This design comes from an exercise in tuning for small area and a short achievable clock period on the open sky130 flow, not from production work.
Where RTL was checked, it was by simulation tests only, not by an equivalence proof against the original.
Some runs may be left out. An edit can pass the tests and still lose a function that they never use.
Only the layout flow was run in runs 3 to 11; the RTL was not checked for function there.
Power and IR drop assume default switching activity.

==> run_1/drive_strength.png <==
Scale: 2 px per micron.
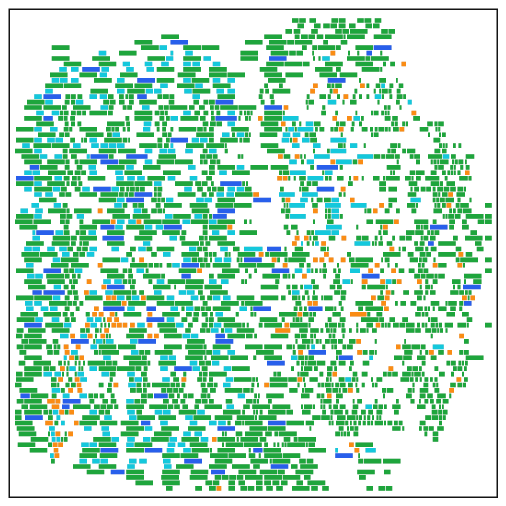
==> run_1/metal_stack.png <==
Scale: 2 px per micron. Two of the layers only.
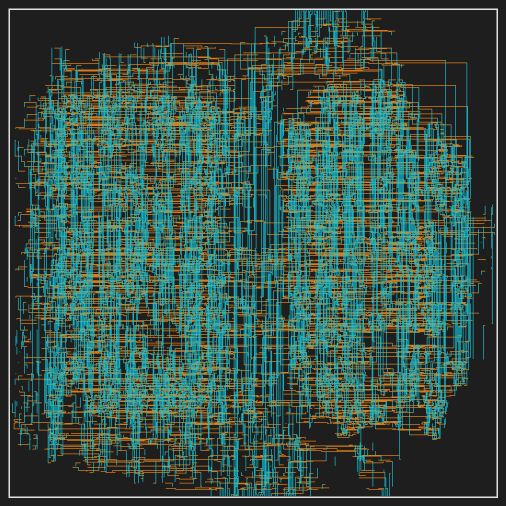
==> run_1/final_placement.png <==
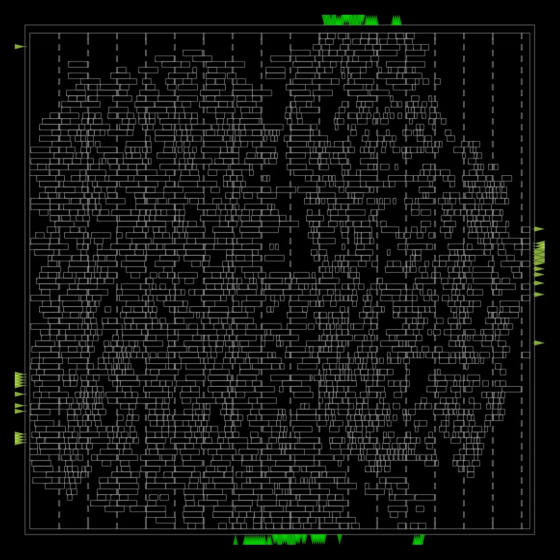
[flow/run.sh]
#!/bin/bash
# synth_recipe.tcl (not shown) runs the flow's synth.tcl, then flattens the netlist and writes it again
# the make line also repeats each setting of config.mk as NAME=value (left out here)
make -C /OpenROAD-flow-scripts/flow DESIGN_CONFIG=/design/flow/config.mk WORK_HOME=/design/flow/orfs CLKGATE_MAP_FILE= SYNTH_SCRIPT=/design/flow/synth_recipe.tcl finish
[flow/constraint.sdc]
create_clock -name core_clock -period 4.5 [get_ports {clk}]
set_input_delay 0.9000 -clock core_clock [delete_from_list [all_inputs] [get_ports {clk}]]
set_output_delay 0.9000 -clock core_clock [all_outputs]
set_load 0.01 [all_outputs]
[flow/config.mk]
export PLATFORM = sky130hd
export DESIGN_NAME = final_top
export DESIGN_NICKNAME = final_top
export VERILOG_FILES = /design/flow/design.v
export SDC_FILE = /design/flow/constraint.sdc
export NUM_CORES = 4
export LEC_CHECK = 0
export CAP_MARGIN = 20
export CORE_MARGIN = 2
export CORE_UTILIZATION = 40
export SLEW_MARGIN = 20
[flow/design.v]
module instruction_decoder (
    input [31:0] instruction,
    output reg [3:0] opcode,
    output reg [3:0] reg1,
    output reg [3:0] reg2,
    output reg [3:0] destReg,
    output reg [15:0] immediate
);
    always @(*) begin
        opcode = instruction[31:28];
        reg1 = instruction[27:24];
        reg2 = instruction[23:20];
        destReg = instruction[19:16];
        immediate = instruction[15:0];
    end
endmodule
module reg_file (
    input clk,
    input rst,  
    input [3:0] read_reg1,
    input [3:0] read_reg2,
    input [3:0] write_reg,
    input [15:0] write_data,
    input write_enable,
    output reg [15:0] read_data1,
    output reg [15:0] read_data2
);
    reg [255:0] registers;
    wire [15:0] regs_w [0:15];
    integer i;
    genvar g;
    generate
        for (g = 0; g < 16; g = g + 1) begin : rd
            assign regs_w[g] = registers[g*16 +: 16];
        end
    endgenerate
    always @(posedge clk or posedge rst) begin
        if (rst) begin
            registers <= 256'b0;
        end else begin
            for (i = 0; i < 16; i = i + 1) begin
                if (write_enable && write_reg == i)
                    registers[i*16 +: 16] <= write_data;
            end
        end
    end
    always @(*) begin
        read_data1 = (write_enable && write_reg == read_reg1) ? write_data : regs_w[read_reg1];
        read_data2 = (write_enable && write_reg == read_reg2) ? write_data : regs_w[read_reg2];
    end
endmodule
module alu (
    input [15:0] operand1,
    input [15:0] operand2,
    input carry_in,
    input [3:0] opcode,
    output reg [15:0] result,
    output reg zero,
    output reg carry_out
);
    always @(*) begin
        case (opcode)
            4'b0011: {carry_out, result} = operand1 + operand2 + carry_in;
            4'b0100: {carry_out, result} = operand1 - (operand2 + carry_in);
            4'b0101, 4'b1101: {carry_out, result} = {1'b0, operand1 & operand2};
            4'b0110, 4'b1110: {carry_out, result} = {1'b0, operand1 | operand2};
            4'b0111, 4'b1111: {carry_out, result} = {1'b0, operand1 ^ operand2};
            4'b1000: {carry_out, result} = {1'b0, operand1 << operand2};
            4'b1001: {carry_out, result} = {1'b0, operand1 >> operand2};
            4'b1010: {carry_out, result} = {1'b0, $signed(operand1) >>> operand2};
            4'b1011: {carry_out, result} = {1'b0, operand1 + operand2};  
            4'b1100: {carry_out, result} = {1'b0, operand1 - operand2};  
            default: {carry_out, result} = 17'b0;
        endcase
        zero = ({carry_out, result} == 17'b0) ? 1'b1 : 1'b0;
    end
endmodule
module final_top (
    input clk,
    input rst,  
    input [31:0] instruction,
    input [15:0] data_in,  
    output [15:0] data_out,  
    output [15:0] addr,  
    output we,  
    output [15:0] out_reg,  
    output zero,
    output carry
);
    wire [3:0] opcode, reg1, reg2, destReg;
    wire [15:0] alu_result, alu_operand1, alu_operand2, immediate, write_data, reg_data1, reg_data2;
    wire write_enable_rf, zero_d2, carry_d2;
    reg [31:0] instruction_d1;
    reg [15:0] alu_operand1_d2, alu_operand2_d2, addr_d2, data_out_d2, write_data_d3, alu_result_d3;
    reg [3:0] opcode_d2, destReg_d2, destReg_d3;
    reg we_d2, zero_d3, carry_d3, write_enable_rf_d3;
    instruction_decoder id (
        .instruction (instruction_d1),
        .opcode (opcode),
        .reg1 (reg1),
        .reg2 (reg2),
        .destReg (destReg),
        .immediate (immediate)
    );
    reg_file rf (
        .clk(clk),
        .rst(rst),
        .read_reg1(reg1),
        .read_reg2(reg2),
        .write_reg(destReg_d3),
        .write_data(write_data),
        .write_enable(write_enable_rf),
        .read_data1(reg_data1),
        .read_data2(reg_data2)
    );
    alu alu_unit (
        .operand1(alu_operand1),
        .operand2(alu_operand2),
        .carry_in(carry_d3),
        .opcode(opcode_d2),
        .result(alu_result),
        .zero(zero_d2),
        .carry_out(carry_d2)
    );
    always @(posedge clk or posedge rst) begin
        if (rst) begin
            instruction_d1 <= 32'b0;
        end else begin
            instruction_d1 <= instruction;
        end
    end
    always @(posedge clk or posedge rst) begin
        if (rst) begin
            opcode_d2 <= 4'b0;
            alu_operand1_d2 <= 16'b0;
            alu_operand2_d2 <= 16'b0;
            addr_d2 <= 16'b0;
            data_out_d2 <= 16'b0;
            we_d2 <= 1'b0;
            destReg_d2 <= 4'b0;
        end else begin
            opcode_d2 <= opcode;
            alu_operand1_d2 <= reg_data1;
            alu_operand2_d2 <= (opcode == 4'b1011 || opcode == 4'b1100 || opcode == 4'b1101 || opcode == 4'b1110 || opcode == 4'b1111) ? immediate : reg_data2;
            addr_d2 <= immediate;
            data_out_d2 <= (opcode == 4'b0001) ? reg_data1 : 16'b0;
            destReg_d2 <= destReg;
            we_d2 <= (opcode == 4'b0001);
        end
    end
    always @(posedge clk or posedge rst) begin
        if (rst) begin
            write_enable_rf_d3 <= 1'b0;
            write_data_d3 <= 16'b0;
            alu_result_d3 <= 16'b0;
            zero_d3 <= 1'b0;
            carry_d3 <= 1'b0;
            destReg_d3 <= 4'b0;
        end else begin
            carry_d3 <= carry_d2;  
            write_enable_rf_d3 <= !(opcode_d2 == 4'b0000 || opcode_d2 == 4'b0001);
            write_data_d3 <= (opcode_d2 == 4'b0010) ? data_in : alu_result;
            alu_result_d3 <= alu_result;
            zero_d3 <= zero_d2;
            destReg_d3 <= destReg_d2;
        end
    end
    assign alu_operand1 = alu_operand1_d2;
    assign alu_operand2 = alu_operand2_d2;
    assign write_enable_rf = write_enable_rf_d3;
    assign write_data = write_data_d3;
    assign out_reg = alu_result_d3;
    assign addr = addr_d2;
    assign data_out = data_out_d2;
    assign we = we_d2;
    assign zero = zero_d3;
    assign carry = carry_d3;
endmodule
==> impl_metrics.yaml, run 1 <==
sta:
  fmax_ghz: 0.234
  drv_slew: 0
  finalHoldViolCount: 0
  fin_setup_tns_ns: 0
  min_period_over_period_pct: 95.0
  rsz0062_at_grt: "false"
  setup_viol: 0
  final.setup_skew_ns: 0.0352
  final.min_clock_period_ns: 4.28
  slew_headroom_pct: 20.6
  hold-worst-slack_ns: 0.347
  tightest_slew_ns: 1.18
clock_network:
  cts_resized: 0
  cts_buffer_depth: 3
  cts_tree: "built"
  cts_setup_buffers: 0
  htreeDepth: 2
  cts-root-buf: "clkbuf_16"
  clk_latency_ns: 0.61
  cts-buffers-inserted: 46
  holdBufCountCts: 0
  cts_sinks: 400
  clk_pin_slew_ns: 0.06
pwr:
  ir_drop_mv: 0.451
  finalPower_mw: 18.6
  power.density_nw_per_um2: 680
  leakagePower_nw: 11.8
placement:
  placed_cell_area_sq_um: 25600
  place_ws_ns: 0.145
  dp_hpwl_mm: 66.7
  port_buffers: 100
  dp.cells: 3001
  gp_congestion: 1.05
worst_setup_path:
  crit_required_ns: 4.99
  critPathArrivalTime_ns: 4.77
  slowest_delay_ns: 0.53
  worst-setup-path-type: "reg -> reg"
  path_buf_inv: 1
  startpoint_type: "register"
  endpoint_kind: "register"
  path_max_fanout: 4
  crit_chain: "nor4bb_1 -> nor2_1 -> xnor2_1 -> ha_1 -> nor2b_1 -> o31a_1 -> o31a_1 -> o41ai_1 -> buf_4 -> xnor2_1 -> a221o_1 -> or4_1 -> nor4_1 -> nor4b_2"
  slowest_stage: "or4_1"
  crit_family: "simple AND/OR/NAND/NOR gates"
logic_synthesis:
  synth_top_family_by_area: "compound AO/OA/AOI/OAI gates"
  synth_edf_count: 0
  syn_nets: 2274
  synthesis.area_sq_um: 22900
  synth_cell_types: 80
  synth_mux_area_share_pct: 16.7
  syn_avg_cell_area_sq_um: 10.7
  synthAdderAreaFrac_pct: 4.70
  ys_seq_area_share_pct: 43.7
  syn_inst: 2141
  synth-simple-area-share_pct: 11.0
  ys.flop_type: "dfrtp_1"
  synth_xor_xnor_area_share_pct: 1.65
  ys_seq_elements: 400
  synthArstFlopShare_pct: 100
  yosysWarnings: 4
  synth_compound_area_share_pct: 18.7
route:
  drt_iter0_markers: 2488
  m1WireLength_mm: 35.8
  via_per_inst: 6.64
  wl_met2_mm: 44.9
  wl_met3_mm: 9.37
  drt_pre_antenna_iters: 10
  ant_nets: 0
  drc: 0
  highest_layer: "met4"
grt:
  grt_most_used_layer: "met2"
  grt_use_met1_pct: 39.3
  gr-total-overflow: 0
  grt_start_max_net_pins: 79
  use_met3_pct: 7.60
  grt_pass1_wl_mm: 141
  use_met2_pct: 51.7
  antenna_found_initial: 5
  grt_pass1_vias: 20600
die:
  dieArea_sq_um: 59200
  die_h_microns: 243
  ios: 101
  die_x_microns: 243
  num_rows: 87
  start_util_pct: 40.5
job:
  max_cap_violations: 0
finish:
  layout-area-overhead-vs-synth_pct: 19.3
  fin_nets: 2427
  largest_reg_flops: 256
  layout_commonest_cell: "dfrtp_1"
  final_core_util_pct: 48.4
  top_regs: "rf.registers (256), instruction_d1 (32)"
  layout_common_cells: "dfrtp_1, mux2_2, buf_4"
  regMostFlops: "rf.registers"
  drive_gt1_share_pct: 24.6
hold_path:
  min_path_type: "reg -> reg"
run_status:
  status: "complete, no violations"
About drive_strength.png:
size	colour	cells
drive 2	cyan	345
drive 3 to 4	orange	152
drive 1 or less	green	1757
drive 6 and up	blue	76
Final Instance Area: 27300 sq um
Setup WS post-layout: 0.225 ns

About metal_stack.png:
layer	colour	wire length
met2	cyan	44.9 mm
met1	orange	35.8 mm
drt wl/cell: 31.6 microns
total wire length: 97.5 mm
GRT Resource Usage Total: 32.5%
via count: 20500

About final_placement.png:
core area: 56500 sq um
fin cells: 3089
Filler cells: 5100
Seq Cell Count: 400

run 1: Yosys cell counts, types with 20 or more instances:
| library cell | number | share of area, % |
|---|---|---|
| dfrtp_1 | 400 | 44 |
| o22ai_1 | 33 | 0.90 |
| ha_1 | 78 | 4.3 |
| clkbuf_1 | 122 | 2.0 |
| o21a_1 | 20 | 0.66 |
| inv_1 | 60 | 0.98 |
| mux2_2 | 276 | 14 |
| mux2i_1 | 32 | 1.4 |
| a21o_1 | 23 | 0.75 |
| xnor2_1 | 27 | 1.0 |
| nand2_1 | 97 | 1.6 |
| nor3_1 | 44 | 0.96 |
| a22oi_1 | 138 | 4.5 |
| nand2b_1 | 29 | 0.79 |
| a21oi_1 | 89 | 1.9 |
| o21ai_0 | 79 | 1.7 |
| nand4_1 | 48 | 1.3 |
| nand3_1 | 52 | 1.1 |
| nor2_1 | 105 | 1.7 |
| a22o_1 | 59 | 2.3 |
| a221oi_1 | 53 | 2.0 |
run 1: area by class of cell:
cell class	count	area (sq um)	share of cell area (%)
Clock inverter	24	348	1.27
Clock buffer	60	1330	4.85
Sequential cell	400	10000	36.6
Tap cell	756	946	3.46
Inverter	63	240	0.879
Timing Repair Buffer	247	2190	8.02
Multi-Input combinational cell	1536	12200	44.8
Antenna cell	3	7.51	0.0275
run 1: power breakdown:
part | total, mW | leakage [nW] | switching (mW) | internal, mW
combinational | 7.84 | 5.87 | 4.39 | 3.45
clock | 4.09 | 0.814 | 1.64 | 2.45
sequential | 6.66 | 5.08 | 1.69 | 4.97
total | 18.6 | 11.8 | 7.72 | 10.9
run 1: final timing paths:
| check | startpoint | endpoint | slack, ns | depth (start not counted) |
|---|---|---|---|---|
| min in group asynchronous | rst | rf.registers[155]$_DFFE_PP0P_ | 0.62 | 2 |
| hold / removal | instruction_d1[19]$_DFF_PP0_ | destReg_d2[3]$_DFF_PP0_ | 0.35 | 0 |
| setup reg to reg | opcode_d2[1]$_DFF_PP0_ | zero_d3$_DFF_PP0_ | 0.22 | 14 |
| max in group asynchronous | rst | alu_result_d3[10]$_DFF_PP0_ | 2.91 | 4 |
| hold reg to reg | instruction_d1[19]$_DFF_PP0_ | destReg_d2[3]$_DFF_PP0_ | 0.35 | 0 |
| setup / recovery | opcode_d2[1]$_DFF_PP0_ | zero_d3$_DFF_PP0_ | 0.22 | 14 |
==> run_1/registers.png <==
Scale: 2 px per micron. Other sequential cells in the stronger grey, the rest of the logic in the fainter grey.
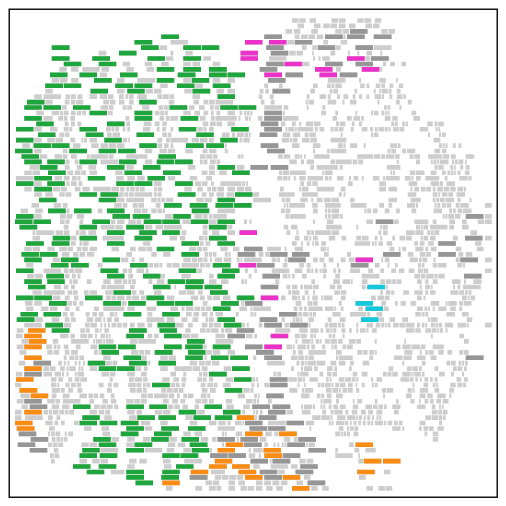

==> run 1 -> run 2 <==
==> flow/design.v (replaced) <==
module instruction_decoder (
    input [31:0] instruction,
    output [3:0] opcode,
    output [3:0] reg1,
    output [3:0] reg2,
    output [3:0] destReg,
    output [15:0] immediate
);
    assign opcode = instruction[31:28];
    assign reg1 = instruction[27:24];
    assign reg2 = instruction[23:20];
    assign destReg = instruction[19:16];
    assign immediate = instruction[15:0];
endmodule
module reg_file (
    input clk,
    input rst,  
    input [3:0] read_reg1,
    input [3:0] read_reg2,
    input [3:0] write_reg,
    input [15:0] write_data,
    input write_enable,
    output [15:0] read_data1,
    output [15:0] read_data2
);
    reg [15:0] regs [0:15];
    genvar g;
    generate
        for (g = 0; g < 16; g = g + 1) begin : r
            always @(posedge clk or posedge rst) begin
                if (rst)
                    regs[g] <= 16'b0;
                else if (write_enable && write_reg == g)
                    regs[g] <= write_data;
            end
        end
    endgenerate
    assign read_data1 = regs[read_reg1];
    assign read_data2 = regs[read_reg2];
endmodule
module alu (
    input [15:0] operand1,
    input [15:0] operand2,
    input carry_in,
    input [3:0] opcode,
    output reg [15:0] result,
    output reg carry_out
);
    wire is_addc = (opcode == 4'b0011);
    wire is_subc = (opcode == 4'b0100);
    wire cin = (is_addc & carry_in) | (is_subc & ~carry_in) | (opcode == 4'b1100);
    wire [16:0] sum = {1'b0, operand1} + {1'b0, operand2} + {16'b0, cin};
    wire big = |operand2[15:4];
    wire fill = (opcode == 4'b1010) & operand1[15];
    wire [31:0] shr_full = {{16{fill}}, operand1} >> operand2[3:0];
    wire [15:0] shr = big ? {16{fill}} : shr_full[15:0];
    wire [15:0] shl = big ? 16'b0 : (operand1 << operand2[3:0]);
    always @(*) begin
        carry_out = (is_addc & sum[16]) | (is_subc & ~sum[16]);
        case (opcode)
            4'b0011, 4'b0100, 4'b1011, 4'b1100: result = sum[15:0];
            4'b0101, 4'b1101: result = operand1 & operand2;
            4'b0110, 4'b1110: result = operand1 | operand2;
            4'b0111, 4'b1111: result = operand1 ^ operand2;
            4'b1000: result = shl;
            4'b1001, 4'b1010: result = shr;
            default: result = 16'b0;
        endcase
    end
endmodule
module final_top (
    input clk,
    input rst,  
    input [31:0] instruction,
    input [15:0] data_in,  
    output [15:0] data_out,  
    output [15:0] addr,  
    output we,  
    output [15:0] out_reg,  
    output zero,
    output carry
);
    wire [3:0] opcode, reg1, reg2, destReg;
    wire [15:0] immediate, reg_data1, reg_data2, alu_result;
    wire carry_d2;
    reg [3:0] opcode_d1;
    reg [15:0] imm_d1;
    reg [11:0] regs_d1;
    reg [3:0] opcode_d2, destReg_d2;
    reg [15:0] op1_d2, op2_d2, addr_d2;
    reg [15:0] result_d3;
    reg carry_d3;
    reg live_d3;  
    instruction_decoder id (
        .instruction ({opcode_d1, regs_d1, imm_d1}),
        .opcode (opcode),
        .reg1 (reg1),
        .reg2 (reg2),
        .destReg (destReg),
        .immediate (immediate)
    );
    wire is_load_d2 = (opcode_d2 == 4'b0010);
    wire rf_we = (opcode_d2 != 4'b0000) && (opcode_d2 != 4'b0001);
    reg_file rf (
        .clk(clk),
        .rst(rst),
        .read_reg1(reg1),
        .read_reg2(reg2),
        .write_reg(destReg_d2),
        .write_data(is_load_d2 ? data_in : alu_result),
        .write_enable(rf_we),
        .read_data1(reg_data1),
        .read_data2(reg_data2)
    );
    alu alu_unit (
        .operand1(op1_d2),
        .operand2(op2_d2),
        .carry_in(carry_d3),
        .opcode(opcode_d2),
        .result(alu_result),
        .carry_out(carry_d2)
    );
    wire use_imm = (opcode == 4'b1011) || (opcode == 4'b1100) || (opcode == 4'b1101) ||
                   (opcode == 4'b1110) || (opcode == 4'b1111);
    wire invert_b = (opcode == 4'b0100) || (opcode == 4'b1100);
    wire [15:0] b = use_imm ? immediate : reg_data2;
    always @(posedge clk or posedge rst) begin
        if (rst) begin
            opcode_d1 <= 4'b0;
            imm_d1 <= 16'b0;
            opcode_d2 <= 4'b0;
            addr_d2 <= 16'b0;
            result_d3 <= 16'b0;
            carry_d3 <= 1'b0;
            live_d3 <= 1'b0;
        end else begin
            opcode_d1 <= instruction[31:28];
            imm_d1 <= instruction[15:0];
            opcode_d2 <= opcode;
            addr_d2 <= immediate;
            result_d3 <= alu_result;
            carry_d3 <= carry_d2;
            live_d3 <= 1'b1;
        end
    end
    always @(posedge clk) begin
        regs_d1 <= instruction[27:16];
        destReg_d2 <= destReg;
        op1_d2 <= reg_data1;
        op2_d2 <= invert_b ? ~b : b;
    end
    assign addr = addr_d2;
    assign we = (opcode_d2 == 4'b0001);
    assign data_out = we ? op1_d2 : 16'b0;
    assign out_reg = result_d3;
    assign carry = carry_d3;
    assign zero = live_d3 & ~(carry_d3 | (|result_d3));
endmodule
==> run_2/registers.png <==
Scale: 2 px per micron. Other sequential cells in the stronger grey, the rest of the logic in the fainter grey.
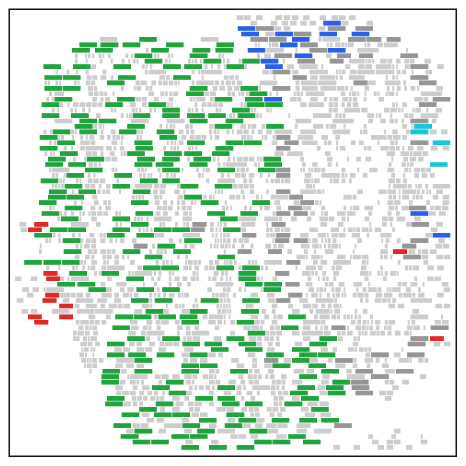
name in the netlist	colour	sequential cells
`opcode_d2`	cyan	4
`imm_d1`	blue	16
`regs_d1`	red	12
`rf.regs`	green	256
not coloured	74
Post-Route Utilization: 47.8%
seq pwr: 5.26 mW
storage element area: 8820 sq um
Seq area share: 38.9%

==> impl_metrics.yaml, run 2 <==
logic_synthesis:
  synthesis.area_sq_um: 19100
  syn_avg_cell_area_sq_um: 9.91
  syn_nets: 2017
  synth_edf_count: 0
  yosysTopAreaCell: "dfrtp_1"
  synth_cell_types: 80
  yosys-top-cells-area: "dfrtp_1, a22oi_1, mux2_2"
  ys_seq_elements: 362
  synth_top_area_share_pct: 41.0
  ys.flop_type: "dfrtp_1"
  yosysMostFrequentCell: "dfrtp_1"
run_status:
  status: "complete, no violations"
clock_network:
  cts_buffer_depth: 3
  htreeDepth: 2
  cts_sinks: 362
  cts-buffers-inserted: 42
  clk_latency_ns: 0.59
placement:
  dp_hpwl_mm: 52.5
  gp_congestion: 0.969
  port_buffers: 100
grt:
  grt_start_max_net_pins: 69
  gr-total-overflow: 0
  grt_pass1_vias: 17100
  antenna_found_initial: 2
  grt_use_met1_pct: 41.1
  use_met3_pct: 7.87
sta:
  slew_headroom_pct: 8.10
  final.setup_skew_ns: 0.0243
  min_period_over_period_pct: 90.4
  tightest_slew_ns: 1.38
  final.min_clock_period_ns: 4.07
finish:
  nFillCells: 4455
  drive_gt1_share_pct: 15.8
  multiInputGateArea_sq_um: 9750
  regMostFlops: "rf.regs"
pwr:
  pwr-share-seq_pct: 42.1
  power.density_nw_per_um2: 551
  finalPower_mw: 12.5
  switchingPower_mw: 4.45
  swShare_pct: 35.7
  ir_drop_mv: 0.288
  p_comb_share_pct: 27.9
hold_path:
  min_path_type: "reg -> reg"
die:
  die_x_microns: 223
  die_h_microns: 223
  start_util_pct: 40.4
  coreArea_sq_um: 47400
  ios: 101
job:
  max_cap_violations: 0
worst_setup_path:
  crit_required_ns: 3.60
  worst-setup-path-type: "reg -> out"
  critPathArrivalTime_ns: 3.17
  startpoint_type: "register"
route:
  drc: 0
  m1WireLength_mm: 30.8
  drt_wl_total_mm: 79.4
  ant_nets: 0
  routedWlPerCell_microns: 29.8
  wl_met3_mm: 8.66
  highest_layer: "met4"
  via_per_inst: 6.59
==> run_2/drive_strength.png <==
Scale: 2 px per micron.
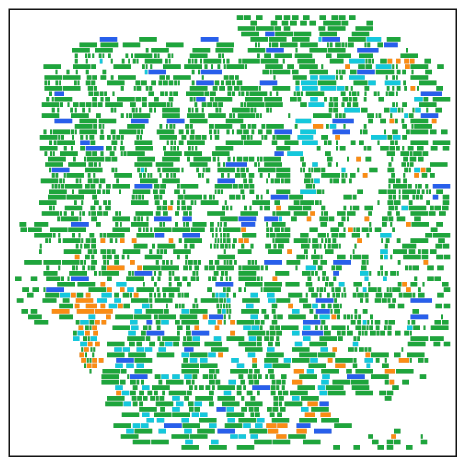
Setup WS post-layout: 0.433 ns
synth-to-layout area growth: 18.4%
Final Instance Area: 22700 sq um

[run 2: cell types whose count changed after synthesis, sizes merged, moves of 25 or more]
cell   change
dfxtp     +48
a22o      -26
a22oi     +32
xnor2     -25
dfrtp     -86
nand2    +125
o21ai    +104
inv       -27
nor2      -29
mux2     -170
ha        -45
[run 2: power groups by stage]
stage / clock network [mW] / logic [mW] / registers [mW]
3_3_place_gp: 0 / 3.36 / 5.22
5_1_grt: 3.93 / 3.78 / 5.35
4_1_cts: 3.79 / 3.43 / 5.20
3_5_place_dp: 0 / 3.42 / 5.24
2_1_floorplan: 0 / 2.37 / 4.90
6_report: 3.74 / 3.49 / 5.26
[run 2: path summary, 6_finish.rpt]
check	start	endpoint	slack, ns	depth (start not counted)
setup / recovery	opcode_d2[1]$_DFF_PP0_	data_out[12]	0.43	4
hold / removal	regs_d1[0]$_DFF_P_	destReg_d2[0]$_DFF_P_	0.33	0
setup reg to reg	opcode_d2[0]$_DFF_PP0_	rf.regs[2][15]$_DFFE_PP0P_	0.61	10
hold reg to reg	regs_d1[0]$_DFF_P_	destReg_d2[0]$_DFF_P_	0.33	0
max in group asynchronous	rst	opcode_d1[3]$_DFF_PP0_	2.72	3
min in group asynchronous	rst	result_d3[15]$_DFF_PP0_	0.86	2
[run 2: critical path, stage by stage, from the launching register on]
cell             delay, ns
dfrtp_1               0.48
buf_4                 0.30
or3_1                 0.70
nor3_1                0.48
clkdlybuf4s50_1       0.62
[run 2: through the flow]
stage               cells  util, %
floorplan            1932        -
global placement     2586     44.5
detailed placement   2586     44.5
CTS                  2664     47.8
global route         2664     47.8
finish               2667     47.8
[run 2: cell type report]
class	instances	area share (%)
clock inverter	20	1.36
timing repair buffer	179	7.31
inverter	37	0.629
sequential	362	38.9
multi-input combinational	1393	43.0
antenna	3	0.0331
clock buffer	58	5.34
tap	615	3.39
[run 2: logic make-up (layout without fill, tap and decap cells)]
logic type / count (synthesis) / after routing / share of synthesized area, %
AND/OR/NAND/NOR: 552 / 552 / 13.9
flip-flops: 362 / 362 / 46.1
other: 1 / 4 / 0.0196
buffers and inverters: 177 / 294 / 3.95
adder cells (fa/ha/maj): 35 / 35 / 2.37
XOR/XNOR: 19 / 19 / 0.869
multiplexers: 166 / 166 / 11.4
AO/OA/AOI/OAI: 620 / 620 / 21.4
==> run_2/final_placement.png <==
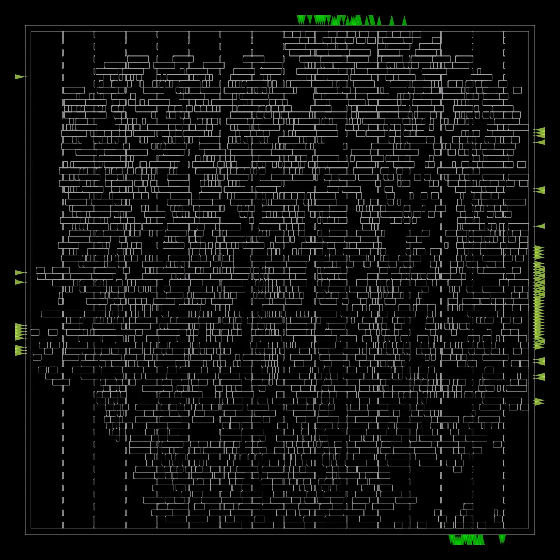

==> run 2 -> run 3 <==
--- a/flow/design.v
+++ b/flow/design.v
@@ -43,30 +43,63 @@
     input [15:0] operand2,
     input carry_in,
     input [3:0] opcode,
-    output reg [15:0] result,
-    output reg carry_out
+    output [15:0] result,
+    output carry_out
 );
     wire is_addc = (opcode == 4'b0011);
     wire is_subc = (opcode == 4'b0100);
+    wire is_arith = is_addc | is_subc | (opcode == 4'b1011) | (opcode == 4'b1100);
+    wire is_shl = (opcode == 4'b1000);
+    wire is_shr = (opcode == 4'b1001) | (opcode == 4'b1010);
+    wire is_and = (opcode[2:0] == 3'b101);
+    wire is_or = (opcode[2:0] == 3'b110);
+    wire is_xor = (opcode[2:0] == 3'b111);
     wire cin = (is_addc & carry_in) | (is_subc & ~carry_in) | (opcode == 4'b1100);
-    wire [16:0] sum = {1'b0, operand1} + {1'b0, operand2} + {16'b0, cin};
+    wire [15:0] p = operand1 ^ operand2;
+    wire [15:0] g = operand1 & operand2;
+    wire [16:0] gk [0:5];
+    wire [16:0] pk [0:5];
+    assign gk[0] = {g, cin};
+    assign pk[0] = {p, 1'b0};
+    genvar i, l;
+    generate
+        for (l = 0; l < 5; l = l + 1) begin : lvl
+            for (i = 0; i < 17; i = i + 1) begin : b
+                if (i >= (1 << l)) begin : pg
+                    assign gk[l+1][i] = gk[l][i] | (pk[l][i] & gk[l][i - (1 << l)]);
+                    assign pk[l+1][i] = pk[l][i] & pk[l][i - (1 << l)];
+                end else begin : pass
+                    assign gk[l+1][i] = gk[l][i];
+                    assign pk[l+1][i] = pk[l][i];
+                end
+            end
+        end
+    endgenerate
+    wire [15:0] sum = p ^ gk[5][15:0];
+    wire c16 = gk[5][16];
+    assign carry_out = (is_addc & c16) | (is_subc & ~c16);
+    function [15:0] rev;
+        input [15:0] x;
+        integer k;
+        begin
+            for (k = 0; k < 16; k = k + 1)
+                rev[k] = x[15 - k];
+        end
+    endfunction
+    wire fill = (opcode == 4'b1010) & operand1[15];
+    wire [15:0] s0 = is_shl ? rev(operand1) : operand1;
+    wire [15:0] s1 = operand2[0] ? {fill, s0[15:1]} : s0;
+    wire [15:0] s2 = operand2[1] ? {{2{fill}}, s1[15:2]} : s1;
+    wire [15:0] s3 = operand2[2] ? {{4{fill}}, s2[15:4]} : s2;
+    wire [15:0] s4 = operand2[3] ? {{8{fill}}, s3[15:8]} : s3;
     wire big = |operand2[15:4];
-    wire fill = (opcode == 4'b1010) & operand1[15];
-    wire [31:0] shr_full = {{16{fill}}, operand1} >> operand2[3:0];
-    wire [15:0] shr = big ? {16{fill}} : shr_full[15:0];
-    wire [15:0] shl = big ? 16'b0 : (operand1 << operand2[3:0]);
-    always @(*) begin
-        carry_out = (is_addc & sum[16]) | (is_subc & ~sum[16]);
-        case (opcode)
-            4'b0011, 4'b0100, 4'b1011, 4'b1100: result = sum[15:0];
-            4'b0101, 4'b1101: result = operand1 & operand2;
-            4'b0110, 4'b1110: result = operand1 | operand2;
-            4'b0111, 4'b1111: result = operand1 ^ operand2;
-            4'b1000: result = shl;
-            4'b1001, 4'b1010: result = shr;
-            default: result = 16'b0;
-        endcase
-    end
+    wire [15:0] sh = big ? {16{fill}} : s4;
+    assign result = ({16{is_arith}} & sum) |
+                    ({16{is_and}} & g) |
+                    ({16{is_or}} & (p | g)) |
+                    ({16{is_xor}} & p) |
+                    ({16{is_shr}} & sh) |
+                    ({16{is_shl}} & rev(sh));
 endmodule
 module final_top (
     input clk,
--- a/flow/config.mk
+++ b/flow/config.mk
@@ -8,4 +8,5 @@
 export CAP_MARGIN = 20
 export CORE_MARGIN = 2
 export CORE_UTILIZATION = 40
+export SETUP_SLACK_MARGIN = 2.0
 export SLEW_MARGIN = 20
==> run_3/final_placement.png <==
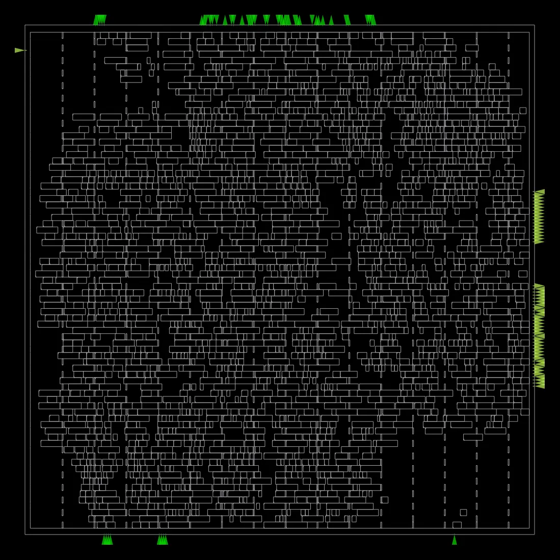
Post-Route Utilization: 53.2%
Tap Cells: 607

==> run_3/metal_stack.png <==
Scale: 2 px per micron. Two of the layers only.
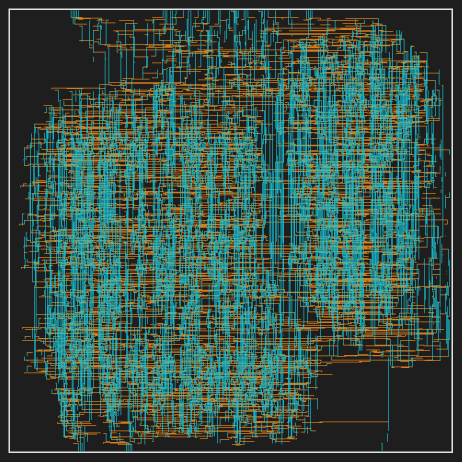
layer	colour	wire length
met1	orange	31.3 mm
met2	cyan	37.1 mm
drt wl/cell: 30.9 microns
total wire length: 83.6 mm
via count: 17900

==> impl_metrics.yaml, run 3 <==
die:
  ios: 101
  num_rows: 79
  die_x_microns: 221
  die_h_microns: 221
  coreArea_sq_um: 46500
  start_util_pct: 40.5
  dieArea_sq_um: 48700
clock_network:
  cts-buffers-inserted: 42
  cts_tree: "built"
  cts_buffer_depth: 3
  cts_sinks: 362
  cts-root-buf: "clkbuf_16"
  clk_latency_ns: 0.59
  htreeDepth: 2
  clk_pin_slew_ns: 0.06
sta:
  fin_setup_tns_ns: 0
  finalHoldViolCount: 0
  final.setup_skew_ns: 0.0252
  final.min_clock_period_ns: 3.38
  min_period_over_period_pct: 75.2
  slew_headroom_pct: 22.7
  setup_viol: 0
  fmax_ghz: 0.296
  drv_slew: 0
  rsz0062_at_grt: "true"
  hold-worst-slack_ns: 0.328
  tightest_slew_ns: 1.16
  setup_ws_ns: 1.12
finish:
  layout_common_cells: "dfrtp_1, nand2_1, a22oi_1"
  drive_gt1_share_pct: 33.4
  largest_reg_flops: 256
  layout-area-overhead-vs-synth_pct: 31.6
  fin_nets: 2155
  nFillCells: 4150
  final_cells: 2711
  final_cell_area_sq_um: 24700
  regMostFlops: "rf.regs"
  layout_commonest_cell: "dfrtp_1"
pwr:
  finalPower_mw: 14.1
  clockPowerShare_pct: 24.1
  ir_drop_mv: 0.321
  p_int_mw: 8.72
  swShare_pct: 38.1
  power.density_nw_per_um2: 570
  p_comb_share_pct: 37.0
  pwr-share-seq_pct: 38.9
  switchingPower_mw: 5.37
  leakagePower_nw: 10.5
placement:
  gp_congestion: 0.997
  dp.cells: 2544
  dp_hpwl_mm: 51.4
  port_buffers: 100
  place_ws_ns: 0.608
  placed_cell_area_sq_um: 21200
logic_synthesis:
  synth_mux_area_share_pct: 12.1
  syn_inst: 1855
  synth_top_area_share_pct: 41.8
  synth_edf_count: 0
  synth_common_cells: "dfrtp_1, nand2_1, a22oi_1, mux2_2, o21ai_0"
  ys_seq_elements: 362
  yosysMostFrequentCell: "dfrtp_1"
  syn_avg_cell_area_sq_um: 10.1
  synth_cell_types: 90
  syn_nets: 1938
  yosysWarnings: 4
  synth_compound_area_share_pct: 21.0
  synthAdderAreaFrac_pct: 2.24
  synth_top_family_by_area: "compound AO/OA/AOI/OAI gates"
  synthArstFlopShare_pct: 86.7
  synth-simple-area-share_pct: 12.9
  ys_seq_area_share_pct: 46.9
  yosys-top-cells-area: "dfrtp_1, mux2_2, a22oi_1"
  synthesis.area_sq_um: 18800
  synth_xor_xnor_area_share_pct: 1.26
  yosysTopAreaCell: "dfrtp_1"
  ys.flop_type: "dfrtp_1"
route:
  ant_nets: 0
  via_per_inst: 6.60
  drt_pre_antenna_iters: 7
  drt_iter0_markers: 2393
  drc: 0
grt:
  grt_pass1_vias: 17200
  grt_usage_pct: 33.6
  grt_pass1_wl_mm: 118
  antenna_found_initial: 2
  gr-total-overflow: 0
  grt_start_max_net_pins: 93
worst_setup_path:
  endpoint_kind: "register"
  startpoint_type: "register"
  rr_startpoint: "opcode_d2[2]$_DFF_PP0_"
  startpoint: "opcode_d2[2]$_DFF_PP0_"
  worst-setup-path-type: "reg -> reg"
  critPathArrivalTime_ns: 3.84
  crit_required_ns: 4.95
  path_max_fanout: 8
run_status:
  status: "complete, no violations"
hold_path:
  worstHoldStart: "regs_d1[0]$_DFF_P_"
  min_path_type: "reg -> reg"
job:
  max_cap_violations: 0
## run 3: cell count changes in the layout (fill, tap and decap cells not counted), sizes merged, moves of 14 or more
| cell | delta |
|---|---|
| mux4 | -14 |
| o22ai | -16 |
| clkdlybuf4s50 | -19 |
| o21ai | -26 |
| mux2 | +59 |
| nor3 | -29 |
| nand2 | -32 |
| buf | +135 |
| mux2i | -19 |
## run 3: layer usage
layer  global-route usage, %  share of wire (%)
met4                    20.0                7.0
met5                       0              0.018
met1                    42.3                 37
met3                    8.56                 11
met2                    52.2                 44
## run 3: final timing paths
kind | depth (start not counted) | slack [ns] | to
max reg2reg | 13 | 1.12 | rf.regs[0][11]$_DFFE_PP0P_
min in group asynchronous | 2 | 0.74 | result_d3[5]$_DFF_PP0_
max in group asynchronous | 3 | 2.88 | rf.regs[12][10]$_DFFE_PP0P_
min reg2reg | 0 | 0.33 | destReg_d2[0]$_DFF_P_
max | 13 | 1.12 | rf.regs[0][11]$_DFFE_PP0P_
min | 0 | 0.33 | destReg_d2[0]$_DFF_P_
## run 3: power groups by stage
stage	sequential, mW	clock [mW]	combinational [mW]
after detailed placement	5.42	0	4.03
final	5.48	3.40	5.21
after global placement	5.38	0	3.99
after CTS	5.39	3.44	4.60
after global routing	5.57	3.57	5.51
after floorplan	5.04	0	2.69
## run 3: cell type report
type,instances,area (sq um),share of cell area [%]
Clock inverter,16,188,0.759
Antenna cell,1,2.50,0.0101
Tap cell,607,759,3.07
Inverter,37,143,0.577
Multi-Input combinational cell,1331,10700,43.4
Clock buffer,59,1150,4.67
Sequential cell,362,8860,35.8
Timing Repair Buffer,298,2880,11.7
## run 3: cells by family after synthesis
| kind of cell | count (synthesis) |
|---|---|
| compound gates | 581 |
| mux | 191 |
| other cells | 1 |
| buf+inv | 165 |
| xor+xnor | 27 |
| flops | 362 |
| simple gates | 495 |
| fa+ha+maj | 33 |
## run 3: repair_timing
item,4_1_cts,5_1_grt
endpoints found under the setup margin,311,301
cloned,8,5
hold buffers,0,0
pin swaps,64,42
gates resized for setup,281,213
setup buffers,55,23
## run 3: worst max-delay path, stage by stage, from the launching register on
cell	delay, ns
dfrtp_2	0.44
buf_6	0.13
and3b_2	0.28
mux2i_4	0.09
fa_2	0.38
nor2b_2	0.15
o311a_1	0.19
o21a_1	0.19
a31oi_4	0.16
xnor2_2	0.17
a22oi_2	0.30
a41oi_4	0.27
buf_6	0.22
mux2_2	0.26
==> run_3/drive_strength.png <==
Scale: 2 px per micron.
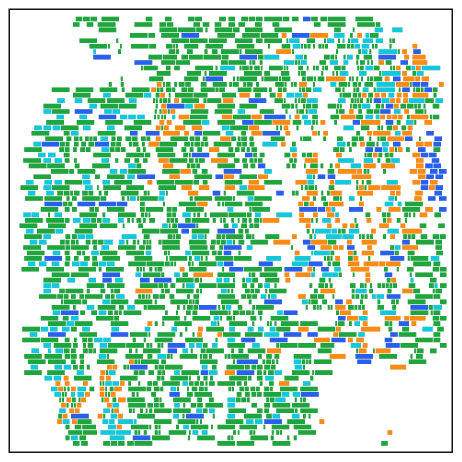

==> run 3 -> run 4 <==
--- a/flow/design.v
+++ b/flow/design.v
@@ -35,8 +35,8 @@
             end
         end
     endgenerate
-    assign read_data1 = regs[read_reg1];
-    assign read_data2 = regs[read_reg2];
+    assign read_data1 = (write_enable && write_reg == read_reg1) ? write_data : regs[read_reg1];
+    assign read_data2 = (write_enable && write_reg == read_reg2) ? write_data : regs[read_reg2];
 endmodule
 module alu (
     input [15:0] operand1,
@@ -121,9 +121,10 @@
     reg [11:0] regs_d1;
     reg [3:0] opcode_d2, destReg_d2;
     reg [15:0] op1_d2, op2_d2, addr_d2;
-    reg [15:0] result_d3;
-    reg carry_d3;
+    reg [15:0] wdata_d3;
+    reg load_d3, rf_we_d3, carry_d3;
     reg live_d3;  
+    reg [3:0] destReg_d3;
     instruction_decoder id (
         .instruction ({opcode_d1, regs_d1, imm_d1}),
         .opcode (opcode),
@@ -132,16 +133,14 @@
         .destReg (destReg),
         .immediate (immediate)
     );
-    wire is_load_d2 = (opcode_d2 == 4'b0010);
-    wire rf_we = (opcode_d2 != 4'b0000) && (opcode_d2 != 4'b0001);
     reg_file rf (
         .clk(clk),
         .rst(rst),
         .read_reg1(reg1),
         .read_reg2(reg2),
-        .write_reg(destReg_d2),
-        .write_data(is_load_d2 ? data_in : alu_result),
-        .write_enable(rf_we),
+        .write_reg(destReg_d3),
+        .write_data(wdata_d3),
+        .write_enable(rf_we_d3),
         .read_data1(reg_data1),
         .read_data2(reg_data2)
     );
@@ -157,13 +156,16 @@
                    (opcode == 4'b1110) || (opcode == 4'b1111);
     wire invert_b = (opcode == 4'b0100) || (opcode == 4'b1100);
     wire [15:0] b = use_imm ? immediate : reg_data2;
+    wire is_load_d2 = (opcode_d2 == 4'b0010);
     always @(posedge clk or posedge rst) begin
         if (rst) begin
             opcode_d1 <= 4'b0;
             imm_d1 <= 16'b0;
             opcode_d2 <= 4'b0;
             addr_d2 <= 16'b0;
-            result_d3 <= 16'b0;
+            wdata_d3 <= 16'b0;
+            load_d3 <= 1'b0;
+            rf_we_d3 <= 1'b0;
             carry_d3 <= 1'b0;
             live_d3 <= 1'b0;
         end else begin
@@ -171,7 +173,9 @@
             imm_d1 <= instruction[15:0];
             opcode_d2 <= opcode;
             addr_d2 <= immediate;
-            result_d3 <= alu_result;
+            wdata_d3 <= is_load_d2 ? data_in : alu_result;
+            load_d3 <= is_load_d2;
+            rf_we_d3 <= (opcode_d2 != 4'b0000) && (opcode_d2 != 4'b0001);
             carry_d3 <= carry_d2;
             live_d3 <= 1'b1;
         end
@@ -179,13 +183,14 @@
     always @(posedge clk) begin
         regs_d1 <= instruction[27:16];
         destReg_d2 <= destReg;
+        destReg_d3 <= destReg_d2;
         op1_d2 <= reg_data1;
         op2_d2 <= invert_b ? ~b : b;
     end
     assign addr = addr_d2;
     assign we = (opcode_d2 == 4'b0001);
     assign data_out = we ? op1_d2 : 16'b0;
-    assign out_reg = result_d3;
+    assign out_reg = load_d3 ? 16'b0 : wdata_d3;
     assign carry = carry_d3;
-    assign zero = live_d3 & ~(carry_d3 | (|result_d3));
+    assign zero = live_d3 & ~(carry_d3 | (|out_reg));
 endmodule
==> run_4/drive_strength.png <==
Scale: 2 px per micron.
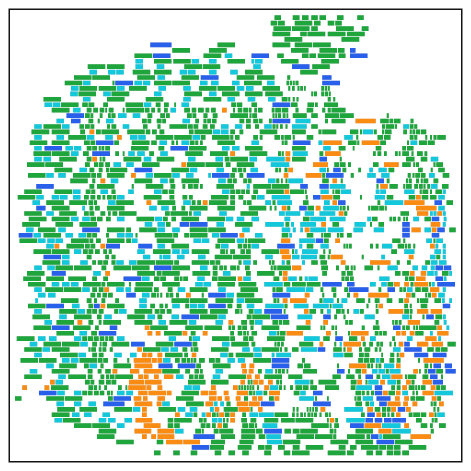
size	colour	cells
drive 1 or less	green	1282
drive 3 to 4	orange	220
drive 2	cyan	442
drive 6 and up	blue	119
Final Instance Area: 25000 sq um
synth-to-layout area growth: 27.5%
Setup WS post-layout: 1.18 ns
Non-clk bufs: 294

==> run_4/metal_stack.png <==
Scale: 2 px per micron. Two of the layers only.
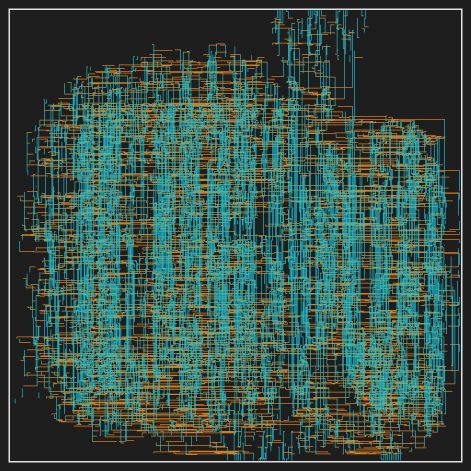
layer	colour	wire length
met1	orange	30.8 mm
met2	cyan	37.2 mm
via count: 17900
GRT Resource Usage Total: 32.4%
drt wl/cell: 31.0 microns
total wire length: 83.3 mm

==> impl_metrics.yaml, run 4 <==
run_status:
  status: "complete, no violations"
logic_synthesis:
  yosys-top-cells-area: "dfrtp_1, mux2_2, a22oi_1"
  synth_top_area_share_pct: 40.3
  yosysTopAreaCell: "dfrtp_1"
  syn_nets: 1933
  syn_inst: 1850
  ys.flop_type: "dfrtp_1"
  ys_seq_area_share_pct: 45.6
  synthArstFlopShare_pct: 85.9
  synth_edf_count: 0
  ys_seq_elements: 368
  yosysWarnings: 4
  synth_common_cells: "dfrtp_1, mux2_2, a22oi_1, clkbuf_1, nand2_1"
  yosysMostFrequentCell: "dfrtp_1"
  synth_cell_types: 76
  syn_avg_cell_area_sq_um: 10.6
finish:
  final_cells: 2687
  largest_reg_flops: 256
  regArea_sq_um: 9030
  nFillCells: 4291
  fin_nets: 2115
  drive_gt1_share_pct: 37.9
  layout_common_cells: "dfrtp_1, mux2_2, a22oi_1"
  regMostFlops: "rf.regs"
  multiInputGateArea_sq_um: 10900
grt:
  grt_pass1_wl_mm: 120
  antenna_found_initial: 1
  gr-total-overflow: 0
  grt_pass1_vias: 17700
  grt_start_max_net_pins: 93
sta:
  fmax_ghz: 0.301
  drv_slew: 0
  final.min_clock_period_ns: 3.32
  hold-worst-slack_ns: 0.327
  finalHoldViolCount: 0
  slew_headroom_pct: 32.1
  tightest_slew_ns: 1.02
  final.setup_skew_ns: 0.0345
  min_period_over_period_pct: 73.8
  setup_viol: 0
  rsz0062_at_grt: "true"
worst_setup_path:
  crit_required_ns: 3.60
  endpoint_kind: "output port"
  r2r-end: "wdata_d3[9]$_DFF_PP0_"
  r2r_slack_ns: 1.62
  path_max_fanout: 4
  worst-setup-path-type: "reg -> out"
  path_buf_inv: 2
  crit_path_frequent_cell: "buf_6"
  rr_startpoint: "opcode_d2[3]$_DFF_PP0_"
  crit_family: "simple AND/OR/NAND/NOR gates"
  critPathArrivalTime_ns: 2.42
  startpoint_type: "register"
  slowest_delay_ns: 0.48
  slowest_stage: "or4_1"
  ff2ff_path_depth: 12
  crit_chain: "buf_6 -> nor2b_4 -> nor4_2 -> nand2_1 -> or4_1 -> and3b_2 -> buf_6"
clock_network:
  cts-root-buf: "clkbuf_16"
  clk_pin_slew_ns: 0.07
  cts_tree: "built"
  cts_buffer_depth: 3
  htreeDepth: 2
  clk_latency_ns: 0.59
  cts_sinks: 368
  cts-buffers-inserted: 41
die:
  die_x_microns: 226
  die_h_microns: 226
  num_rows: 81
  start_util_pct: 40.3
  ios: 101
  dieArea_sq_um: 50900
  coreArea_sq_um: 48600
route:
  wl_met3_mm: 8.62
  drt_pre_antenna_iters: 6
  drc: 0
  via_per_inst: 6.67
  m1WireLength_mm: 30.8
  ant_nets: 0
  drt_iter0_markers: 2278
hold_path:
  holdPathStages: 0
  min_path_type: "reg -> reg"
  holdPathEnd: "destReg_d2[2]$_DFF_P_"
  worstHoldStart: "regs_d1[2]$_DFF_P_"
job:
  max_cap_violations: 0
placement:
  place_ws_ns: 1.05
  dp.cells: 2490
  placed_cell_area_sq_um: 21700
  dp_hpwl_mm: 51.8
  gp_congestion: 0.967
  port_buffers: 100
pwr:
  ir_drop_mv: 0.290
  power.density_nw_per_um2: 574
  leakagePower_nw: 10.7
[run 4: cell types whose count changed after synthesis, moves of 12 or more]
cell / before / now
mux2_2: 162 / 259
nand2_1: 190 / 101
o21ai_0: 152 / 69
a22oi_1: 174 / 203
clkbuf_1: 104 / 133
mux2i_1: 14 / 36
nor3_1: 28 / 50
nand3_1: 42 / 24
and3_1: 21 / 5
a22o_1: 29 / 14
xor2_1: 21 / 6
o22a_1: 16 / 4
[run 4: what timing repair did]
action	4_1_cts	5_1_grt
setup buffers	91	25
gates resized for setup	301	115
cloned	3	2
setup endpoints to repair	82	85
hold buffers	0	0
pin swaps	45	47
[run 4: per-stage QoR]
step | total power [mW] | util (%) | TNS [ns]
after floorplan | 8.25 | - | -193.03
after global placement | 9.80 | 44.6 | 0
after detailed placement | 9.90 | 44.6 | 0
after CTS | 14.0 | 50.1 | 0
after global routing | 15.0 | 51.4 | 0
final | 14.4 | 51.5 | 0
[run 4: kinds of logic (layout without fill, tap and decap cells)]
family          after synthesis  after routing  synth area share [%]
simple gates                416            418                  11.2
other cells                   1              3                0.0191
flops                       368            368                  45.6
fa+ha+maj                    33             33                  2.14
compound gates              517            517                  18.3
mux                         309            309                  18.3
xor+xnor                     12             12                 0.535
buf+inv                     194            405                  3.89
[run 4: final cells by class]
cell class,count,share of cell area [%]
sequential,368,36.1
tap,622,3.11
multi-input combinational,1290,43.6
clock inverter,17,0.715
clock buffer,57,5.13
antenna,2,0.0200
timing repair buffer,294,10.7
inverter,37,0.620
[run 4: where the power goes]
part / internal [mW] / switching (mW) / leakage, nW
logic: 2.28 / 2.47 / 5.51
clock network: 2.17 / 1.44 / 0.721
registers: 4.60 / 1.41 / 4.43
[run 4: per-layer routing]
metal | vias up | track usage, %
met3 | 437 | 8.17
met1 | 8877 | 39.0
met5 | - | 0
met2 | 1246 | 51.6
li1 | 7356 | -
met4 | 0 | 21.6
[run 4: worst max path at each step]
stage / startpoint / to / slack (ns) / depth (start not counted)
after floorplan: rst / addr_d2[0]$_DFF_PP0_ / -0.61 / 1
after global placement: wdata_d3[10]$_DFF_PP0_ / zero / 1.06 / 6
after detailed placement: op2_d2[1]$_DFF_P_ / carry_d3$_DFF_PP0_ / 1.05 / 9
after CTS: wdata_d3[1]$_DFF_PP0_ / zero / 1.15 / 6
after global routing: load_d3$_DFF_PP0_ / zero / 1.12 / 7
final: load_d3$_DFF_PP0_ / zero / 1.18 / 7
==> run_4/wire_density.png <==
Scale: 1.5 px per micron. The die is cut into 23 by 23 equal tiles; dark purple is low, yellow is high, scaled to the fullest tile. Values are wire area over tile area, all layers added.
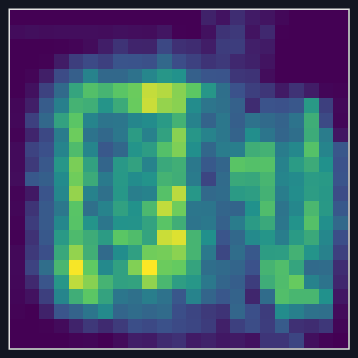

==> run 4 -> run 5 <==
--- a/flow/design.v
+++ b/flow/design.v
@@ -57,14 +57,14 @@
     wire cin = (is_addc & carry_in) | (is_subc & ~carry_in) | (opcode == 4'b1100);
     wire [15:0] p = operand1 ^ operand2;
     wire [15:0] g = operand1 & operand2;
-    wire [16:0] gk [0:5];
-    wire [16:0] pk [0:5];
-    assign gk[0] = {g, cin};
-    assign pk[0] = {p, 1'b0};
+    wire [15:0] gk [0:4];
+    wire [15:0] pk [0:4];
+    assign gk[0] = g;
+    assign pk[0] = p;
     genvar i, l;
     generate
-        for (l = 0; l < 5; l = l + 1) begin : lvl
-            for (i = 0; i < 17; i = i + 1) begin : b
+        for (l = 0; l < 4; l = l + 1) begin : lvl
+            for (i = 0; i < 16; i = i + 1) begin : b
                 if (i >= (1 << l)) begin : pg
                     assign gk[l+1][i] = gk[l][i] | (pk[l][i] & gk[l][i - (1 << l)]);
                     assign pk[l+1][i] = pk[l][i] & pk[l][i - (1 << l)];
@@ -75,8 +75,9 @@
             end
         end
     endgenerate
-    wire [15:0] sum = p ^ gk[5][15:0];
-    wire c16 = gk[5][16];
+    wire [15:0] c = gk[4] | (pk[4] & {16{cin}});
+    wire [15:0] sum = p ^ {c[14:0], cin};
+    wire c16 = c[15];
     assign carry_out = (is_addc & c16) | (is_subc & ~c16);
     function [15:0] rev;
         input [15:0] x;
@@ -123,7 +124,7 @@
     reg [15:0] op1_d2, op2_d2, addr_d2;
     reg [15:0] wdata_d3;
     reg load_d3, rf_we_d3, carry_d3;
-    reg live_d3;  
+    reg nzen_d3;  
     reg [3:0] destReg_d3;
     instruction_decoder id (
         .instruction ({opcode_d1, regs_d1, imm_d1}),
@@ -167,17 +168,17 @@
             load_d3 <= 1'b0;
             rf_we_d3 <= 1'b0;
             carry_d3 <= 1'b0;
-            live_d3 <= 1'b0;
+            nzen_d3 <= 1'b0;
         end else begin
             opcode_d1 <= instruction[31:28];
             imm_d1 <= instruction[15:0];
             opcode_d2 <= opcode;
             addr_d2 <= immediate;
-            wdata_d3 <= is_load_d2 ? data_in : alu_result;
+            wdata_d3 <= alu_result | (data_in & {16{is_load_d2}});  
             load_d3 <= is_load_d2;
             rf_we_d3 <= (opcode_d2 != 4'b0000) && (opcode_d2 != 4'b0001);
             carry_d3 <= carry_d2;
-            live_d3 <= 1'b1;
+            nzen_d3 <= ~is_load_d2;
         end
     end
     always @(posedge clk) begin
@@ -192,5 +193,5 @@
     assign data_out = we ? op1_d2 : 16'b0;
     assign out_reg = load_d3 ? 16'b0 : wdata_d3;
     assign carry = carry_d3;
-    assign zero = live_d3 & ~(carry_d3 | (|out_reg));
+    assign zero = load_d3 | (nzen_d3 & ~(carry_d3 | (|wdata_d3)));
 endmodule
--- a/flow/config.mk
+++ b/flow/config.mk
@@ -8,5 +8,5 @@
 export CAP_MARGIN = 20
 export CORE_MARGIN = 2
 export CORE_UTILIZATION = 40
-export SETUP_SLACK_MARGIN = 2.0
+export SETUP_SLACK_MARGIN = 1.5
 export SLEW_MARGIN = 20
==> run_5/wire_density.png <==
Scale: 1.5 px per micron. The die is cut into 22 by 22 equal tiles; dark purple is low, yellow is high, scaled to the fullest tile. Values are wire area over tile area, all layers added.
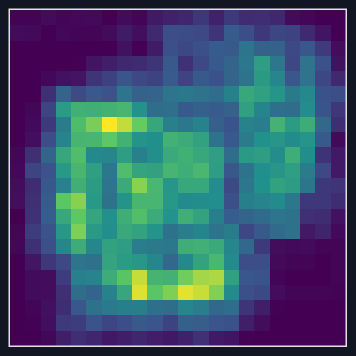
nearly empty tiles	16%
mean over tiles	0.27
fullest tile	0.88
via count: 16700
drt wl/cell: 30.6 microns
total wire length: 76.7 mm
GRT Resource Usage Total: 30.2%

==> run_5/registers.png <==
Scale: 2 px per micron. Other sequential cells in the stronger grey, the rest of the logic in the fainter grey.
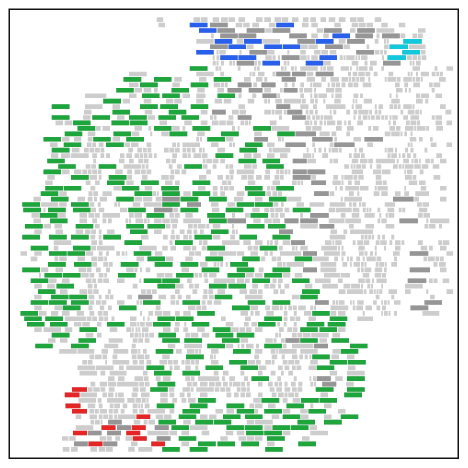
name in the netlist	colour	sequential cells
`opcode_d2`	cyan	4
`regs_d1`	red	12
`rf.regs`	green	256
`imm_d1`	blue	16
not coloured	80
storage element area: 8990 sq um
Seq area share: 38.7%
Post-Route Utilization: 48.6%
seq pwr: 6.20 mW

==> impl_metrics.yaml, run 5 <==
route:
  drt_iter0_markers: 2497
  ant_nets: 0
  via_per_inst: 6.66
  drc: 0
clock_network:
  clk_latency_ns: 0.58
  cts_tree: "built"
  holdBufCountCts: 0
  cts_buffer_depth: 3
  cts-buffers-inserted: 42
  cts-root-buf: "clkbuf_16"
worst_setup_path:
  path_max_fanout: 18
  crit_path_frequent_cell: "a21oi_1"
  rr_startpoint: "regs_d1[5]$_DFF_P_"
  crit_chain: "and4b_1 -> buf_4 -> a21oi_1 -> nand4_1 -> o22ai_1 -> o21ai_1 -> mux2i_1 -> a21oi_1"
  path_buf_inv: 1
  ff2ff_path_depth: 8
  slowest_delay_ns: 0.75
  r2r-end: "op2_d2[10]$_DFF_P_"
sta:
  rsz0062_at_grt: "true"
  setup_viol: 0
  min_period_over_period_pct: 67.6
  final.setup_skew_ns: 0.0157
  tightest_slew_ns: 1.23
  finalHoldViolCount: 0
  fmax_ghz: 0.329
  setup_ws_ns: 1.46
  drv_slew: 0
die:
  coreArea_sq_um: 47700
  die_h_microns: 224
  dieArea_sq_um: 50100
finish:
  drive_gt1_share_pct: 28.6
  fin_nets: 1941
  largest_reg_flops: 256
  final_cells: 2506
  layout_common_cells: "dfrtp_1, mux2_2, a22oi_1"
placement:
  dp.cells: 2399
  port_buffers: 100
logic_synthesis:
  syn_avg_cell_area_sq_um: 10.9
  synth_common_cells: "dfrtp_1, mux2_2, a22oi_1, clkbuf_1, nand2_1"
  yosysWarnings: 4
  ys.flop_type: "dfrtp_1"
  synth_edf_count: 0
  synth_cell_types: 71
  yosys-top-cells-area: "dfrtp_1, mux2_2, a22oi_1"
  synth_top_area_share_pct: 40.9
run_status:
  status: "complete, no violations"
hold_path:
  worstHoldStart: "regs_d1[2]$_DFF_P_"
  holdPathEnd: "destReg_d2[2]$_DFF_P_"
  min_path_type: "reg -> reg"
  holdPathStages: 0
pwr:
  finalPower_mw: 14.2
  leakagePower_nw: 9.77
  ir_drop_mv: 0.382
grt:
  antenna_found_initial: 1
  grt_pass1_wl_mm: 112
==> run 5: cell types whose count changed in the layout (fill, tap and decap cells not counted), moves of 13 or more <==
cell	change
clkdlybuf4s50_1	+17
o22ai_1	+25
nor2b_1	+14
nor2_1	-28
mux2i_1	+18
o21ai_0	-13
a22oi_1	-20
dfxtp_1	+13
buf_2	-26
nand3_1	+17
buf_4	-55
o21ai_1	+16
buf_6	-39
==> run 5: how the worst max path moves through the flow <==
| stage | cells after the start | startpoint | to | slack (ns) |
|---|---|---|---|---|
| CTS | 2 | load_d3$_DFF_PP0_ | out_reg[3] | 1.40 |
| global placement | 9 | opcode_d2[0]$_DFF_PP0_ | wdata_d3[12]$_DFF_PP0_ | 1.23 |
| finish | 8 | regs_d1[5]$_DFF_P_ | op2_d2[10]$_DFF_P_ | 1.46 |
| detailed placement | 10 | op2_d2[1]$_DFF_P_ | wdata_d3[15]$_DFF_PP0_ | 1.07 |
| global route | 4 | wdata_d3[5]$_DFF_PP0_ | zero | 1.42 |
| floorplan | 1 | rst | addr_d2[0]$_DFF_PP0_ | -0.61 |
==> run 5: cell families after synthesis <==
kind of cell / Yosys count / synth area share [%]
AOI/OAI and AO/OA: 486 / 17.4
xor gates and xnor gates: 18 / 0.816
adders and majority gates: 34 / 2.24
buffers and inverters: 190 / 4.02
DFF: 368 / 46.3
muxes: 325 / 19.5
and+or+nand+nor: 351 / 9.68
==> run 5: layer usage <==
layer / GRT usage, % / wire length (microns)
met1: 38.7 / 29400
met2: 47.1 / 34500
met3: 7.82 / 8410
met4: 16.0 / 4450
met5: 0 / 0
==> run 5: layout make-up <==
type                    count  area [sq um]  share of cell area [%]
multi-input cells        1214          9990                    43.0
flip-flops and latches    368          8990                    38.7
repair buffers            194          1790                    7.71
clock buffers              54          1190                    5.12
well taps                 615           769                    3.32
clock inverters            23           334                    1.44
inverters                  37           145                   0.625
diodes                      1          2.50                  0.0108
==> run 5: what timing repair did <==
action,in CTS,in global routing
buffers inserted,15,12
resized for setup,72,39
endpoints found under the setup margin,67,36
pin swaps,3,9
cloned,1,1
==> run 5: where the power goes <==
| part | switching (mW) | leakage [nW] | internal (mW) |
|---|---|---|---|
| sequential | 1.58 | 4.45 | 4.62 |
| clock | 1.46 | 0.749 | 2.33 |
| combinational | 2.14 | 4.57 | 2.07 |
==> run_5/metal_stack.png <==
Scale: 2 px per micron. Two of the layers only.
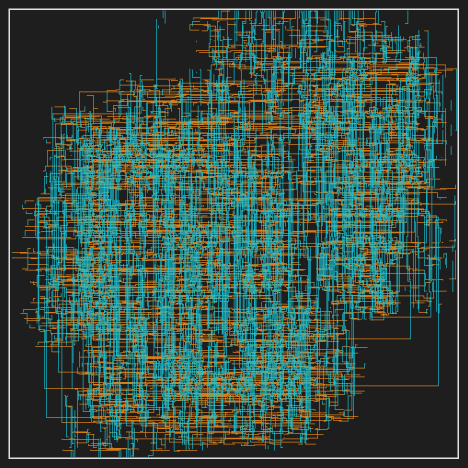

==> run 5 -> run 6 <==
--- a/flow/config.mk
+++ b/flow/config.mk
@@ -8,5 +8,5 @@
 export CAP_MARGIN = 20
 export CORE_MARGIN = 2
 export CORE_UTILIZATION = 40
-export SETUP_SLACK_MARGIN = 1.5
+export SETUP_SLACK_MARGIN = 2.0
 export SLEW_MARGIN = 20
==> run_6/metal_stack.png <==
Scale: 2 px per micron. Two of the layers only.
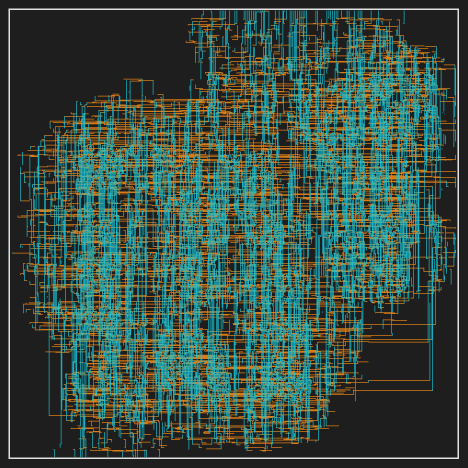
via count: 17200
GRT Resource Usage Total: 30.8%
drt wl/cell: 30.2 microns
total wire length: 78.6 mm

==> impl_metrics.yaml, run 6 <==
pwr:
  finalPower_mw: 14.5
  swShare_pct: 37.4
  p_int_mw: 9.08
  clockPowerShare_pct: 24.6
  leakagePower_nw: 10.4
  ir_drop_mv: 0.301
  p_comb_share_pct: 32.7
  pwr-share-seq_pct: 42.7
  switchingPower_mw: 5.44
worst_setup_path:
  rr_startpoint: "opcode_d2[1]$_DFF_PP0_"
  crit_required_ns: 3.60
  path_max_fanout: 20
  startpoint: "wdata_d3[2]$_DFF_PP0_"
  startpoint_type: "register"
grt:
  use_met2_pct: 48.0
  grt_pass1_wl_mm: 113
  antenna_found_initial: 3
  use_met3_pct: 7.32
  grt_use_met1_pct: 38.9
  gr-total-overflow: 0
  grt_most_used_layer: "met2"
logic_synthesis:
  synthesis.area_sq_um: 19300
  synth_compound_area_share_pct: 17.4
  synth_cell_types: 71
  syn_avg_cell_area_sq_um: 10.9
  synth_top_family_by_area: "multiplexers"
  yosys-top-cells-area: "dfrtp_1, mux2_2, a22oi_1"
  synth_top_area_share_pct: 40.9
  synth_mux_area_share_pct: 19.5
  synth_xor_xnor_area_share_pct: 0.816
  synth-simple-area-share_pct: 9.68
  synth_edf_count: 0
  yosysWarnings: 4
  syn_nets: 1856
  synthAdderAreaFrac_pct: 2.24
  ys.flop_type: "dfrtp_1"
  yosysTopAreaCell: "dfrtp_1"
  synth_common_cells: "dfrtp_1, mux2_2, a22oi_1, clkbuf_1, nand2_1"
clock_network:
  holdBufCountCts: 0
  cts_tree: "built"
  cts-root-buf: "clkbuf_16"
  cts_buffer_depth: 3
  clk_latency_ns: 0.59
  htreeDepth: 2
  cts-buffers-inserted: 42
sta:
  fmax_ghz: 0.328
  final.min_clock_period_ns: 3.05
  rsz0062_at_grt: "true"
  finalHoldViolCount: 0
  drv_slew: 0
  setup_viol: 0
  tightest_slew_ns: 0.971
  final.setup_skew_ns: 0.0270
  min_period_over_period_pct: 67.7
  setup_ws_ns: 1.45
finish:
  final_core_util_pct: 51.4
  fin_nets: 2039
  layout_common_cells: "dfrtp_1, mux2_2, a22oi_1"
  regMostFlops: "rf.regs"
  final_cell_area_sq_um: 24500
  drive_gt1_share_pct: 37.4
  num_antenna_cells: 0
  layout_commonest_cell: "dfrtp_1"
  largest_reg_flops: 256
  layout-area-overhead-vs-synth_pct: 27.1
die:
  die_x_microns: 224
  die_h_microns: 224
  dieArea_sq_um: 50100
hold_path:
  min_path_type: "reg -> reg"
  worstHoldStart: "regs_d1[3]$_DFF_P_"
placement:
  gp_congestion: 0.962
  port_buffers: 100
route:
  ant_nets: 0
  drc: 0
  drt_iter0_markers: 2204
  via_per_inst: 6.62
run_status:
  status: "complete, no violations"
==> run_6/final_placement.png <==
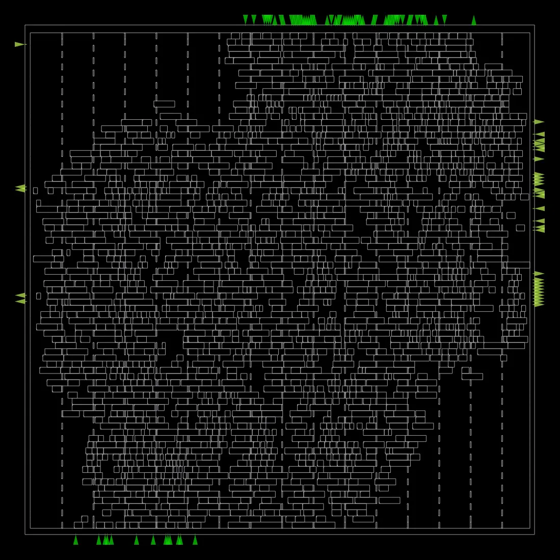
fin cells: 2604
Tap Cells: 615
core area: 47700 sq um
Seq area share: 36.8%

## run 6: cell counts after synthesis
Identical to the previous run, type by type.
## run 6: cell families after synthesis
logic type | Yosys count
simple gates | 351
buf+inv | 190
xor+xnor | 18
compound gates | 486
flops | 368
mux | 325
fa+ha+maj | 34
## run 6: what timing repair did
| action | 4_1_cts | 5_1_grt |
|---|---|---|
| endpoints found under the setup margin | 73 | 64 |
| pin swaps | 51 | 35 |
| gates resized for setup | 281 | 85 |
| setup buffers | 70 | 40 |
| cloned | 5 | 0 |
## run 6: final timing paths
check | end | slack, ns | cells after the start
worst min-delay path | destReg_d2[3]$_DFF_P_ | 0.32 | 0
min in group asynchronous | rf.regs[13][5]$_DFFE_PP0P_ | 0.77 | 2
worst max register to register | wdata_d3[9]$_DFF_PP0_ | 1.60 | 10
max in group asynchronous | rf.regs[14][2]$_DFFE_PP0P_ | 2.79 | 4
worst max-delay path | zero | 1.45 | 4
worst min register to register | destReg_d2[3]$_DFF_P_ | 0.32 | 0
## run 6: cell type report
type | instances | area [sq um]
Timing Repair Buffer | 289 | 2650
Clock inverter | 21 | 249
Sequential cell | 368 | 9030
Multi-Input combinational cell | 1217 | 10500
Fill cell | 4163 | 23200
Inverter | 37 | 173
Tap cell | 615 | 769
Clock buffer | 57 | 1200
## run 6: worst max-delay path, stage by stage (launching register included)
cell and delay [ns]:
dfrtp_1 0.36, buf_4 0.20, or4_4 0.63, o41ai_4 0.21, buf_2 0.17
## run 6: power groups by stage
stage,combinational [mW],sequential (mW),clock (mW)
after floorplan,3.03,5.38,0
after global placement,3.84,6.14,0
after detailed placement,3.90,6.17,0
after CTS,4.46,6.09,3.61
after global routing,5.07,6.28,3.76
final,4.74,6.20,3.58
## run 6: stage by stage
stage          setup TNS (ns)  hold WS [ns]  std cells
2_1_floorplan         -193.03         0.310       1772
3_3_place_gp                0         0.315       2411
3_5_place_dp                0         0.313       2411
4_1_cts                     0         0.323       2564
5_1_grt                     0         0.328       2604
6_report                    0         0.319       2604
## run 6: layer usage
layer / vias up / part of all wire (%)
li1: 7100 / -
met4: 2 / 7.0
met1: 8541 / 38
met5: - / 0.015
met3: 401 / 10
met2: 1183 / 44
==> run_6/drive_strength.png <==
Scale: 2 px per micron.
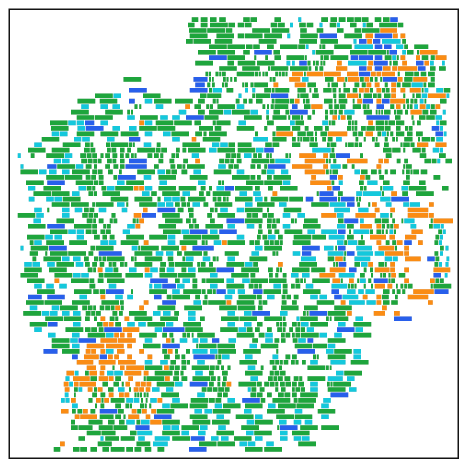

==> run 6 -> run 7 <==
--- a/flow/design.v
+++ b/flow/design.v
@@ -15,13 +15,13 @@
 module reg_file (
     input clk,
     input rst,  
-    input [3:0] read_reg1,
-    input [3:0] read_reg2,
+    input [15:0] read_sel1,
+    input [15:0] read_sel2,
     input [3:0] write_reg,
     input [15:0] write_data,
     input write_enable,
-    output [15:0] read_data1,
-    output [15:0] read_data2
+    output reg [15:0] read_data1,
+    output reg [15:0] read_data2
 );
     reg [15:0] regs [0:15];
     genvar g;
@@ -35,8 +35,15 @@
             end
         end
     endgenerate
-    assign read_data1 = (write_enable && write_reg == read_reg1) ? write_data : regs[read_reg1];
-    assign read_data2 = (write_enable && write_reg == read_reg2) ? write_data : regs[read_reg2];
+    integer i;
+    always @(*) begin
+        read_data1 = 16'b0;
+        read_data2 = 16'b0;
+        for (i = 0; i < 16; i = i + 1) begin
+            read_data1 = read_data1 | (regs[i] & {16{read_sel1[i]}});
+            read_data2 = read_data2 | (regs[i] & {16{read_sel2[i]}});
+        end
+    end
 endmodule
 module alu (
     input [15:0] operand1,
@@ -117,9 +124,10 @@
     wire [3:0] opcode, reg1, reg2, destReg;
     wire [15:0] immediate, reg_data1, reg_data2, alu_result;
     wire carry_d2;
-    reg [3:0] opcode_d1;
+    reg [3:0] opcode_d1, destReg_d1;
     reg [15:0] imm_d1;
-    reg [11:0] regs_d1;
+    reg [15:0] sel1_d1, sel2_d1;
+    reg fwd1_d1, fwd2_d1, use_imm_d1, inv_d1;
     reg [3:0] opcode_d2, destReg_d2;
     reg [15:0] op1_d2, op2_d2, addr_d2;
     reg [15:0] wdata_d3;
@@ -127,18 +135,31 @@
     reg nzen_d3;  
     reg [3:0] destReg_d3;
     instruction_decoder id (
-        .instruction ({opcode_d1, regs_d1, imm_d1}),
+        .instruction (instruction),
         .opcode (opcode),
         .reg1 (reg1),
         .reg2 (reg2),
         .destReg (destReg),
         .immediate (immediate)
     );
+    wire rf_we_d2 = (opcode_d2 != 4'b0000) && (opcode_d2 != 4'b0001);
+    wire use_imm = (opcode == 4'b1011) || (opcode == 4'b1100) || (opcode == 4'b1101) ||
+                   (opcode == 4'b1110) || (opcode == 4'b1111);
+    wire fwd1 = rf_we_d2 && (reg1 == destReg_d2);
+    wire fwd2 = rf_we_d2 && (reg2 == destReg_d2);
+    wire [15:0] sel1, sel2;
+    genvar k;
+    generate
+        for (k = 0; k < 16; k = k + 1) begin : dec
+            assign sel1[k] = (reg1 == k) && !fwd1;
+            assign sel2[k] = (reg2 == k) && !fwd2;
+        end
+    endgenerate
     reg_file rf (
         .clk(clk),
         .rst(rst),
-        .read_reg1(reg1),
-        .read_reg2(reg2),
+        .read_sel1(sel1_d1),
+        .read_sel2(sel2_d1),
         .write_reg(destReg_d3),
         .write_data(wdata_d3),
         .write_enable(rf_we_d3),
@@ -153,10 +174,6 @@
         .result(alu_result),
         .carry_out(carry_d2)
     );
-    wire use_imm = (opcode == 4'b1011) || (opcode == 4'b1100) || (opcode == 4'b1101) ||
-                   (opcode == 4'b1110) || (opcode == 4'b1111);
-    wire invert_b = (opcode == 4'b0100) || (opcode == 4'b1100);
-    wire [15:0] b = use_imm ? immediate : reg_data2;
     wire is_load_d2 = (opcode_d2 == 4'b0010);
     always @(posedge clk or posedge rst) begin
         if (rst) begin
@@ -170,23 +187,29 @@
             carry_d3 <= 1'b0;
             nzen_d3 <= 1'b0;
         end else begin
-            opcode_d1 <= instruction[31:28];
-            imm_d1 <= instruction[15:0];
-            opcode_d2 <= opcode;
-            addr_d2 <= immediate;
+            opcode_d1 <= opcode;
+            imm_d1 <= immediate;
+            opcode_d2 <= opcode_d1;
+            addr_d2 <= imm_d1;
             wdata_d3 <= alu_result | (data_in & {16{is_load_d2}});  
             load_d3 <= is_load_d2;
-            rf_we_d3 <= (opcode_d2 != 4'b0000) && (opcode_d2 != 4'b0001);
+            rf_we_d3 <= rf_we_d2;
             carry_d3 <= carry_d2;
             nzen_d3 <= ~is_load_d2;
         end
     end
     always @(posedge clk) begin
-        regs_d1 <= instruction[27:16];
-        destReg_d2 <= destReg;
+        destReg_d1 <= destReg;
+        sel1_d1 <= sel1;
+        sel2_d1 <= use_imm ? 16'b0 : sel2;
+        fwd1_d1 <= fwd1;
+        fwd2_d1 <= fwd2 && !use_imm;
+        use_imm_d1 <= use_imm;
+        inv_d1 <= (opcode == 4'b0100) || (opcode == 4'b1100);
+        destReg_d2 <= destReg_d1;
         destReg_d3 <= destReg_d2;
-        op1_d2 <= reg_data1;
-        op2_d2 <= invert_b ? ~b : b;
+        op1_d2 <= reg_data1 | (wdata_d3 & {16{fwd1_d1}});
+        op2_d2 <= (reg_data2 | (wdata_d3 & {16{fwd2_d1}}) | (imm_d1 & {16{use_imm_d1}})) ^ {16{inv_d1}};
     end
     assign addr = addr_d2;
     assign we = (opcode_d2 == 4'b0001);
--- a/flow/config.mk
+++ b/flow/config.mk
@@ -8,5 +8,5 @@
 export CAP_MARGIN = 20
 export CORE_MARGIN = 2
 export CORE_UTILIZATION = 40
-export SETUP_SLACK_MARGIN = 2.0
+export SETUP_SLACK_MARGIN = 1.5
 export SLEW_MARGIN = 20
==> run_7/drive_strength.png <==
Scale: 2 px per micron.
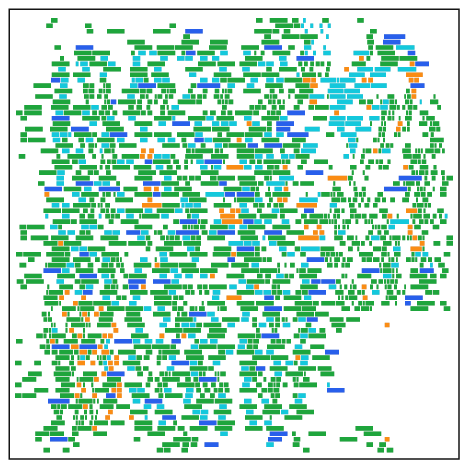
synth-to-layout area growth: 20.6%
Non-clk bufs: 213

==> run_7/registers.png <==
Scale: 2 px per micron. Other sequential cells in the stronger grey, the rest of the logic in the fainter grey.
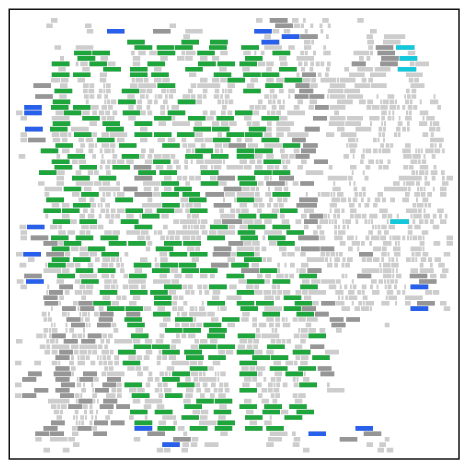
Post-Route Utilization: 48.9%
seq pwr: 6.29 mW
Seq area share: 40.8%
storage element area: 9540 sq um

==> impl_metrics.yaml, run 7 <==
run_status:
  status: "complete, no violations"
finish:
  num_antenna_cells: 0
  drive_gt1_share_pct: 30.0
  layout_common_cells: "dfrtp_1, mux2_2, a22oi_1"
  largest_reg_flops: 256
  regMostFlops: "rf.regs"
  final_cells: 2457
  multiInputGateArea_sq_um: 9300
  layout_commonest_cell: "dfrtp_1"
  fin_nets: 1889
  nFillCells: 4320
logic_synthesis:
  yosysMostFrequentCell: "dfrtp_1"
  ys_seq_area_share_pct: 49.1
  syn_inst: 1700
  syn_nets: 1783
  yosysTopAreaCell: "dfrtp_1"
  synth_top_area_share_pct: 40.8
  synth_edf_count: 0
  ys.flop_type: "dfrtp_1"
  yosys-top-cells-area: "dfrtp_1, mux2_2, dfxtp_1"
  ys_seq_elements: 396
  synthArstFlopShare_pct: 79.8
  synth_common_cells: "dfrtp_1, mux2_2, a22oi_1, clkbuf_1, nor2_1"
  syn_avg_cell_area_sq_um: 11.4
  synth_cell_types: 65
  synthesis.area_sq_um: 19400
  yosysWarnings: 4
grt:
  gr-total-overflow: 0
  antenna_found_initial: 3
  grt_pass1_wl_mm: 108
  grt_usage_pct: 29.8
  grt_pass1_vias: 15900
  grt_start_max_net_pins: 106
sta:
  fmax_ghz: 0.327
  tightest_slew_ns: 1.27
  setup_viol: 0
  min_period_over_period_pct: 68.0
  fin_setup_tns_ns: 0
  final.setup_skew_ns: 0.0280
  drv_slew: 0
  hold-worst-slack_ns: 0.325
  finalHoldViolCount: 0
  final.min_clock_period_ns: 3.06
  rsz0062_at_grt: "true"
  slew_headroom_pct: 14.9
pwr:
  p_int_mw: 9.27
  p_clk_mw: 3.81
  swShare_pct: 35.3
  leakagePower_nw: 10.1
  power_leader: "sequential cells"
  switchingPower_mw: 5.05
  pg_comb_mw: 4.23
  power.density_nw_per_um2: 613
  ir_drop_mv: 0.257
  p_comb_share_pct: 29.5
  clockPowerShare_pct: 26.6
  pwr-share-seq_pct: 43.9
clock_network:
  cts_resized: 91
  cts-root-buf: "clkbuf_16"
  cts_tree: "built"
  htreeDepth: 2
  cts_buffer_depth: 3
  cts_sinks: 396
  clk_latency_ns: 0.59
  holdBufCountCts: 0
  clk_pin_slew_ns: 0.07
  cts_setup_buffers: 33
  cts-buffers-inserted: 44
worst_setup_path:
  path_buf_inv: 1
  crit_required_ns: 3.60
  slowest_stage: "dfrtp_2"
  crit_chain: "nor4b_4 -> nand3_2 -> o41ai_4 -> buf_2"
  critPathArrivalTime_ns: 2.16
  path_max_fanout: 11
  crit_family: "flip-flops"
  startpoint_type: "register"
  slowest_delay_ns: 0.52
  worst-setup-path-type: "reg -> out"
  endpoint_kind: "output port"
job:
  max_cap_violations: 0
placement:
  dp.cells: 2333
  port_buffers: 100
  gp_congestion: 0.926
  dp_hpwl_mm: 44.3
die:
  die_h_microns: 224
  dieArea_sq_um: 50200
  coreArea_sq_um: 47700
  start_util_pct: 40.6
  die_x_microns: 224
  ios: 101
  num_rows: 80
route:
  drt_pre_antenna_iters: 6
  dr_total_vias: 16000
  via_per_inst: 6.52
  drt_iter0_markers: 2252
  routedWlPerCell_microns: 30.7
  ant_nets: 0
  drc: 0
  drt_wl_total_mm: 75.4
hold_path:
  min_path_type: "reg -> reg"
[run 7: cell count changes after synthesis, sizes merged, moves of 16 or more]
cell   delta
nor3     -20
a21oi    -49
o22ai    -37
mux2i    -41
nand2    -40
o21ai    -47
and3     +16
xnor2    +22
nor2     +38
dfxtp    +28
[run 7: worst register-to-register path: stages, from the launching register on]
cell and delay (ns):
dfrtp_2 0.44, nor4b_4 0.30, buf_6 0.20, mux4_2 0.55
mux4_2 0.50, o21ai_2 0.14, a21oi_2 0.07, a2111oi_4 0.38
o211ai_1 0.22
[run 7: cell type report]
class	instances	area share, %
clock buffer	62	5.56
sequential	396	40.8
tap	615	3.29
inverter	49	0.819
multi-input combinational	1102	39.8
clock inverter	20	1.02
timing repair buffer	213	8.69
[run 7: cells by family after synthesis]
kind of cell | Yosys count | synth area share, %
AND/OR/NAND/NOR | 329 | 8.59
adder cells (fa/ha/maj) | 33 | 2.17
flip-flops | 396 | 49.1
multiplexers | 301 | 18.7
XOR/XNOR | 35 | 1.58
buffers and inverters | 202 | 4.01
AO/OA/AOI/OAI | 404 | 15.9
[run 7: final timing paths]
kind / slack [ns] / startpoint / endpoint / cells after the start
max in group asynchronous: 2.68 / rst / addr_d2[7]$_DFF_PP0_ / 3
setup / recovery: 1.44 / wdata_d3[8]$_DFF_PP0_ / zero / 4
hold reg to reg: 0.33 / destReg_d1[2]$_DFF_P_ / destReg_d2[2]$_DFF_P_ / 0
min in group asynchronous: 0.80 / rst / addr_d2[13]$_DFF_PP0_ / 2
hold / removal: 0.33 / destReg_d1[2]$_DFF_P_ / destReg_d2[2]$_DFF_P_ / 0
setup reg to reg: 1.54 / opcode_d2[1]$_DFF_PP0_ / wdata_d3[11]$_DFF_PP0_ / 8
[run 7: stage by stage]
stage                     utilization (%)  instance area, sq um  setup WS (ns)  power, mW
after detailed placement             44.4                 21200           1.07       10.1
after global routing                 48.9                 23400           1.41       15.0
after global placement               44.4                 21200           1.04       9.96
after floorplan                         -                 19400         -0.611       8.51
final                                48.9                 23400           1.44       14.3
after CTS                            48.9                 23400           1.47       14.2
[run 7: routing by layer]
metal	global-route usage, %	wire [microns]	share of wire, %
met2	45.9	33700	45
met1	38.7	28800	38
met3	7.32	8400	11
met5	0	0	0
met4	16.2	4510	6.0
==> run_7/final_placement.png <==
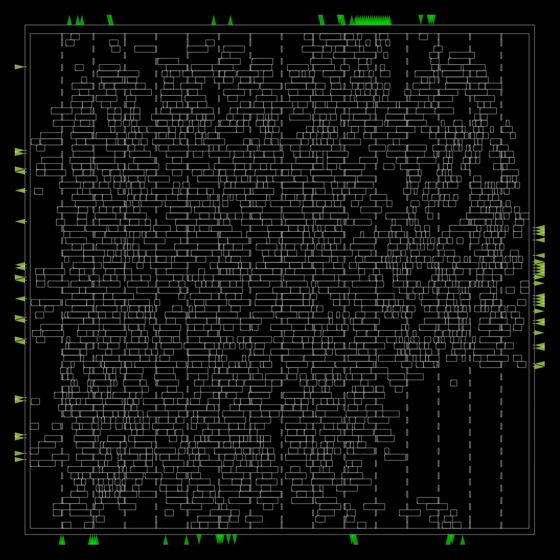

==> run 7 -> run 8 <==
--- a/flow/config.mk
+++ b/flow/config.mk
@@ -8,5 +8,5 @@
 export CAP_MARGIN = 20
 export CORE_MARGIN = 2
 export CORE_UTILIZATION = 40
-export SETUP_SLACK_MARGIN = 1.5
+export SETUP_SLACK_MARGIN = 2.0
 export SLEW_MARGIN = 20
==> run_8/final_placement.png <==
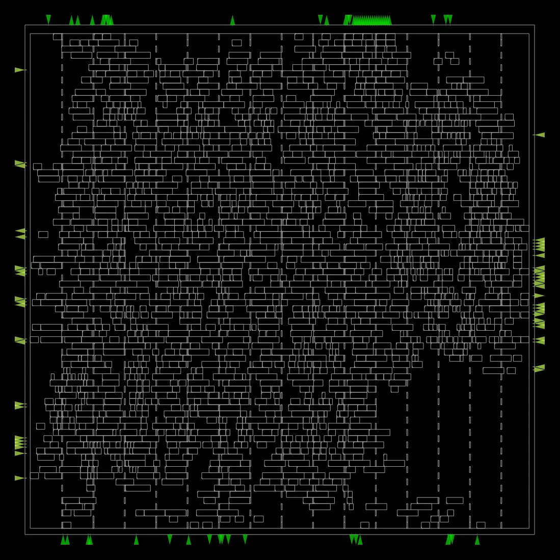
Seq area share: 39.7%
fin cells: 2471
Filler cells: 4209
Seq Cell Count: 396
Rows: 80

==> run_8/registers.png <==
Scale: 2 px per micron. Other sequential cells in the stronger grey, the rest of the logic in the fainter grey.
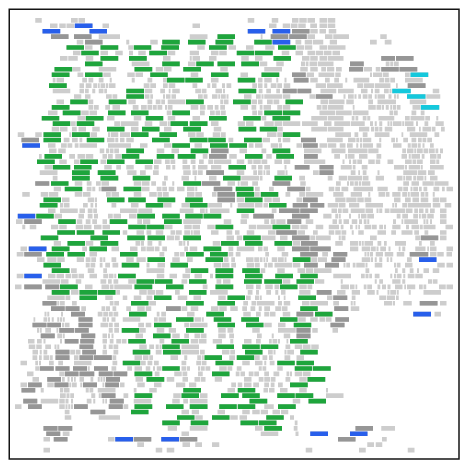
name in the netlist	colour	sequential cells
`opcode_d2`	cyan	4
`rf.regs`	green	256
`imm_d1`	blue	16
seq pwr: 6.28 mW
Post-Route Utilization: 50.4%
storage element area: 9560 sq um

==> impl_metrics.yaml, run 8 <==
grt:
  antenna_found_initial: 0
  grt_pass1_vias: 16100
  gr-total-overflow: 0
  grt_usage_pct: 29.7
  grt_most_used_layer: "met2"
  use_met3_pct: 7.71
route:
  highest_layer: "met4"
  drc: 0
  drt_wl_total_mm: 74.6
  wl_met2_mm: 33.6
  routedWlPerCell_microns: 30.2
  via_per_inst: 6.48
  ant_nets: 0
finish:
  fin_nets: 1904
  layout-area-overhead-vs-synth_pct: 24.1
  largest_reg_flops: 256
  num_antenna_cells: 0
  regMostFlops: "rf.regs"
  layout_commonest_cell: "dfrtp_1"
  layout_common_cells: "dfrtp_1, mux2_2, a22oi_1"
die:
  die_h_microns: 224
  die_x_microns: 224
  coreArea_sq_um: 47700
  ios: 101
  dieArea_sq_um: 50200
  start_util_pct: 40.6
hold_path:
  min_path_type: "reg -> reg"
  holdPathStages: 0
clock_network:
  cts_resized: 300
  cts_sinks: 396
  htreeDepth: 2
  clk_pin_slew_ns: 0.06
  cts-root-buf: "clkbuf_16"
  cts_buffer_depth: 3
  cts_setup_buffers: 44
  clk_latency_ns: 0.59
  cts-buffers-inserted: 43
worst_setup_path:
  worst-setup-path-type: "reg -> out"
  slowest_delay_ns: 0.45
  path_buf_inv: 2
  path_max_fanout: 20
  endpoint_kind: "output port"
  crit_family: "compound AO/OA/AOI/OAI gates"
  slowest_stage: "o41ai_4"
logic_synthesis:
  syn_avg_cell_area_sq_um: 11.4
  yosys-top-cells-area: "dfrtp_1, mux2_2, dfxtp_1"
  syn_nets: 1783
  synth_top_area_share_pct: 40.8
  synthesis.area_sq_um: 19400
  ys_seq_elements: 396
  ys_seq_area_share_pct: 49.1
  yosysTopAreaCell: "dfrtp_1"
  synthArstFlopShare_pct: 79.8
  yosysMostFrequentCell: "dfrtp_1"
  synth_common_cells: "dfrtp_1, mux2_2, a22oi_1, clkbuf_1, nor2_1"
  syn_inst: 1700
sta:
  min_period_over_period_pct: 69.4
  finalHoldViolCount: 0
  final.setup_skew_ns: 0.0276
  slew_headroom_pct: 9.02
  setup_ws_ns: 1.38
  hold-worst-slack_ns: 0.326
  tightest_slew_ns: 1.36
  rsz0062_at_grt: "true"
pwr:
  pwr-share-seq_pct: 43.4
  clockPowerShare_pct: 24.8
  power.density_nw_per_um2: 603
  p_comb_share_pct: 31.8
  leakagePower_nw: 10.3
  swShare_pct: 36.1
  switchingPower_mw: 5.23
  ir_drop_mv: 0.282
  p_int_mw: 9.26
placement:
  place_ws_ns: 1.01
  gp_congestion: 0.965
  dp_hpwl_mm: 44.8
run_status:
  status: "complete, no violations"
## run 8: changes by cell type in the layout (fill, tap and decap cells not counted), sizes merged, moves of 2 or more
cell,previous run,this run
clkdlybuf4s50,82,65
clkdlybuf4s15,3,0
clkbuf,70,58
bufbuf,4,2
clkinv,11,15
bufinv,4,2
buf,116,161
## run 8: cells by family (layout without fill, tap and decap cells)
| logic type | Yosys count | after routing | synth area share (%) |
|---|---|---|---|
| AOI/OAI and AO/OA | 404 | 404 | 15.9 |
| and+or+nand+nor | 329 | 329 | 8.59 |
| DFF | 396 | 396 | 49.1 |
| xor gates and xnor gates | 35 | 35 | 1.58 |
| muxes | 301 | 301 | 18.7 |
| adders and majority gates | 33 | 33 | 2.17 |
| buffers and inverters | 202 | 358 | 4.01 |
## run 8: final timing paths
check / from / to / slack [ns]
max in group asynchronous: rst / imm_d1[9]$_DFF_PP0_ / 2.64
worst min-delay path: destReg_d1[3]$_DFF_P_ / destReg_d2[3]$_DFF_P_ / 0.33
worst max-delay path: wdata_d3[6]$_DFF_PP0_ / zero / 1.38
min in group asynchronous: rst / rf.regs[11][13]$_DFFE_PP0P_ / 0.84
worst min register to register: destReg_d1[3]$_DFF_P_ / destReg_d2[3]$_DFF_P_ / 0.33
worst max register to register: opcode_d2[1]$_DFF_PP0_ / wdata_d3[11]$_DFF_PP0_ / 1.54
## run 8: per-stage QoR
step	utilization [%]	TNS, ns	cell area (sq um)	total power [mW]
2_1_floorplan	-	-193.03	19400	8.53
3_3_place_gp	44.4	0	21200	10.0
5_1_grt	50.4	0	24000	15.2
3_5_place_dp	44.4	0	21200	10.1
6_report	50.4	0	24000	14.5
4_1_cts	49.5	0	23600	14.2
## run 8: area by class of cell
cell class / instances / area (sq um) / area share, %
multi-input cells: 1102 / 9800 / 40.8
flip-flops and latches: 396 / 9560 / 39.7
repair buffers: 229 / 2270 / 9.44
clock buffers: 58 / 1230 / 5.14
well taps: 615 / 769 / 3.20
clock inverters: 22 / 218 / 0.905
inverters: 49 / 191 / 0.796
## run 8: power by group through the flow
stage	Combinational, mW	Sequential (mW)	Clock, mW
2_1_floorplan	2.91	5.61	0
3_3_place_gp	3.86	6.16	0
3_5_place_dp	3.92	6.21	0
4_1_cts	4.35	6.19	3.66
5_1_grt	4.93	6.41	3.82
6_report	4.61	6.28	3.60
==> run_8/drive_strength.png <==
Scale: 2 px per micron.
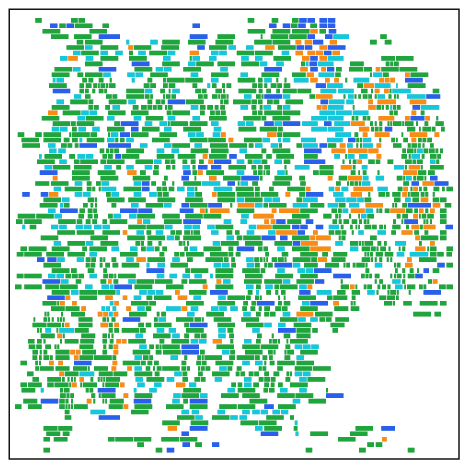

==> run 8 -> run 9 <==
--- a/flow/design.v
+++ b/flow/design.v
@@ -50,8 +50,10 @@
     input [15:0] operand2,
     input carry_in,
     input [3:0] opcode,
-    output [15:0] result,
-    output carry_out
+    output [15:0] x,
+    output [15:0] cm,
+    output carry_out,
+    output zero
 );
     wire is_addc = (opcode == 4'b0011);
     wire is_subc = (opcode == 4'b0100);
@@ -64,6 +66,7 @@
     wire cin = (is_addc & carry_in) | (is_subc & ~carry_in) | (opcode == 4'b1100);
     wire [15:0] p = operand1 ^ operand2;
     wire [15:0] g = operand1 & operand2;
+    wire [15:0] k = operand1 | operand2;
     wire [15:0] gk [0:4];
     wire [15:0] pk [0:4];
     assign gk[0] = g;
@@ -83,15 +86,14 @@
         end
     endgenerate
     wire [15:0] c = gk[4] | (pk[4] & {16{cin}});
-    wire [15:0] sum = p ^ {c[14:0], cin};
     wire c16 = c[15];
     assign carry_out = (is_addc & c16) | (is_subc & ~c16);
     function [15:0] rev;
-        input [15:0] x;
-        integer k;
+        input [15:0] v;
+        integer j;
         begin
-            for (k = 0; k < 16; k = k + 1)
-                rev[k] = x[15 - k];
+            for (j = 0; j < 16; j = j + 1)
+                rev[j] = v[15 - j];
         end
     endfunction
     wire fill = (opcode == 4'b1010) & operand1[15];
@@ -102,12 +104,16 @@
     wire [15:0] s4 = operand2[3] ? {{8{fill}}, s3[15:8]} : s3;
     wire big = |operand2[15:4];
     wire [15:0] sh = big ? {16{fill}} : s4;
-    assign result = ({16{is_arith}} & sum) |
-                    ({16{is_and}} & g) |
-                    ({16{is_or}} & (p | g)) |
-                    ({16{is_xor}} & p) |
-                    ({16{is_shr}} & sh) |
-                    ({16{is_shl}} & rev(sh));
+    wire [15:0] r_na = ({16{is_and}} & g) |
+                       ({16{is_or}} & k) |
+                       ({16{is_xor}} & p) |
+                       ({16{is_shr}} & sh) |
+                       ({16{is_shl}} & rev(sh));
+    assign x = r_na | ({16{is_arith}} & p);
+    assign cm = {16{is_arith}} & {c[14:0], cin};
+    wire sum_zero = &(p ~^ {k[14:0], cin});
+    wire arith_zero = sum_zero & ~(is_addc & k[15]) & ~(is_subc & ~k[15]);
+    assign zero = is_arith ? arith_zero : ~(|r_na);
 endmodule
 module final_top (
     input clk,
@@ -122,18 +128,18 @@
     output carry
 );
     wire [3:0] opcode, reg1, reg2, destReg;
-    wire [15:0] immediate, reg_data1, reg_data2, alu_result;
-    wire carry_d2;
+    wire [15:0] immediate, reg_data1, reg_data2, alu_x, alu_cm;
+    wire carry_d2, zero_d2;
     reg [3:0] opcode_d1, destReg_d1;
     reg [15:0] imm_d1;
     reg [15:0] sel1_d1, sel2_d1;
     reg fwd1_d1, fwd2_d1, use_imm_d1, inv_d1;
     reg [3:0] opcode_d2, destReg_d2;
     reg [15:0] op1_d2, op2_d2, addr_d2;
-    reg [15:0] wdata_d3;
-    reg load_d3, rf_we_d3, carry_d3;
-    reg nzen_d3;  
+    reg [15:0] x_d3, cm_d3;
+    reg load_d3, rf_we_d3, carry_d3, zero_d3;
     reg [3:0] destReg_d3;
+    wire [15:0] wdata_d3 = x_d3 ^ cm_d3;
     instruction_decoder id (
         .instruction (instruction),
         .opcode (opcode),
@@ -171,8 +177,10 @@
         .operand2(op2_d2),
         .carry_in(carry_d3),
         .opcode(opcode_d2),
-        .result(alu_result),
-        .carry_out(carry_d2)
+        .x(alu_x),
+        .cm(alu_cm),
+        .carry_out(carry_d2),
+        .zero(zero_d2)
     );
     wire is_load_d2 = (opcode_d2 == 4'b0010);
     always @(posedge clk or posedge rst) begin
@@ -181,21 +189,23 @@
             imm_d1 <= 16'b0;
             opcode_d2 <= 4'b0;
             addr_d2 <= 16'b0;
-            wdata_d3 <= 16'b0;
+            x_d3 <= 16'b0;
+            cm_d3 <= 16'b0;
             load_d3 <= 1'b0;
             rf_we_d3 <= 1'b0;
             carry_d3 <= 1'b0;
-            nzen_d3 <= 1'b0;
+            zero_d3 <= 1'b0;
         end else begin
             opcode_d1 <= opcode;
             imm_d1 <= immediate;
             opcode_d2 <= opcode_d1;
             addr_d2 <= imm_d1;
-            wdata_d3 <= alu_result | (data_in & {16{is_load_d2}});  
+            x_d3 <= alu_x | (data_in & {16{is_load_d2}});  
+            cm_d3 <= alu_cm;
             load_d3 <= is_load_d2;
             rf_we_d3 <= rf_we_d2;
             carry_d3 <= carry_d2;
-            nzen_d3 <= ~is_load_d2;
+            zero_d3 <= zero_d2;
         end
     end
     always @(posedge clk) begin
@@ -216,5 +226,5 @@
     assign data_out = we ? op1_d2 : 16'b0;
     assign out_reg = load_d3 ? 16'b0 : wdata_d3;
     assign carry = carry_d3;
-    assign zero = load_d3 | (nzen_d3 & ~(carry_d3 | (|wdata_d3)));
-endmodule
+    assign zero = zero_d3;
+endmodule
==> run_9/drive_strength.png <==
Scale: 2 px per micron.
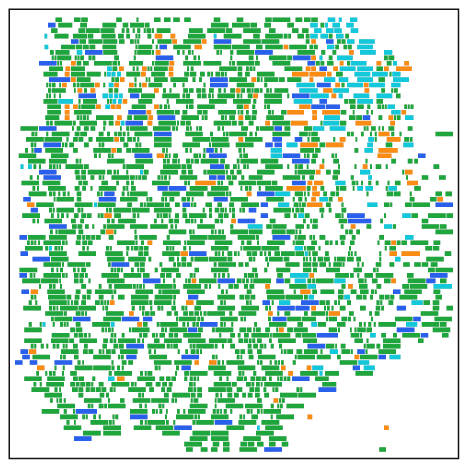
size	colour	cells
drive 2	cyan	122
drive 3 to 4	orange	140
drive 1 or less	green	1801
drive 6 and up	blue	115
Setup WS post-layout: 1.46 ns
Final Instance Area: 24000 sq um
synth-to-layout area growth: 24.1%
Non-clk bufs: 234

==> impl_metrics.yaml, run 9 <==
run_status:
  status: "complete, no violations"
die:
  start_util_pct: 40.5
  ios: 101
  die_x_microns: 224
  dieArea_sq_um: 50100
logic_synthesis:
  synth_mux_area_share_pct: 3.33
  synthesis.area_sq_um: 19300
  synth_top_area_share_pct: 43.0
  synth_xor_xnor_area_share_pct: 2.49
  synthAdderAreaFrac_pct: 2.17
  syn_nets: 2109
  synth_top_family_by_area: "compound AO/OA/AOI/OAI gates"
  yosysTopAreaCell: "dfrtp_1"
  ys_seq_elements: 412
  synthArstFlopShare_pct: 80.6
  ys_seq_area_share_pct: 51.3
  syn_inst: 2026
  synth_common_cells: "dfrtp_1, nor2_1, a22oi_1, a21oi_1, clkbuf_1"
clock_network:
  clk_latency_ns: 0.60
  cts_sinks: 412
  htreeDepth: 2
  cts-root-buf: "clkbuf_16"
route:
  ant_nets: 0
  via_per_inst: 6.30
pwr:
  ir_drop_mv: 0.289
  switchingPower_mw: 5.22
  p_comb_share_pct: 30.9
  pwr-share-seq_pct: 41.2
  clockPowerShare_pct: 27.9
  power.density_nw_per_um2: 591
sta:
  tightest_slew_ns: 1.37
  hold-worst-slack_ns: 0.322
  rsz0062_at_grt: "true"
  min_period_over_period_pct: 67.6
  finalHoldViolCount: 0
finish:
  largest_reg_flops: 256
  fin_nets: 2222
  regMostFlops: "rf.regs"
  layout_common_cells: "dfrtp_1, a22oi_1, nor2_1"
grt:
  grt_usage_pct: 31.4
worst_setup_path:
  worst-setup-path-type: "reg -> reg"
  endpoint_kind: "register"
  slowest_delay_ns: 0.61
placement:
  dp_hpwl_mm: 48.5
  place_ws_ns: 1.14
hold_path:
  min_path_type: "reg -> reg"
==> run_9/final_placement.png <==
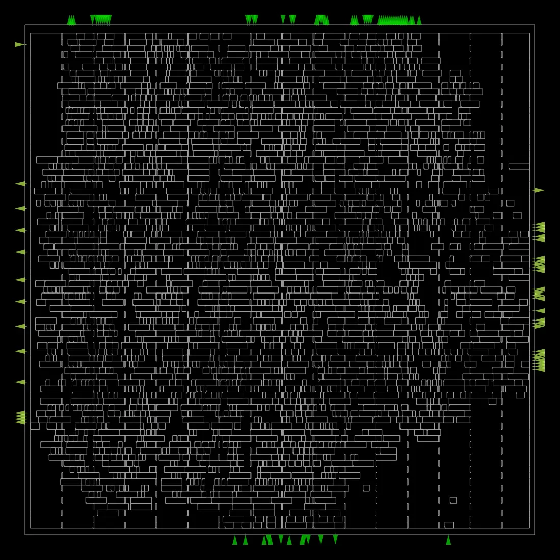
Filler cells: 4438
Seq Cell Count: 412
Post-Route Utilization: 50.2%
fin cells: 2794

-- run 9: cell count changes after synthesis, sizes merged, moves of 26 or more --
cell / change
a21oi: +152
a221oi: -36
a22oi: +65
mux2: -264
nand2: +89
nor2: +177
nor2b: -26
o21ai: +129
-- run 9: worst paths after layout --
kind                                              from  cells after the start                         end
worst max-delay path            opcode_d2[0]$_DFF_PP0_                      7           zero_d3$_DFF_PP0_
worst min-delay path             destReg_d1[2]$_DFF_P_                      0       destReg_d2[2]$_DFF_P_
worst max register to register  opcode_d2[0]$_DFF_PP0_                      7           zero_d3$_DFF_PP0_
worst min register to register   destReg_d1[2]$_DFF_P_                      0       destReg_d2[2]$_DFF_P_
max in group asynchronous                          rst                      3  rf.regs[9][10]$_DFFE_PP0P_
min in group asynchronous                          rst                      2   rf.regs[7][8]$_DFFE_PP0P_
-- run 9: metal layers --
metal	GRT usage, %	vias up	share of wire, %
li1	-	7581	-
met1	39.9	8497	38
met2	47.8	1168	44
met3	9.42	351	12
met4	17.8	0	6.6
met5	0	-	0
-- run 9: through the flow --
stage	util, %	total power [mW]
2_1_floorplan	-	7.97
3_3_place_gp	44.5	9.53
3_5_place_dp	44.5	9.60
4_1_cts	49.5	13.9
5_1_grt	50.2	14.8
6_report	50.2	14.2
-- run 9: power by group through the flow --
stage / Combinational (mW) / Sequential [mW] / Clock, mW
5_1_grt: 4.74 / 5.94 / 4.15
2_1_floorplan: 2.59 / 5.38 / 0
6_report: 4.38 / 5.84 / 3.95
3_3_place_gp: 3.72 / 5.81 / 0
3_5_place_dp: 3.76 / 5.84 / 0
4_1_cts: 4.08 / 5.80 / 4.01
-- run 9: final cells by class --
cell class | count | area (sq um)
clock inverters | 13 | 161
fillers | 4438 | 23800
clock buffers | 75 | 1460
flip-flops and latches | 412 | 9940
diodes | 1 | 2.50
multi-input cells | 1401 | 9220
repair buffers | 234 | 2270
well taps | 615 | 769
inverters | 43 | 175
-- run 9: worst register-to-register path, cell delays in order, from the launching register on --
cell and delay (ns):
dfrtp_2 0.45, or4b_4 0.61, mux4_2 0.33, mux4_2 0.49
o22a_1 0.25, a221o_1 0.36, nor4_2 0.29, a31o_1 0.18
-- run 9: what timing repair did --
action	CTS	global route
pin swaps	27	18
buffers inserted	43	15
setup endpoints to repair	61	55
cloned	2	1
resized for setup	227	51
==> run_9/metal_stack.png <==
Scale: 2 px per micron. Two of the layers only.
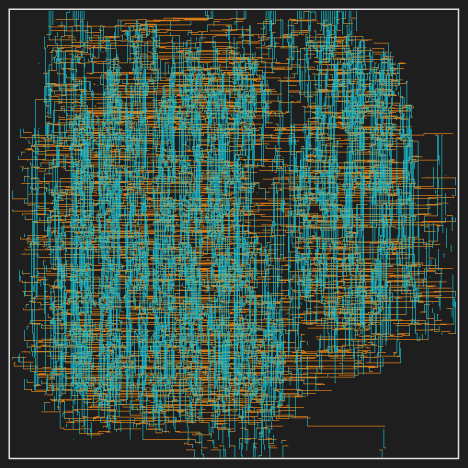

==> run 9 -> run 10 <==
--- a/flow/design.v
+++ b/flow/design.v
@@ -24,14 +24,13 @@
     output reg [15:0] read_data2
 );
     reg [15:0] regs [0:15];
+    wire [15:0] wd = rst ? 16'b0 : write_data;
     genvar g;
     generate
         for (g = 0; g < 16; g = g + 1) begin : r
-            always @(posedge clk or posedge rst) begin
-                if (rst)
-                    regs[g] <= 16'b0;
-                else if (write_enable && write_reg == g)
-                    regs[g] <= write_data;
+            always @(posedge clk) begin
+                if (rst || (write_enable && write_reg == g))
+                    regs[g] <= wd;
             end
         end
     endgenerate
==> run_10/metal_stack.png <==
Scale: 2 px per micron. Two of the layers only.
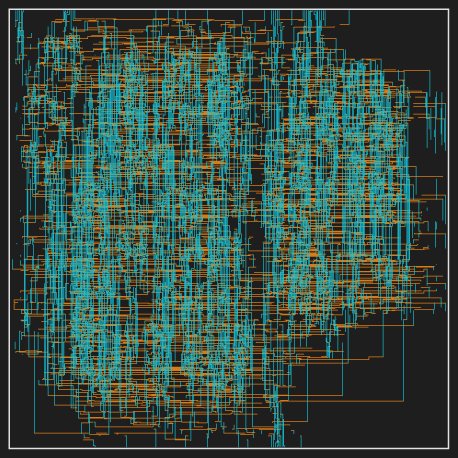
via count: 14900
total wire length: 71.9 mm
drt wl/cell: 31.7 microns
GRT Resource Usage Total: 29.8%

==> impl_metrics.yaml, run 10 <==
logic_synthesis:
  ys_seq_elements: 412
  yosysWarnings: 4
  yosysMostFrequentCell: "edfxtp_1"
  synth_mux_area_share_pct: 3.97
  ys_seq_area_share_pct: 60.6
  synth_edf_count: 256
  yosys-top-cells-area: "edfxtp_1, dfrtp_1, dfxtp_1"
  synth_common_cells: "edfxtp_1, a22oi_1, nor2_1, clkbuf_1, dfxtp_1"
  syn_inst: 1475
  synth_compound_area_share_pct: 17.2
  syn_nets: 1558
  synthesis.area_sq_um: 18500
  syn_avg_cell_area_sq_um: 12.5
  yosysTopAreaCell: "edfxtp_1"
  synth_top_family_by_area: "compound AO/OA/AOI/OAI gates"
  ys.flop_type: "edfxtp_1"
  synth_top_area_share_pct: 41.6
  synth_cell_types: 67
  synthArstFlopShare_pct: 18.4
  synth-simple-area-share_pct: 9.45
  synth_xor_xnor_area_share_pct: 3.37
  synthAdderAreaFrac_pct: 2.28
sta:
  drv_slew: 0
  final.min_clock_period_ns: 3.22
  fmax_ghz: 0.311
  fin_setup_tns_ns: 0
  setup_viol: 0
  min_period_over_period_pct: 71.5
  rsz0062_at_grt: "true"
  slew_headroom_pct: 8.90
  tightest_slew_ns: 1.36
  finalHoldViolCount: 0
  final.setup_skew_ns: 0.0236
  hold-worst-slack_ns: 0.326
worst_setup_path:
  startpoint: "opcode_d2[1]$_DFF_PP0_"
  crit_chain: "buf_4 -> nor4b_4 -> mux4_2 -> mux4_2 -> buf_4 -> o22ai_4 -> nand2b_1 -> a211o_1 -> o31ai_2"
  critPathCapture: "zero_d3$_DFF_PP0_"
  critPathArrivalTime_ns: 3.70
  crit_required_ns: 4.98
  r2r_slack_ns: 1.28
  worst-setup-path-type: "reg -> reg"
  path_max_fanout: 4
  r2r-end: "zero_d3$_DFF_PP0_"
  slowest_delay_ns: 0.59
  slowest_stage: "mux4_2"
  startpoint_type: "register"
  ff2ff_path_depth: 9
  rr_startpoint: "opcode_d2[1]$_DFF_PP0_"
  endpoint_kind: "register"
die:
  start_util_pct: 40.6
  num_rows: 78
  die_x_microns: 219
  die_h_microns: 219
  coreArea_sq_um: 45500
  dieArea_sq_um: 47900
  ios: 101
route:
  drt_iter0_markers: 2577
  drc: 0
  via_per_inst: 6.59
  ant_nets: 0
  drt_pre_antenna_iters: 7
clock_network:
  cts_buffer_depth: 3
  holdBufCountCts: 0
  cts-root-buf: "clkbuf_16"
  htreeDepth: 2
  cts_tree: "built"
  clk_pin_slew_ns: 0.06
  cts-buffers-inserted: 44
  clk_latency_ns: 0.59
  cts_sinks: 412
finish:
  fin_nets: 1712
  drive_gt1_share_pct: 23.2
  largest_reg_flops: 256
  layout_commonest_cell: "edfxtp_1"
  regMostFlops: "rf.regs"
  layout_common_cells: "edfxtp_1, a22oi_1, nor2_1"
  layout-area-overhead-vs-synth_pct: 25.5
pwr:
  power.density_nw_per_um2: 494
  leakagePower_nw: 8.70
  ir_drop_mv: 0.285
placement:
  gp_congestion: 0.984
  port_buffers: 100
  place_ws_ns: 1.05
  dp_hpwl_mm: 45.2
grt:
  gr-total-overflow: 0
  use_met3_pct: 7.29
  grt_most_used_layer: "met2"
  use_met2_pct: 46.9
  antenna_found_initial: 2
  grt_use_met1_pct: 39.9
  grt_start_max_net_pins: 58
  grt_pass1_wl_mm: 102
  grt_pass1_vias: 14600
hold_path:
  holdPathStages: 0
  worstHoldStart: "destReg_d1[3]$_DFF_P_"
  holdPathEnd: "destReg_d2[3]$_DFF_P_"
  min_path_type: "reg -> reg"
job:
  max_cap_violations: 0
run_status:
  status: "complete, no violations"
==> run_10/drive_strength.png <==
Scale: 2 px per micron.
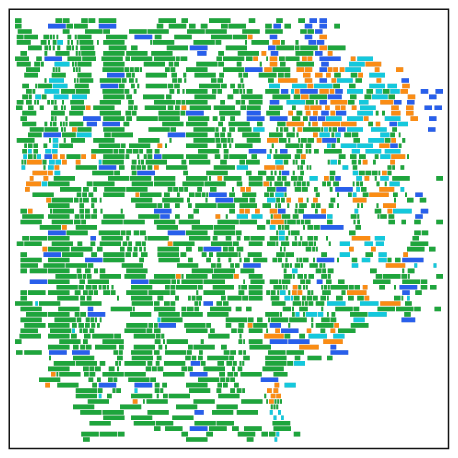
Final Instance Area: 23200 sq um
Setup WS post-layout: 1.28 ns

-- run 10: changes by cell type after synthesis, sizes merged, moves of 56 or more --
cell | previous run | this run
a22oi | 250 | 155
o21ai | 156 | 33
a21oi | 181 | 34
nor2 | 263 | 114
nand2 | 145 | 58
dfrtp | 332 | 76
clkbuf | 157 | 101
edfxtp | 0 | 256
-- run 10: per-layer routing --
metal | vias up | routed length (microns)
met5 | - | 10
met2 | 1208 | 32700
met4 | 2 | 3210
li1 | 6133 | -
met3 | 241 | 8950
met1 | 7348 | 27100
-- run 10: per-stage QoR --
| step | instances | area [sq um] | utilization (%) | total power [mW] |
|---|---|---|---|---|
| 2_1_floorplan | 1475 | 18600 | - | 6.27 |
| 3_3_place_gp | 2111 | 20300 | 44.6 | 7.29 |
| 3_5_place_dp | 2113 | 20300 | 44.7 | 7.31 |
| 4_1_cts | 2249 | 22600 | 49.8 | 11.2 |
| 5_1_grt | 2266 | 23200 | 50.9 | 11.8 |
| 6_report | 2267 | 23200 | 50.9 | 11.4 |
-- run 10: repair_timing --
item,4_1_cts,5_1_grt
pin swaps,33,26
setup buffers,52,15
gates cloned,2,0
setup endpoints to repair,61,54
gates resized for setup,211,111
-- run 10: power breakdown --
group          internal, mW  switching, mW  leakage [nW]
Clock                  2.15           1.57         0.727
Combinational          1.09           1.45          3.73
Sequential             4.63          0.553          4.25
-- run 10: logic make-up (layout without fill, tap and decap cells) --
kind of cell             count (synthesis)  in the layout
AO/OA/AOI/OAI                          413            413
XOR/XNOR                                71             71
adder cells (fa/ha/maj)                 33             33
buffers and inverters                  152            342
flip-flops                             412            412
multiplexers                            48             48
other                                    0              2
AND/OR/NAND/NOR                        346            346
-- run 10: critical path: cells and delay by family, from the launching register on --
family / cells / cell delay (ns)
muxes: 2 / 1.15
AOI/OAI and AO/OA: 3 / 0.74
and+or+nand+nor: 2 / 0.49
DFF: 1 / 0.41
buffers and inverters: 2 / 0.34
-- run 10: cell type report --
type / count / area, sq um
inverter: 41 / 166
clock inverter: 19 / 218
timing repair buffer: 219 / 2060
antenna: 2 / 5.00
sequential: 412 / 11200
tap: 600 / 751
clock buffer: 63 / 1260
multi-input combinational: 911 / 7490
fill: 3962 / 22300
==> run_10/final_placement.png <==
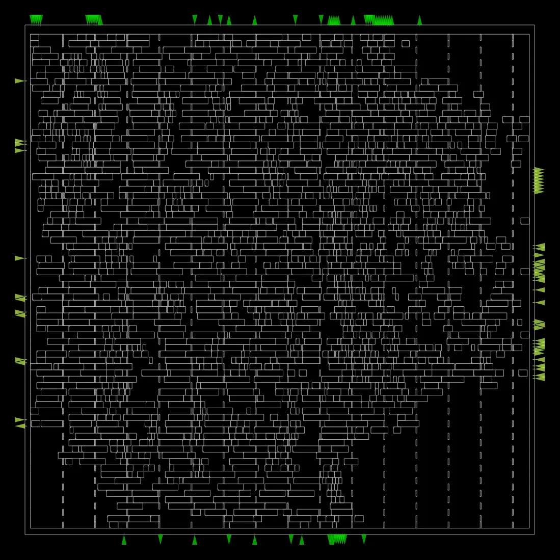

--- run 11 (changed files replaced; the others as in run 10) ---
==> flow/design.v <==
module instruction_decoder (
    input [31:0] instruction,
    output [3:0] opcode,
    output [3:0] reg1,
    output [3:0] reg2,
    output [3:0] destReg,
    output [15:0] immediate
);
    assign opcode = instruction[31:28];
    assign reg1 = instruction[27:24];
    assign reg2 = instruction[23:20];
    assign destReg = instruction[19:16];
    assign immediate = instruction[15:0];
endmodule
module reg_file (
    input clk,
    input rst,  
    input [15:0] read_sel1,
    input [15:0] read_sel2,
    input [3:0] write_reg,
    input [15:0] write_data,
    input write_enable,
    output reg [15:0] read_data1,
    output reg [15:0] read_data2
);
    reg [15:0] regs [0:15];
    wire [15:0] wd = rst ? 16'b0 : write_data;
    genvar g;
    generate
        for (g = 0; g < 16; g = g + 1) begin : r
            always @(posedge clk) begin
                if (rst || (write_enable && write_reg == g))
                    regs[g] <= wd;
            end
        end
    endgenerate
    integer i;
    always @(*) begin
        read_data1 = 16'b0;
        read_data2 = 16'b0;
        for (i = 0; i < 16; i = i + 1) begin
            read_data1 = read_data1 | (regs[i] & {16{read_sel1[i]}});
            read_data2 = read_data2 | (regs[i] & {16{read_sel2[i]}});
        end
    end
endmodule
module alu (
    input [15:0] operand1,
    input [15:0] operand2,
    input big,
    input carry_in,
    input is_arith,  
    input is_addc,
    input is_subc,
    input is_subi,
    input is_and,
    input is_or,
    input is_xor,
    input is_shr,  
    input is_sra,
    input is_shl,
    output [15:0] x,
    output [15:0] cm,
    output carry_out,
    output zero
);
    wire cin = (is_addc & carry_in) | (is_subc & ~carry_in) | is_subi;
    wire [15:0] p = operand1 ^ operand2;
    wire [15:0] g = operand1 & operand2;
    wire [15:0] k = operand1 | operand2;
    wire [15:0] gk [0:4];
    wire [15:0] pk [0:4];
    assign gk[0] = g;
    assign pk[0] = p;
    genvar i, l;
    generate
        for (l = 0; l < 4; l = l + 1) begin : lvl
            for (i = 0; i < 16; i = i + 1) begin : b
                if (i >= (1 << l)) begin : pg
                    assign gk[l+1][i] = gk[l][i] | (pk[l][i] & gk[l][i - (1 << l)]);
                    assign pk[l+1][i] = pk[l][i] & pk[l][i - (1 << l)];
                end else begin : pass
                    assign gk[l+1][i] = gk[l][i];
                    assign pk[l+1][i] = pk[l][i];
                end
            end
        end
    endgenerate
    wire [15:0] c = gk[4] | (pk[4] & {16{cin}});
    wire c16 = c[15];
    assign carry_out = (is_addc & c16) | (is_subc & ~c16);
    function [15:0] rev;
        input [15:0] v;
        integer j;
        begin
            for (j = 0; j < 16; j = j + 1)
                rev[j] = v[15 - j];
        end
    endfunction
    wire fill = is_sra & operand1[15];
    wire [15:0] s0 = is_shl ? rev(operand1) : operand1;
    wire [15:0] s1 = operand2[0] ? {fill, s0[15:1]} : s0;
    wire [15:0] s2 = operand2[1] ? {{2{fill}}, s1[15:2]} : s1;
    wire [15:0] s3 = operand2[2] ? {{4{fill}}, s2[15:4]} : s2;
    wire [15:0] s4 = operand2[3] ? {{8{fill}}, s3[15:8]} : s3;
    wire shr_small = is_shr & ~big;
    wire shl_small = is_shl & ~big;
    wire shr_fill = is_shr & big & fill;
    wire [15:0] r_na = ({16{is_and}} & g) |
                       ({16{is_or}} & k) |
                       ({16{is_xor}} & p) |
                       ({16{shr_small}} & s4) |
                       ({16{shl_small}} & rev(s4)) |
                       {16{shr_fill}};
    assign x = r_na | ({16{is_arith}} & p);
    assign cm = {16{is_arith}} & {c[14:0], cin};
    wire sum_zero = &(p ~^ {k[14:0], cin});
    wire arith_zero = sum_zero & ~(is_addc & k[15]) & ~(is_subc & ~k[15]);
    assign zero = is_arith ? arith_zero : ~(|r_na);
endmodule
module final_top (
    input clk,
    input rst,  
    input [31:0] instruction,
    input [15:0] data_in,  
    output [15:0] data_out,  
    output [15:0] addr,  
    output we,  
    output [15:0] out_reg,  
    output zero,
    output carry
);
    wire [3:0] opcode, reg1, reg2, destReg;
    wire [15:0] immediate, reg_data1, reg_data2, alu_x, alu_cm;
    wire carry_d2, zero_d2;
    reg [3:0] opcode_d1, destReg_d1;
    reg [15:0] imm_d1;
    reg [15:0] sel1_d1, sel2_d1;
    reg fwd1_d1, fwd2_d1, use_imm_d1, inv_d1;
    reg [15:0] op1_d2, op2_d2, addr_d2;
    reg big_d2;  
    reg arith_d2, addc_d2, subc_d2, subi_d2, and_d2, or_d2, xor_d2;
    reg shr_d2, sra_d2, shl_d2, load_d2, store_d2, rf_we_d2;
    reg [3:0] destReg_d2;
    reg [15:0] x_d3, cm_d3;
    reg load_d3, rf_we_d3, carry_d3, zero_d3;
    reg [3:0] destReg_d3;
    wire [15:0] wdata_d3 = x_d3 ^ cm_d3;
    instruction_decoder id (
        .instruction (instruction),
        .opcode (opcode),
        .reg1 (reg1),
        .reg2 (reg2),
        .destReg (destReg),
        .immediate (immediate)
    );
    wire use_imm = (opcode == 4'b1011) || (opcode == 4'b1100) || (opcode == 4'b1101) ||
                   (opcode == 4'b1110) || (opcode == 4'b1111);
    wire fwd1 = rf_we_d2 && (reg1 == destReg_d2);
    wire fwd2 = rf_we_d2 && (reg2 == destReg_d2);
    wire [15:0] sel1, sel2;
    genvar k;
    generate
        for (k = 0; k < 16; k = k + 1) begin : dec
            assign sel1[k] = (reg1 == k) && !fwd1;
            assign sel2[k] = (reg2 == k) && !fwd2;
        end
    endgenerate
    reg_file rf (
        .clk(clk),
        .rst(rst),
        .read_sel1(sel1_d1),
        .read_sel2(sel2_d1),
        .write_reg(destReg_d3),
        .write_data(wdata_d3),
        .write_enable(rf_we_d3),
        .read_data1(reg_data1),
        .read_data2(reg_data2)
    );
    wire [15:0] a_d1 = reg_data1 | (wdata_d3 & {16{fwd1_d1}});
    wire [15:0] b_d1 = reg_data2 | (wdata_d3 & {16{fwd2_d1}}) | (imm_d1 & {16{use_imm_d1}});
    alu alu_unit (
        .operand1(op1_d2),
        .operand2(op2_d2),
        .big(big_d2),
        .carry_in(carry_d3),
        .is_arith(arith_d2),
        .is_addc(addc_d2),
        .is_subc(subc_d2),
        .is_subi(subi_d2),
        .is_and(and_d2),
        .is_or(or_d2),
        .is_xor(xor_d2),
        .is_shr(shr_d2),
        .is_sra(sra_d2),
        .is_shl(shl_d2),
        .x(alu_x),
        .cm(alu_cm),
        .carry_out(carry_d2),
        .zero(zero_d2)
    );
    always @(posedge clk or posedge rst) begin
        if (rst) begin
            opcode_d1 <= 4'b0;
            imm_d1 <= 16'b0;
            addr_d2 <= 16'b0;
            arith_d2 <= 1'b0;
            addc_d2 <= 1'b0;
            subc_d2 <= 1'b0;
            subi_d2 <= 1'b0;
            and_d2 <= 1'b0;
            or_d2 <= 1'b0;
            xor_d2 <= 1'b0;
            shr_d2 <= 1'b0;
            sra_d2 <= 1'b0;
            shl_d2 <= 1'b0;
            load_d2 <= 1'b0;
            store_d2 <= 1'b0;
            rf_we_d2 <= 1'b0;
            x_d3 <= 16'b0;
            cm_d3 <= 16'b0;
            load_d3 <= 1'b0;
            rf_we_d3 <= 1'b0;
            carry_d3 <= 1'b0;
            zero_d3 <= 1'b0;
        end else begin
            opcode_d1 <= opcode;
            imm_d1 <= immediate;
            addr_d2 <= imm_d1;
            arith_d2 <= (opcode_d1 == 4'b0011) || (opcode_d1 == 4'b0100) ||
                        (opcode_d1 == 4'b1011) || (opcode_d1 == 4'b1100);
            addc_d2 <= (opcode_d1 == 4'b0011);
            subc_d2 <= (opcode_d1 == 4'b0100);
            subi_d2 <= (opcode_d1 == 4'b1100);
            and_d2 <= (opcode_d1 == 4'b0101) || (opcode_d1 == 4'b1101);
            or_d2 <= (opcode_d1 == 4'b0110) || (opcode_d1 == 4'b1110);
            xor_d2 <= (opcode_d1 == 4'b0111) || (opcode_d1 == 4'b1111);
            shr_d2 <= (opcode_d1 == 4'b1001) || (opcode_d1 == 4'b1010);
            sra_d2 <= (opcode_d1 == 4'b1010);
            shl_d2 <= (opcode_d1 == 4'b1000);
            load_d2 <= (opcode_d1 == 4'b0010);
            store_d2 <= (opcode_d1 == 4'b0001);
            rf_we_d2 <= (opcode_d1 != 4'b0000) && (opcode_d1 != 4'b0001);
            x_d3 <= alu_x | (data_in & {16{load_d2}});  
            cm_d3 <= alu_cm;
            load_d3 <= load_d2;
            rf_we_d3 <= rf_we_d2;
            carry_d3 <= carry_d2;
            zero_d3 <= zero_d2;
        end
    end
    always @(posedge clk) begin
        destReg_d1 <= destReg;
        sel1_d1 <= sel1;
        sel2_d1 <= use_imm ? 16'b0 : sel2;
        fwd1_d1 <= fwd1;
        fwd2_d1 <= fwd2 && !use_imm;
        use_imm_d1 <= use_imm;
        inv_d1 <= (opcode == 4'b0100) || (opcode == 4'b1100);
        destReg_d2 <= destReg_d1;
        destReg_d3 <= destReg_d2;
        op1_d2 <= a_d1;
        op2_d2 <= b_d1 ^ {16{inv_d1}};
        big_d2 <= |b_d1[15:4];
    end
    assign addr = addr_d2;
    assign we = store_d2;
    assign data_out = op1_d2 & {16{store_d2}};
    assign out_reg = load_d3 ? 16'b0 : wdata_d3;
    assign carry = carry_d3;
    assign zero = zero_d3;
endmodule
==> run_11/final_placement.png <==
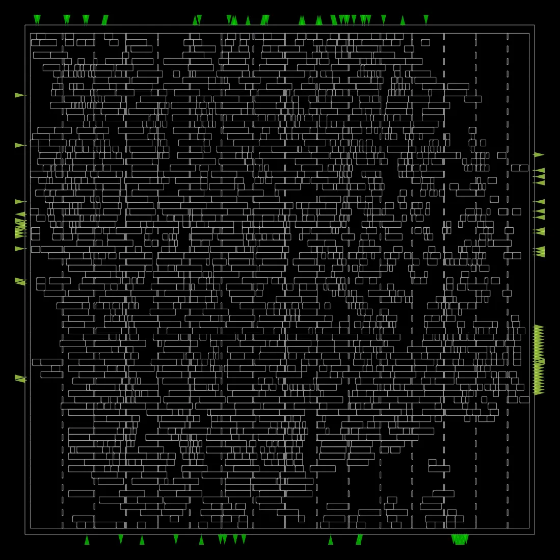
Tap Cells: 607
Seq Cell Count: 422
Seq area share: 50.1%

==> impl_metrics.yaml, run 11 <==
run_status:
  status: "complete, no violations"
sta:
  min_period_over_period_pct: 61.6
  final.setup_skew_ns: 0.0266
  rsz0062_at_grt: "true"
  setup_ws_ns: 1.73
  slew_headroom_pct: 13.3
  drv_slew: 0
  fin_setup_tns_ns: 0
  finalHoldViolCount: 0
  fmax_ghz: 0.361
worst_setup_path:
  r2r-end: "carry_d3$_DFF_PP0_"
  worst-setup-path-type: "reg -> reg"
  rr_startpoint: "op2_d2[0]$_DFF_P_"
  critPathArrivalTime_ns: 3.22
  endpoint_kind: "register"
  r2r_slack_ns: 1.73
logic_synthesis:
  synth_edf_count: 256
  yosysWarnings: 4
  syn_avg_cell_area_sq_um: 12.4
  syn_inst: 1519
  ys_seq_area_share_pct: 60.6
  synth-simple-area-share_pct: 9.92
  synthArstFlopShare_pct: 20.1
  syn_nets: 1602
  synth_compound_area_share_pct: 16.8
  synth_xor_xnor_area_share_pct: 3.20
  yosysMostFrequentCell: "edfxtp_1"
  synth_cell_types: 64
finish:
  multiInputGateArea_sq_um: 7290
  multi_input_area_share_pct: 31.7
  nonClockBufferCount: 178
  nFillCells: 4031
  dominant_cells: "sequential cells"
  layout_common_cells: "edfxtp_1, a22oi_1, nor2_1"
  fin_nets: 1713
  bufAreaShareNonClock_pct: 7.53
  final_core_util_pct: 49.4
  layout-area-overhead-vs-synth_pct: 21.8
  drive_gt1_share_pct: 17.8
  nClkBuffers: 58
  clock_area_share_pct: 6.69
clock_network:
  cts_sinks: 422
  clk_pin_slew_ns: 0.06
  holdBufCountCts: 0
  clk_latency_ns: 0.58
  cts_resized: 187
  htreeDepth: 2
  cts-root-buf: "clkbuf_16"
  cts_tree: "built"
  cts_buffer_depth: 3
placement:
  place_ws_ns: 1.24
  port_buffers: 100
  gp_congestion: 0.986
  dp.cells: 2154
route:
  via_per_inst: 6.62
  drt_iter0_markers: 2648
  routedWlPerCell_microns: 32.3
  ant_nets: 0
pwr:
  clockPowerShare_pct: 32.7
  pwr-share-seq_pct: 44.8
  p_comb_share_pct: 22.5
  leakagePower_nw: 8.61
  switchingPower_mw: 3.63
  p_int_mw: 8.17
  swShare_pct: 30.8
  pg_comb_mw: 2.65
  ir_drop_mv: 0.285
  pg_seq_mw: 5.29
  p_clk_mw: 3.86
  power.density_nw_per_um2: 514
hold_path:
  holdPathStages: 0
  min_path_type: "reg -> reg"
  holdPathEnd: "destReg_d2[0]$_DFF_P_"
grt:
  gr-total-overflow: 0
  grt_pass1_wl_mm: 104
  grt_pass1_vias: 14700
  antenna_found_initial: 2
  grt_start_max_net_pins: 42
die:
  ios: 101
  start_util_pct: 40.5
  num_rows: 79
job:
  max_cap_violations: 0
==> run_11/wire_density.png <==
Scale: 1.5 px per micron. The die is cut into 22 by 22 equal tiles; dark purple is low, yellow is high, scaled to the fullest tile. Values are wire area over tile area, all layers added.
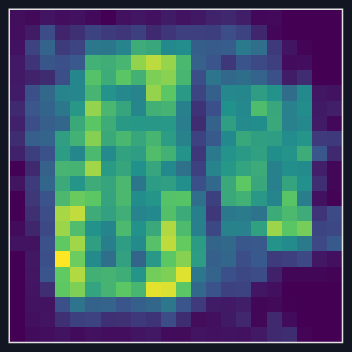
GRT Resource Usage Total: 29.3%
total wire length: 73.4 mm
via count: 15100

==> run 11: cell types whose count changed in the layout (fill, tap and decap cells not counted), moves of 12 or more <==
cell,change
and3_4,-16
buf_4,-32
a22o_1,-14
o211ai_1,+12
dlygate4sd2_1,+16
nor3_1,+16
dfrtp_1,+12
nand2_1,+14
dfxtp_1,-17
and2_1,+18
buf_6,-18
==> run 11: metal layers <==
metal | global-route usage, % | share of wire, % | up-vias
met4 | 15.5 | 6.6 | 2
met2 | 46.0 | 45 | 1234
met3 | 6.41 | 11 | 303
li1 | - | - | 6145
met1 | 38.1 | 37 | 7368
met5 | 0 | 0.018 | -
==> run 11: cells by family (layout without fill, tap and decap cells) <==
kind of cell / Yosys count / count (layout)
AND/OR/NAND/NOR: 379 / 379
buffers and inverters: 155 / 302
multiplexers: 43 / 43
adder cells (fa/ha/maj): 33 / 33
XOR/XNOR: 69 / 69
AO/OA/AOI/OAI: 418 / 418
flip-flops: 422 / 422
==> run 11: worst max-delay path by stage <==
stage | start | end | slack [ns] | depth (start not counted)
detailed placement | op2_d2[0]$_DFF_P_ | zero_d3$_DFF_PP0_ | 1.24 | 7
global placement | op2_d2[0]$_DFF_P_ | zero_d3$_DFF_PP0_ | 1.28 | 7
global route | op2_d2[0]$_DFF_P_ | carry_d3$_DFF_PP0_ | 1.65 | 11
finish | op2_d2[0]$_DFF_P_ | carry_d3$_DFF_PP0_ | 1.73 | 11
floorplan | op2_d2[0]$_DFF_P_ | carry_d3$_DFF_PP0_ | 1.70 | 13
CTS | op2_d2[0]$_DFF_P_ | zero_d3$_DFF_PP0_ | 1.69 | 7
==> run 11: worst max-delay path, stage by stage (launching register included) <==
cell,delay (ns)
dfxtp_4,0.38
buf_6,0.15
buf_12,0.15
ha_4,0.17
o21a_1,0.17
nor2_2,0.09
a21oi_2,0.05
a31o_2,0.25
a221o_1,0.39
a211o_1,0.31
a31oi_1,0.17
mux2_2,0.35
==> run 11: metrics by stage <==
| step | instance area [sq um] | total power [mW] |
|---|---|---|
| 2_1_floorplan | 19000 | 6.54 |
| 3_3_place_gp | 20600 | 7.61 |
| 3_5_place_dp | 20600 | 7.61 |
| 4_1_cts | 22800 | 11.7 |
| 5_1_grt | 23000 | 12.2 |
| 6_report | 23000 | 11.8 |

afterwards: timing with drivers on the ports:
No port has a modelled driver above. Below, the same layouts with a new extraction and two added sets of constraints.
Step 1 assumes that a clkbuf_16 drives the clock port and a buf_2 every other input.
Step 2, shift: input delay + t, output delay - t, t = (earliest + latest rising clock arrival at the registers) / 2. This alone moves slack from input paths to output paths.
Three values: ideal ports, drivers, drivers and shift; two values: the first two.
run | t, ns | setup WS [ns] | hold WS [ns] | worst setup path after step 2 | worst register clock-pin slew, ns
run 1 | 0.649 | 0.225 / 0.225 / 0.225 | 0.347 / 0.347 / 0.347 | register to register | 0.06 / 0.06
run 2 | 0.637 | 0.433 / 0.377 / 0.611 | 0.334 / 0.334 / 0.334 | register to register | 0.07 / 0.07
run 3 | 0.640 | 1.117 / 1.117 / 1.117 | 0.328 / 0.328 / 0.328 | register to register | 0.07 / 0.07
run 4 | 0.623 | 1.177 / 1.123 / 1.618 | 0.327 / 0.327 / 0.327 | register to register | 0.07 / 0.07
run 5 | 0.625 | 1.458 / 1.436 / 1.458 | 0.327 / 0.327 / 0.327 | register to register | 0.07 / 0.07
run 6 | 0.631 | 1.452 / 1.397 / 1.603 | 0.319 / 0.319 / 0.319 | register to register | 0.06 / 0.06
run 7 | 0.639 | 1.442 / 1.384 / 1.539 | 0.325 / 0.325 / 0.325 | register to register | 0.07 / 0.07
run 8 | 0.637 | 1.377 / 1.317 / 1.539 | 0.326 / 0.326 / 0.326 | register to register | 0.06 / 0.06
run 9 | 0.651 | 1.460 / 1.460 / 1.460 | 0.322 / 0.322 / 0.322 | register to register | 0.06 / 0.06
run 10 | 0.631 | 1.283 / 1.283 / 1.283 | 0.326 / 0.326 / 0.326 | register to register | 0.07 / 0.07
run 11 | 0.627 | 1.728 / 1.728 / 1.572 | 0.328 / 0.328 / 0.328 | input to register | 0.07 / 0.07
After both steps every run listed still meets setup and hold. The setup slack of run 11, which loses most, moves by 0.000 ns with the drivers and by -0.156 ns with both steps.
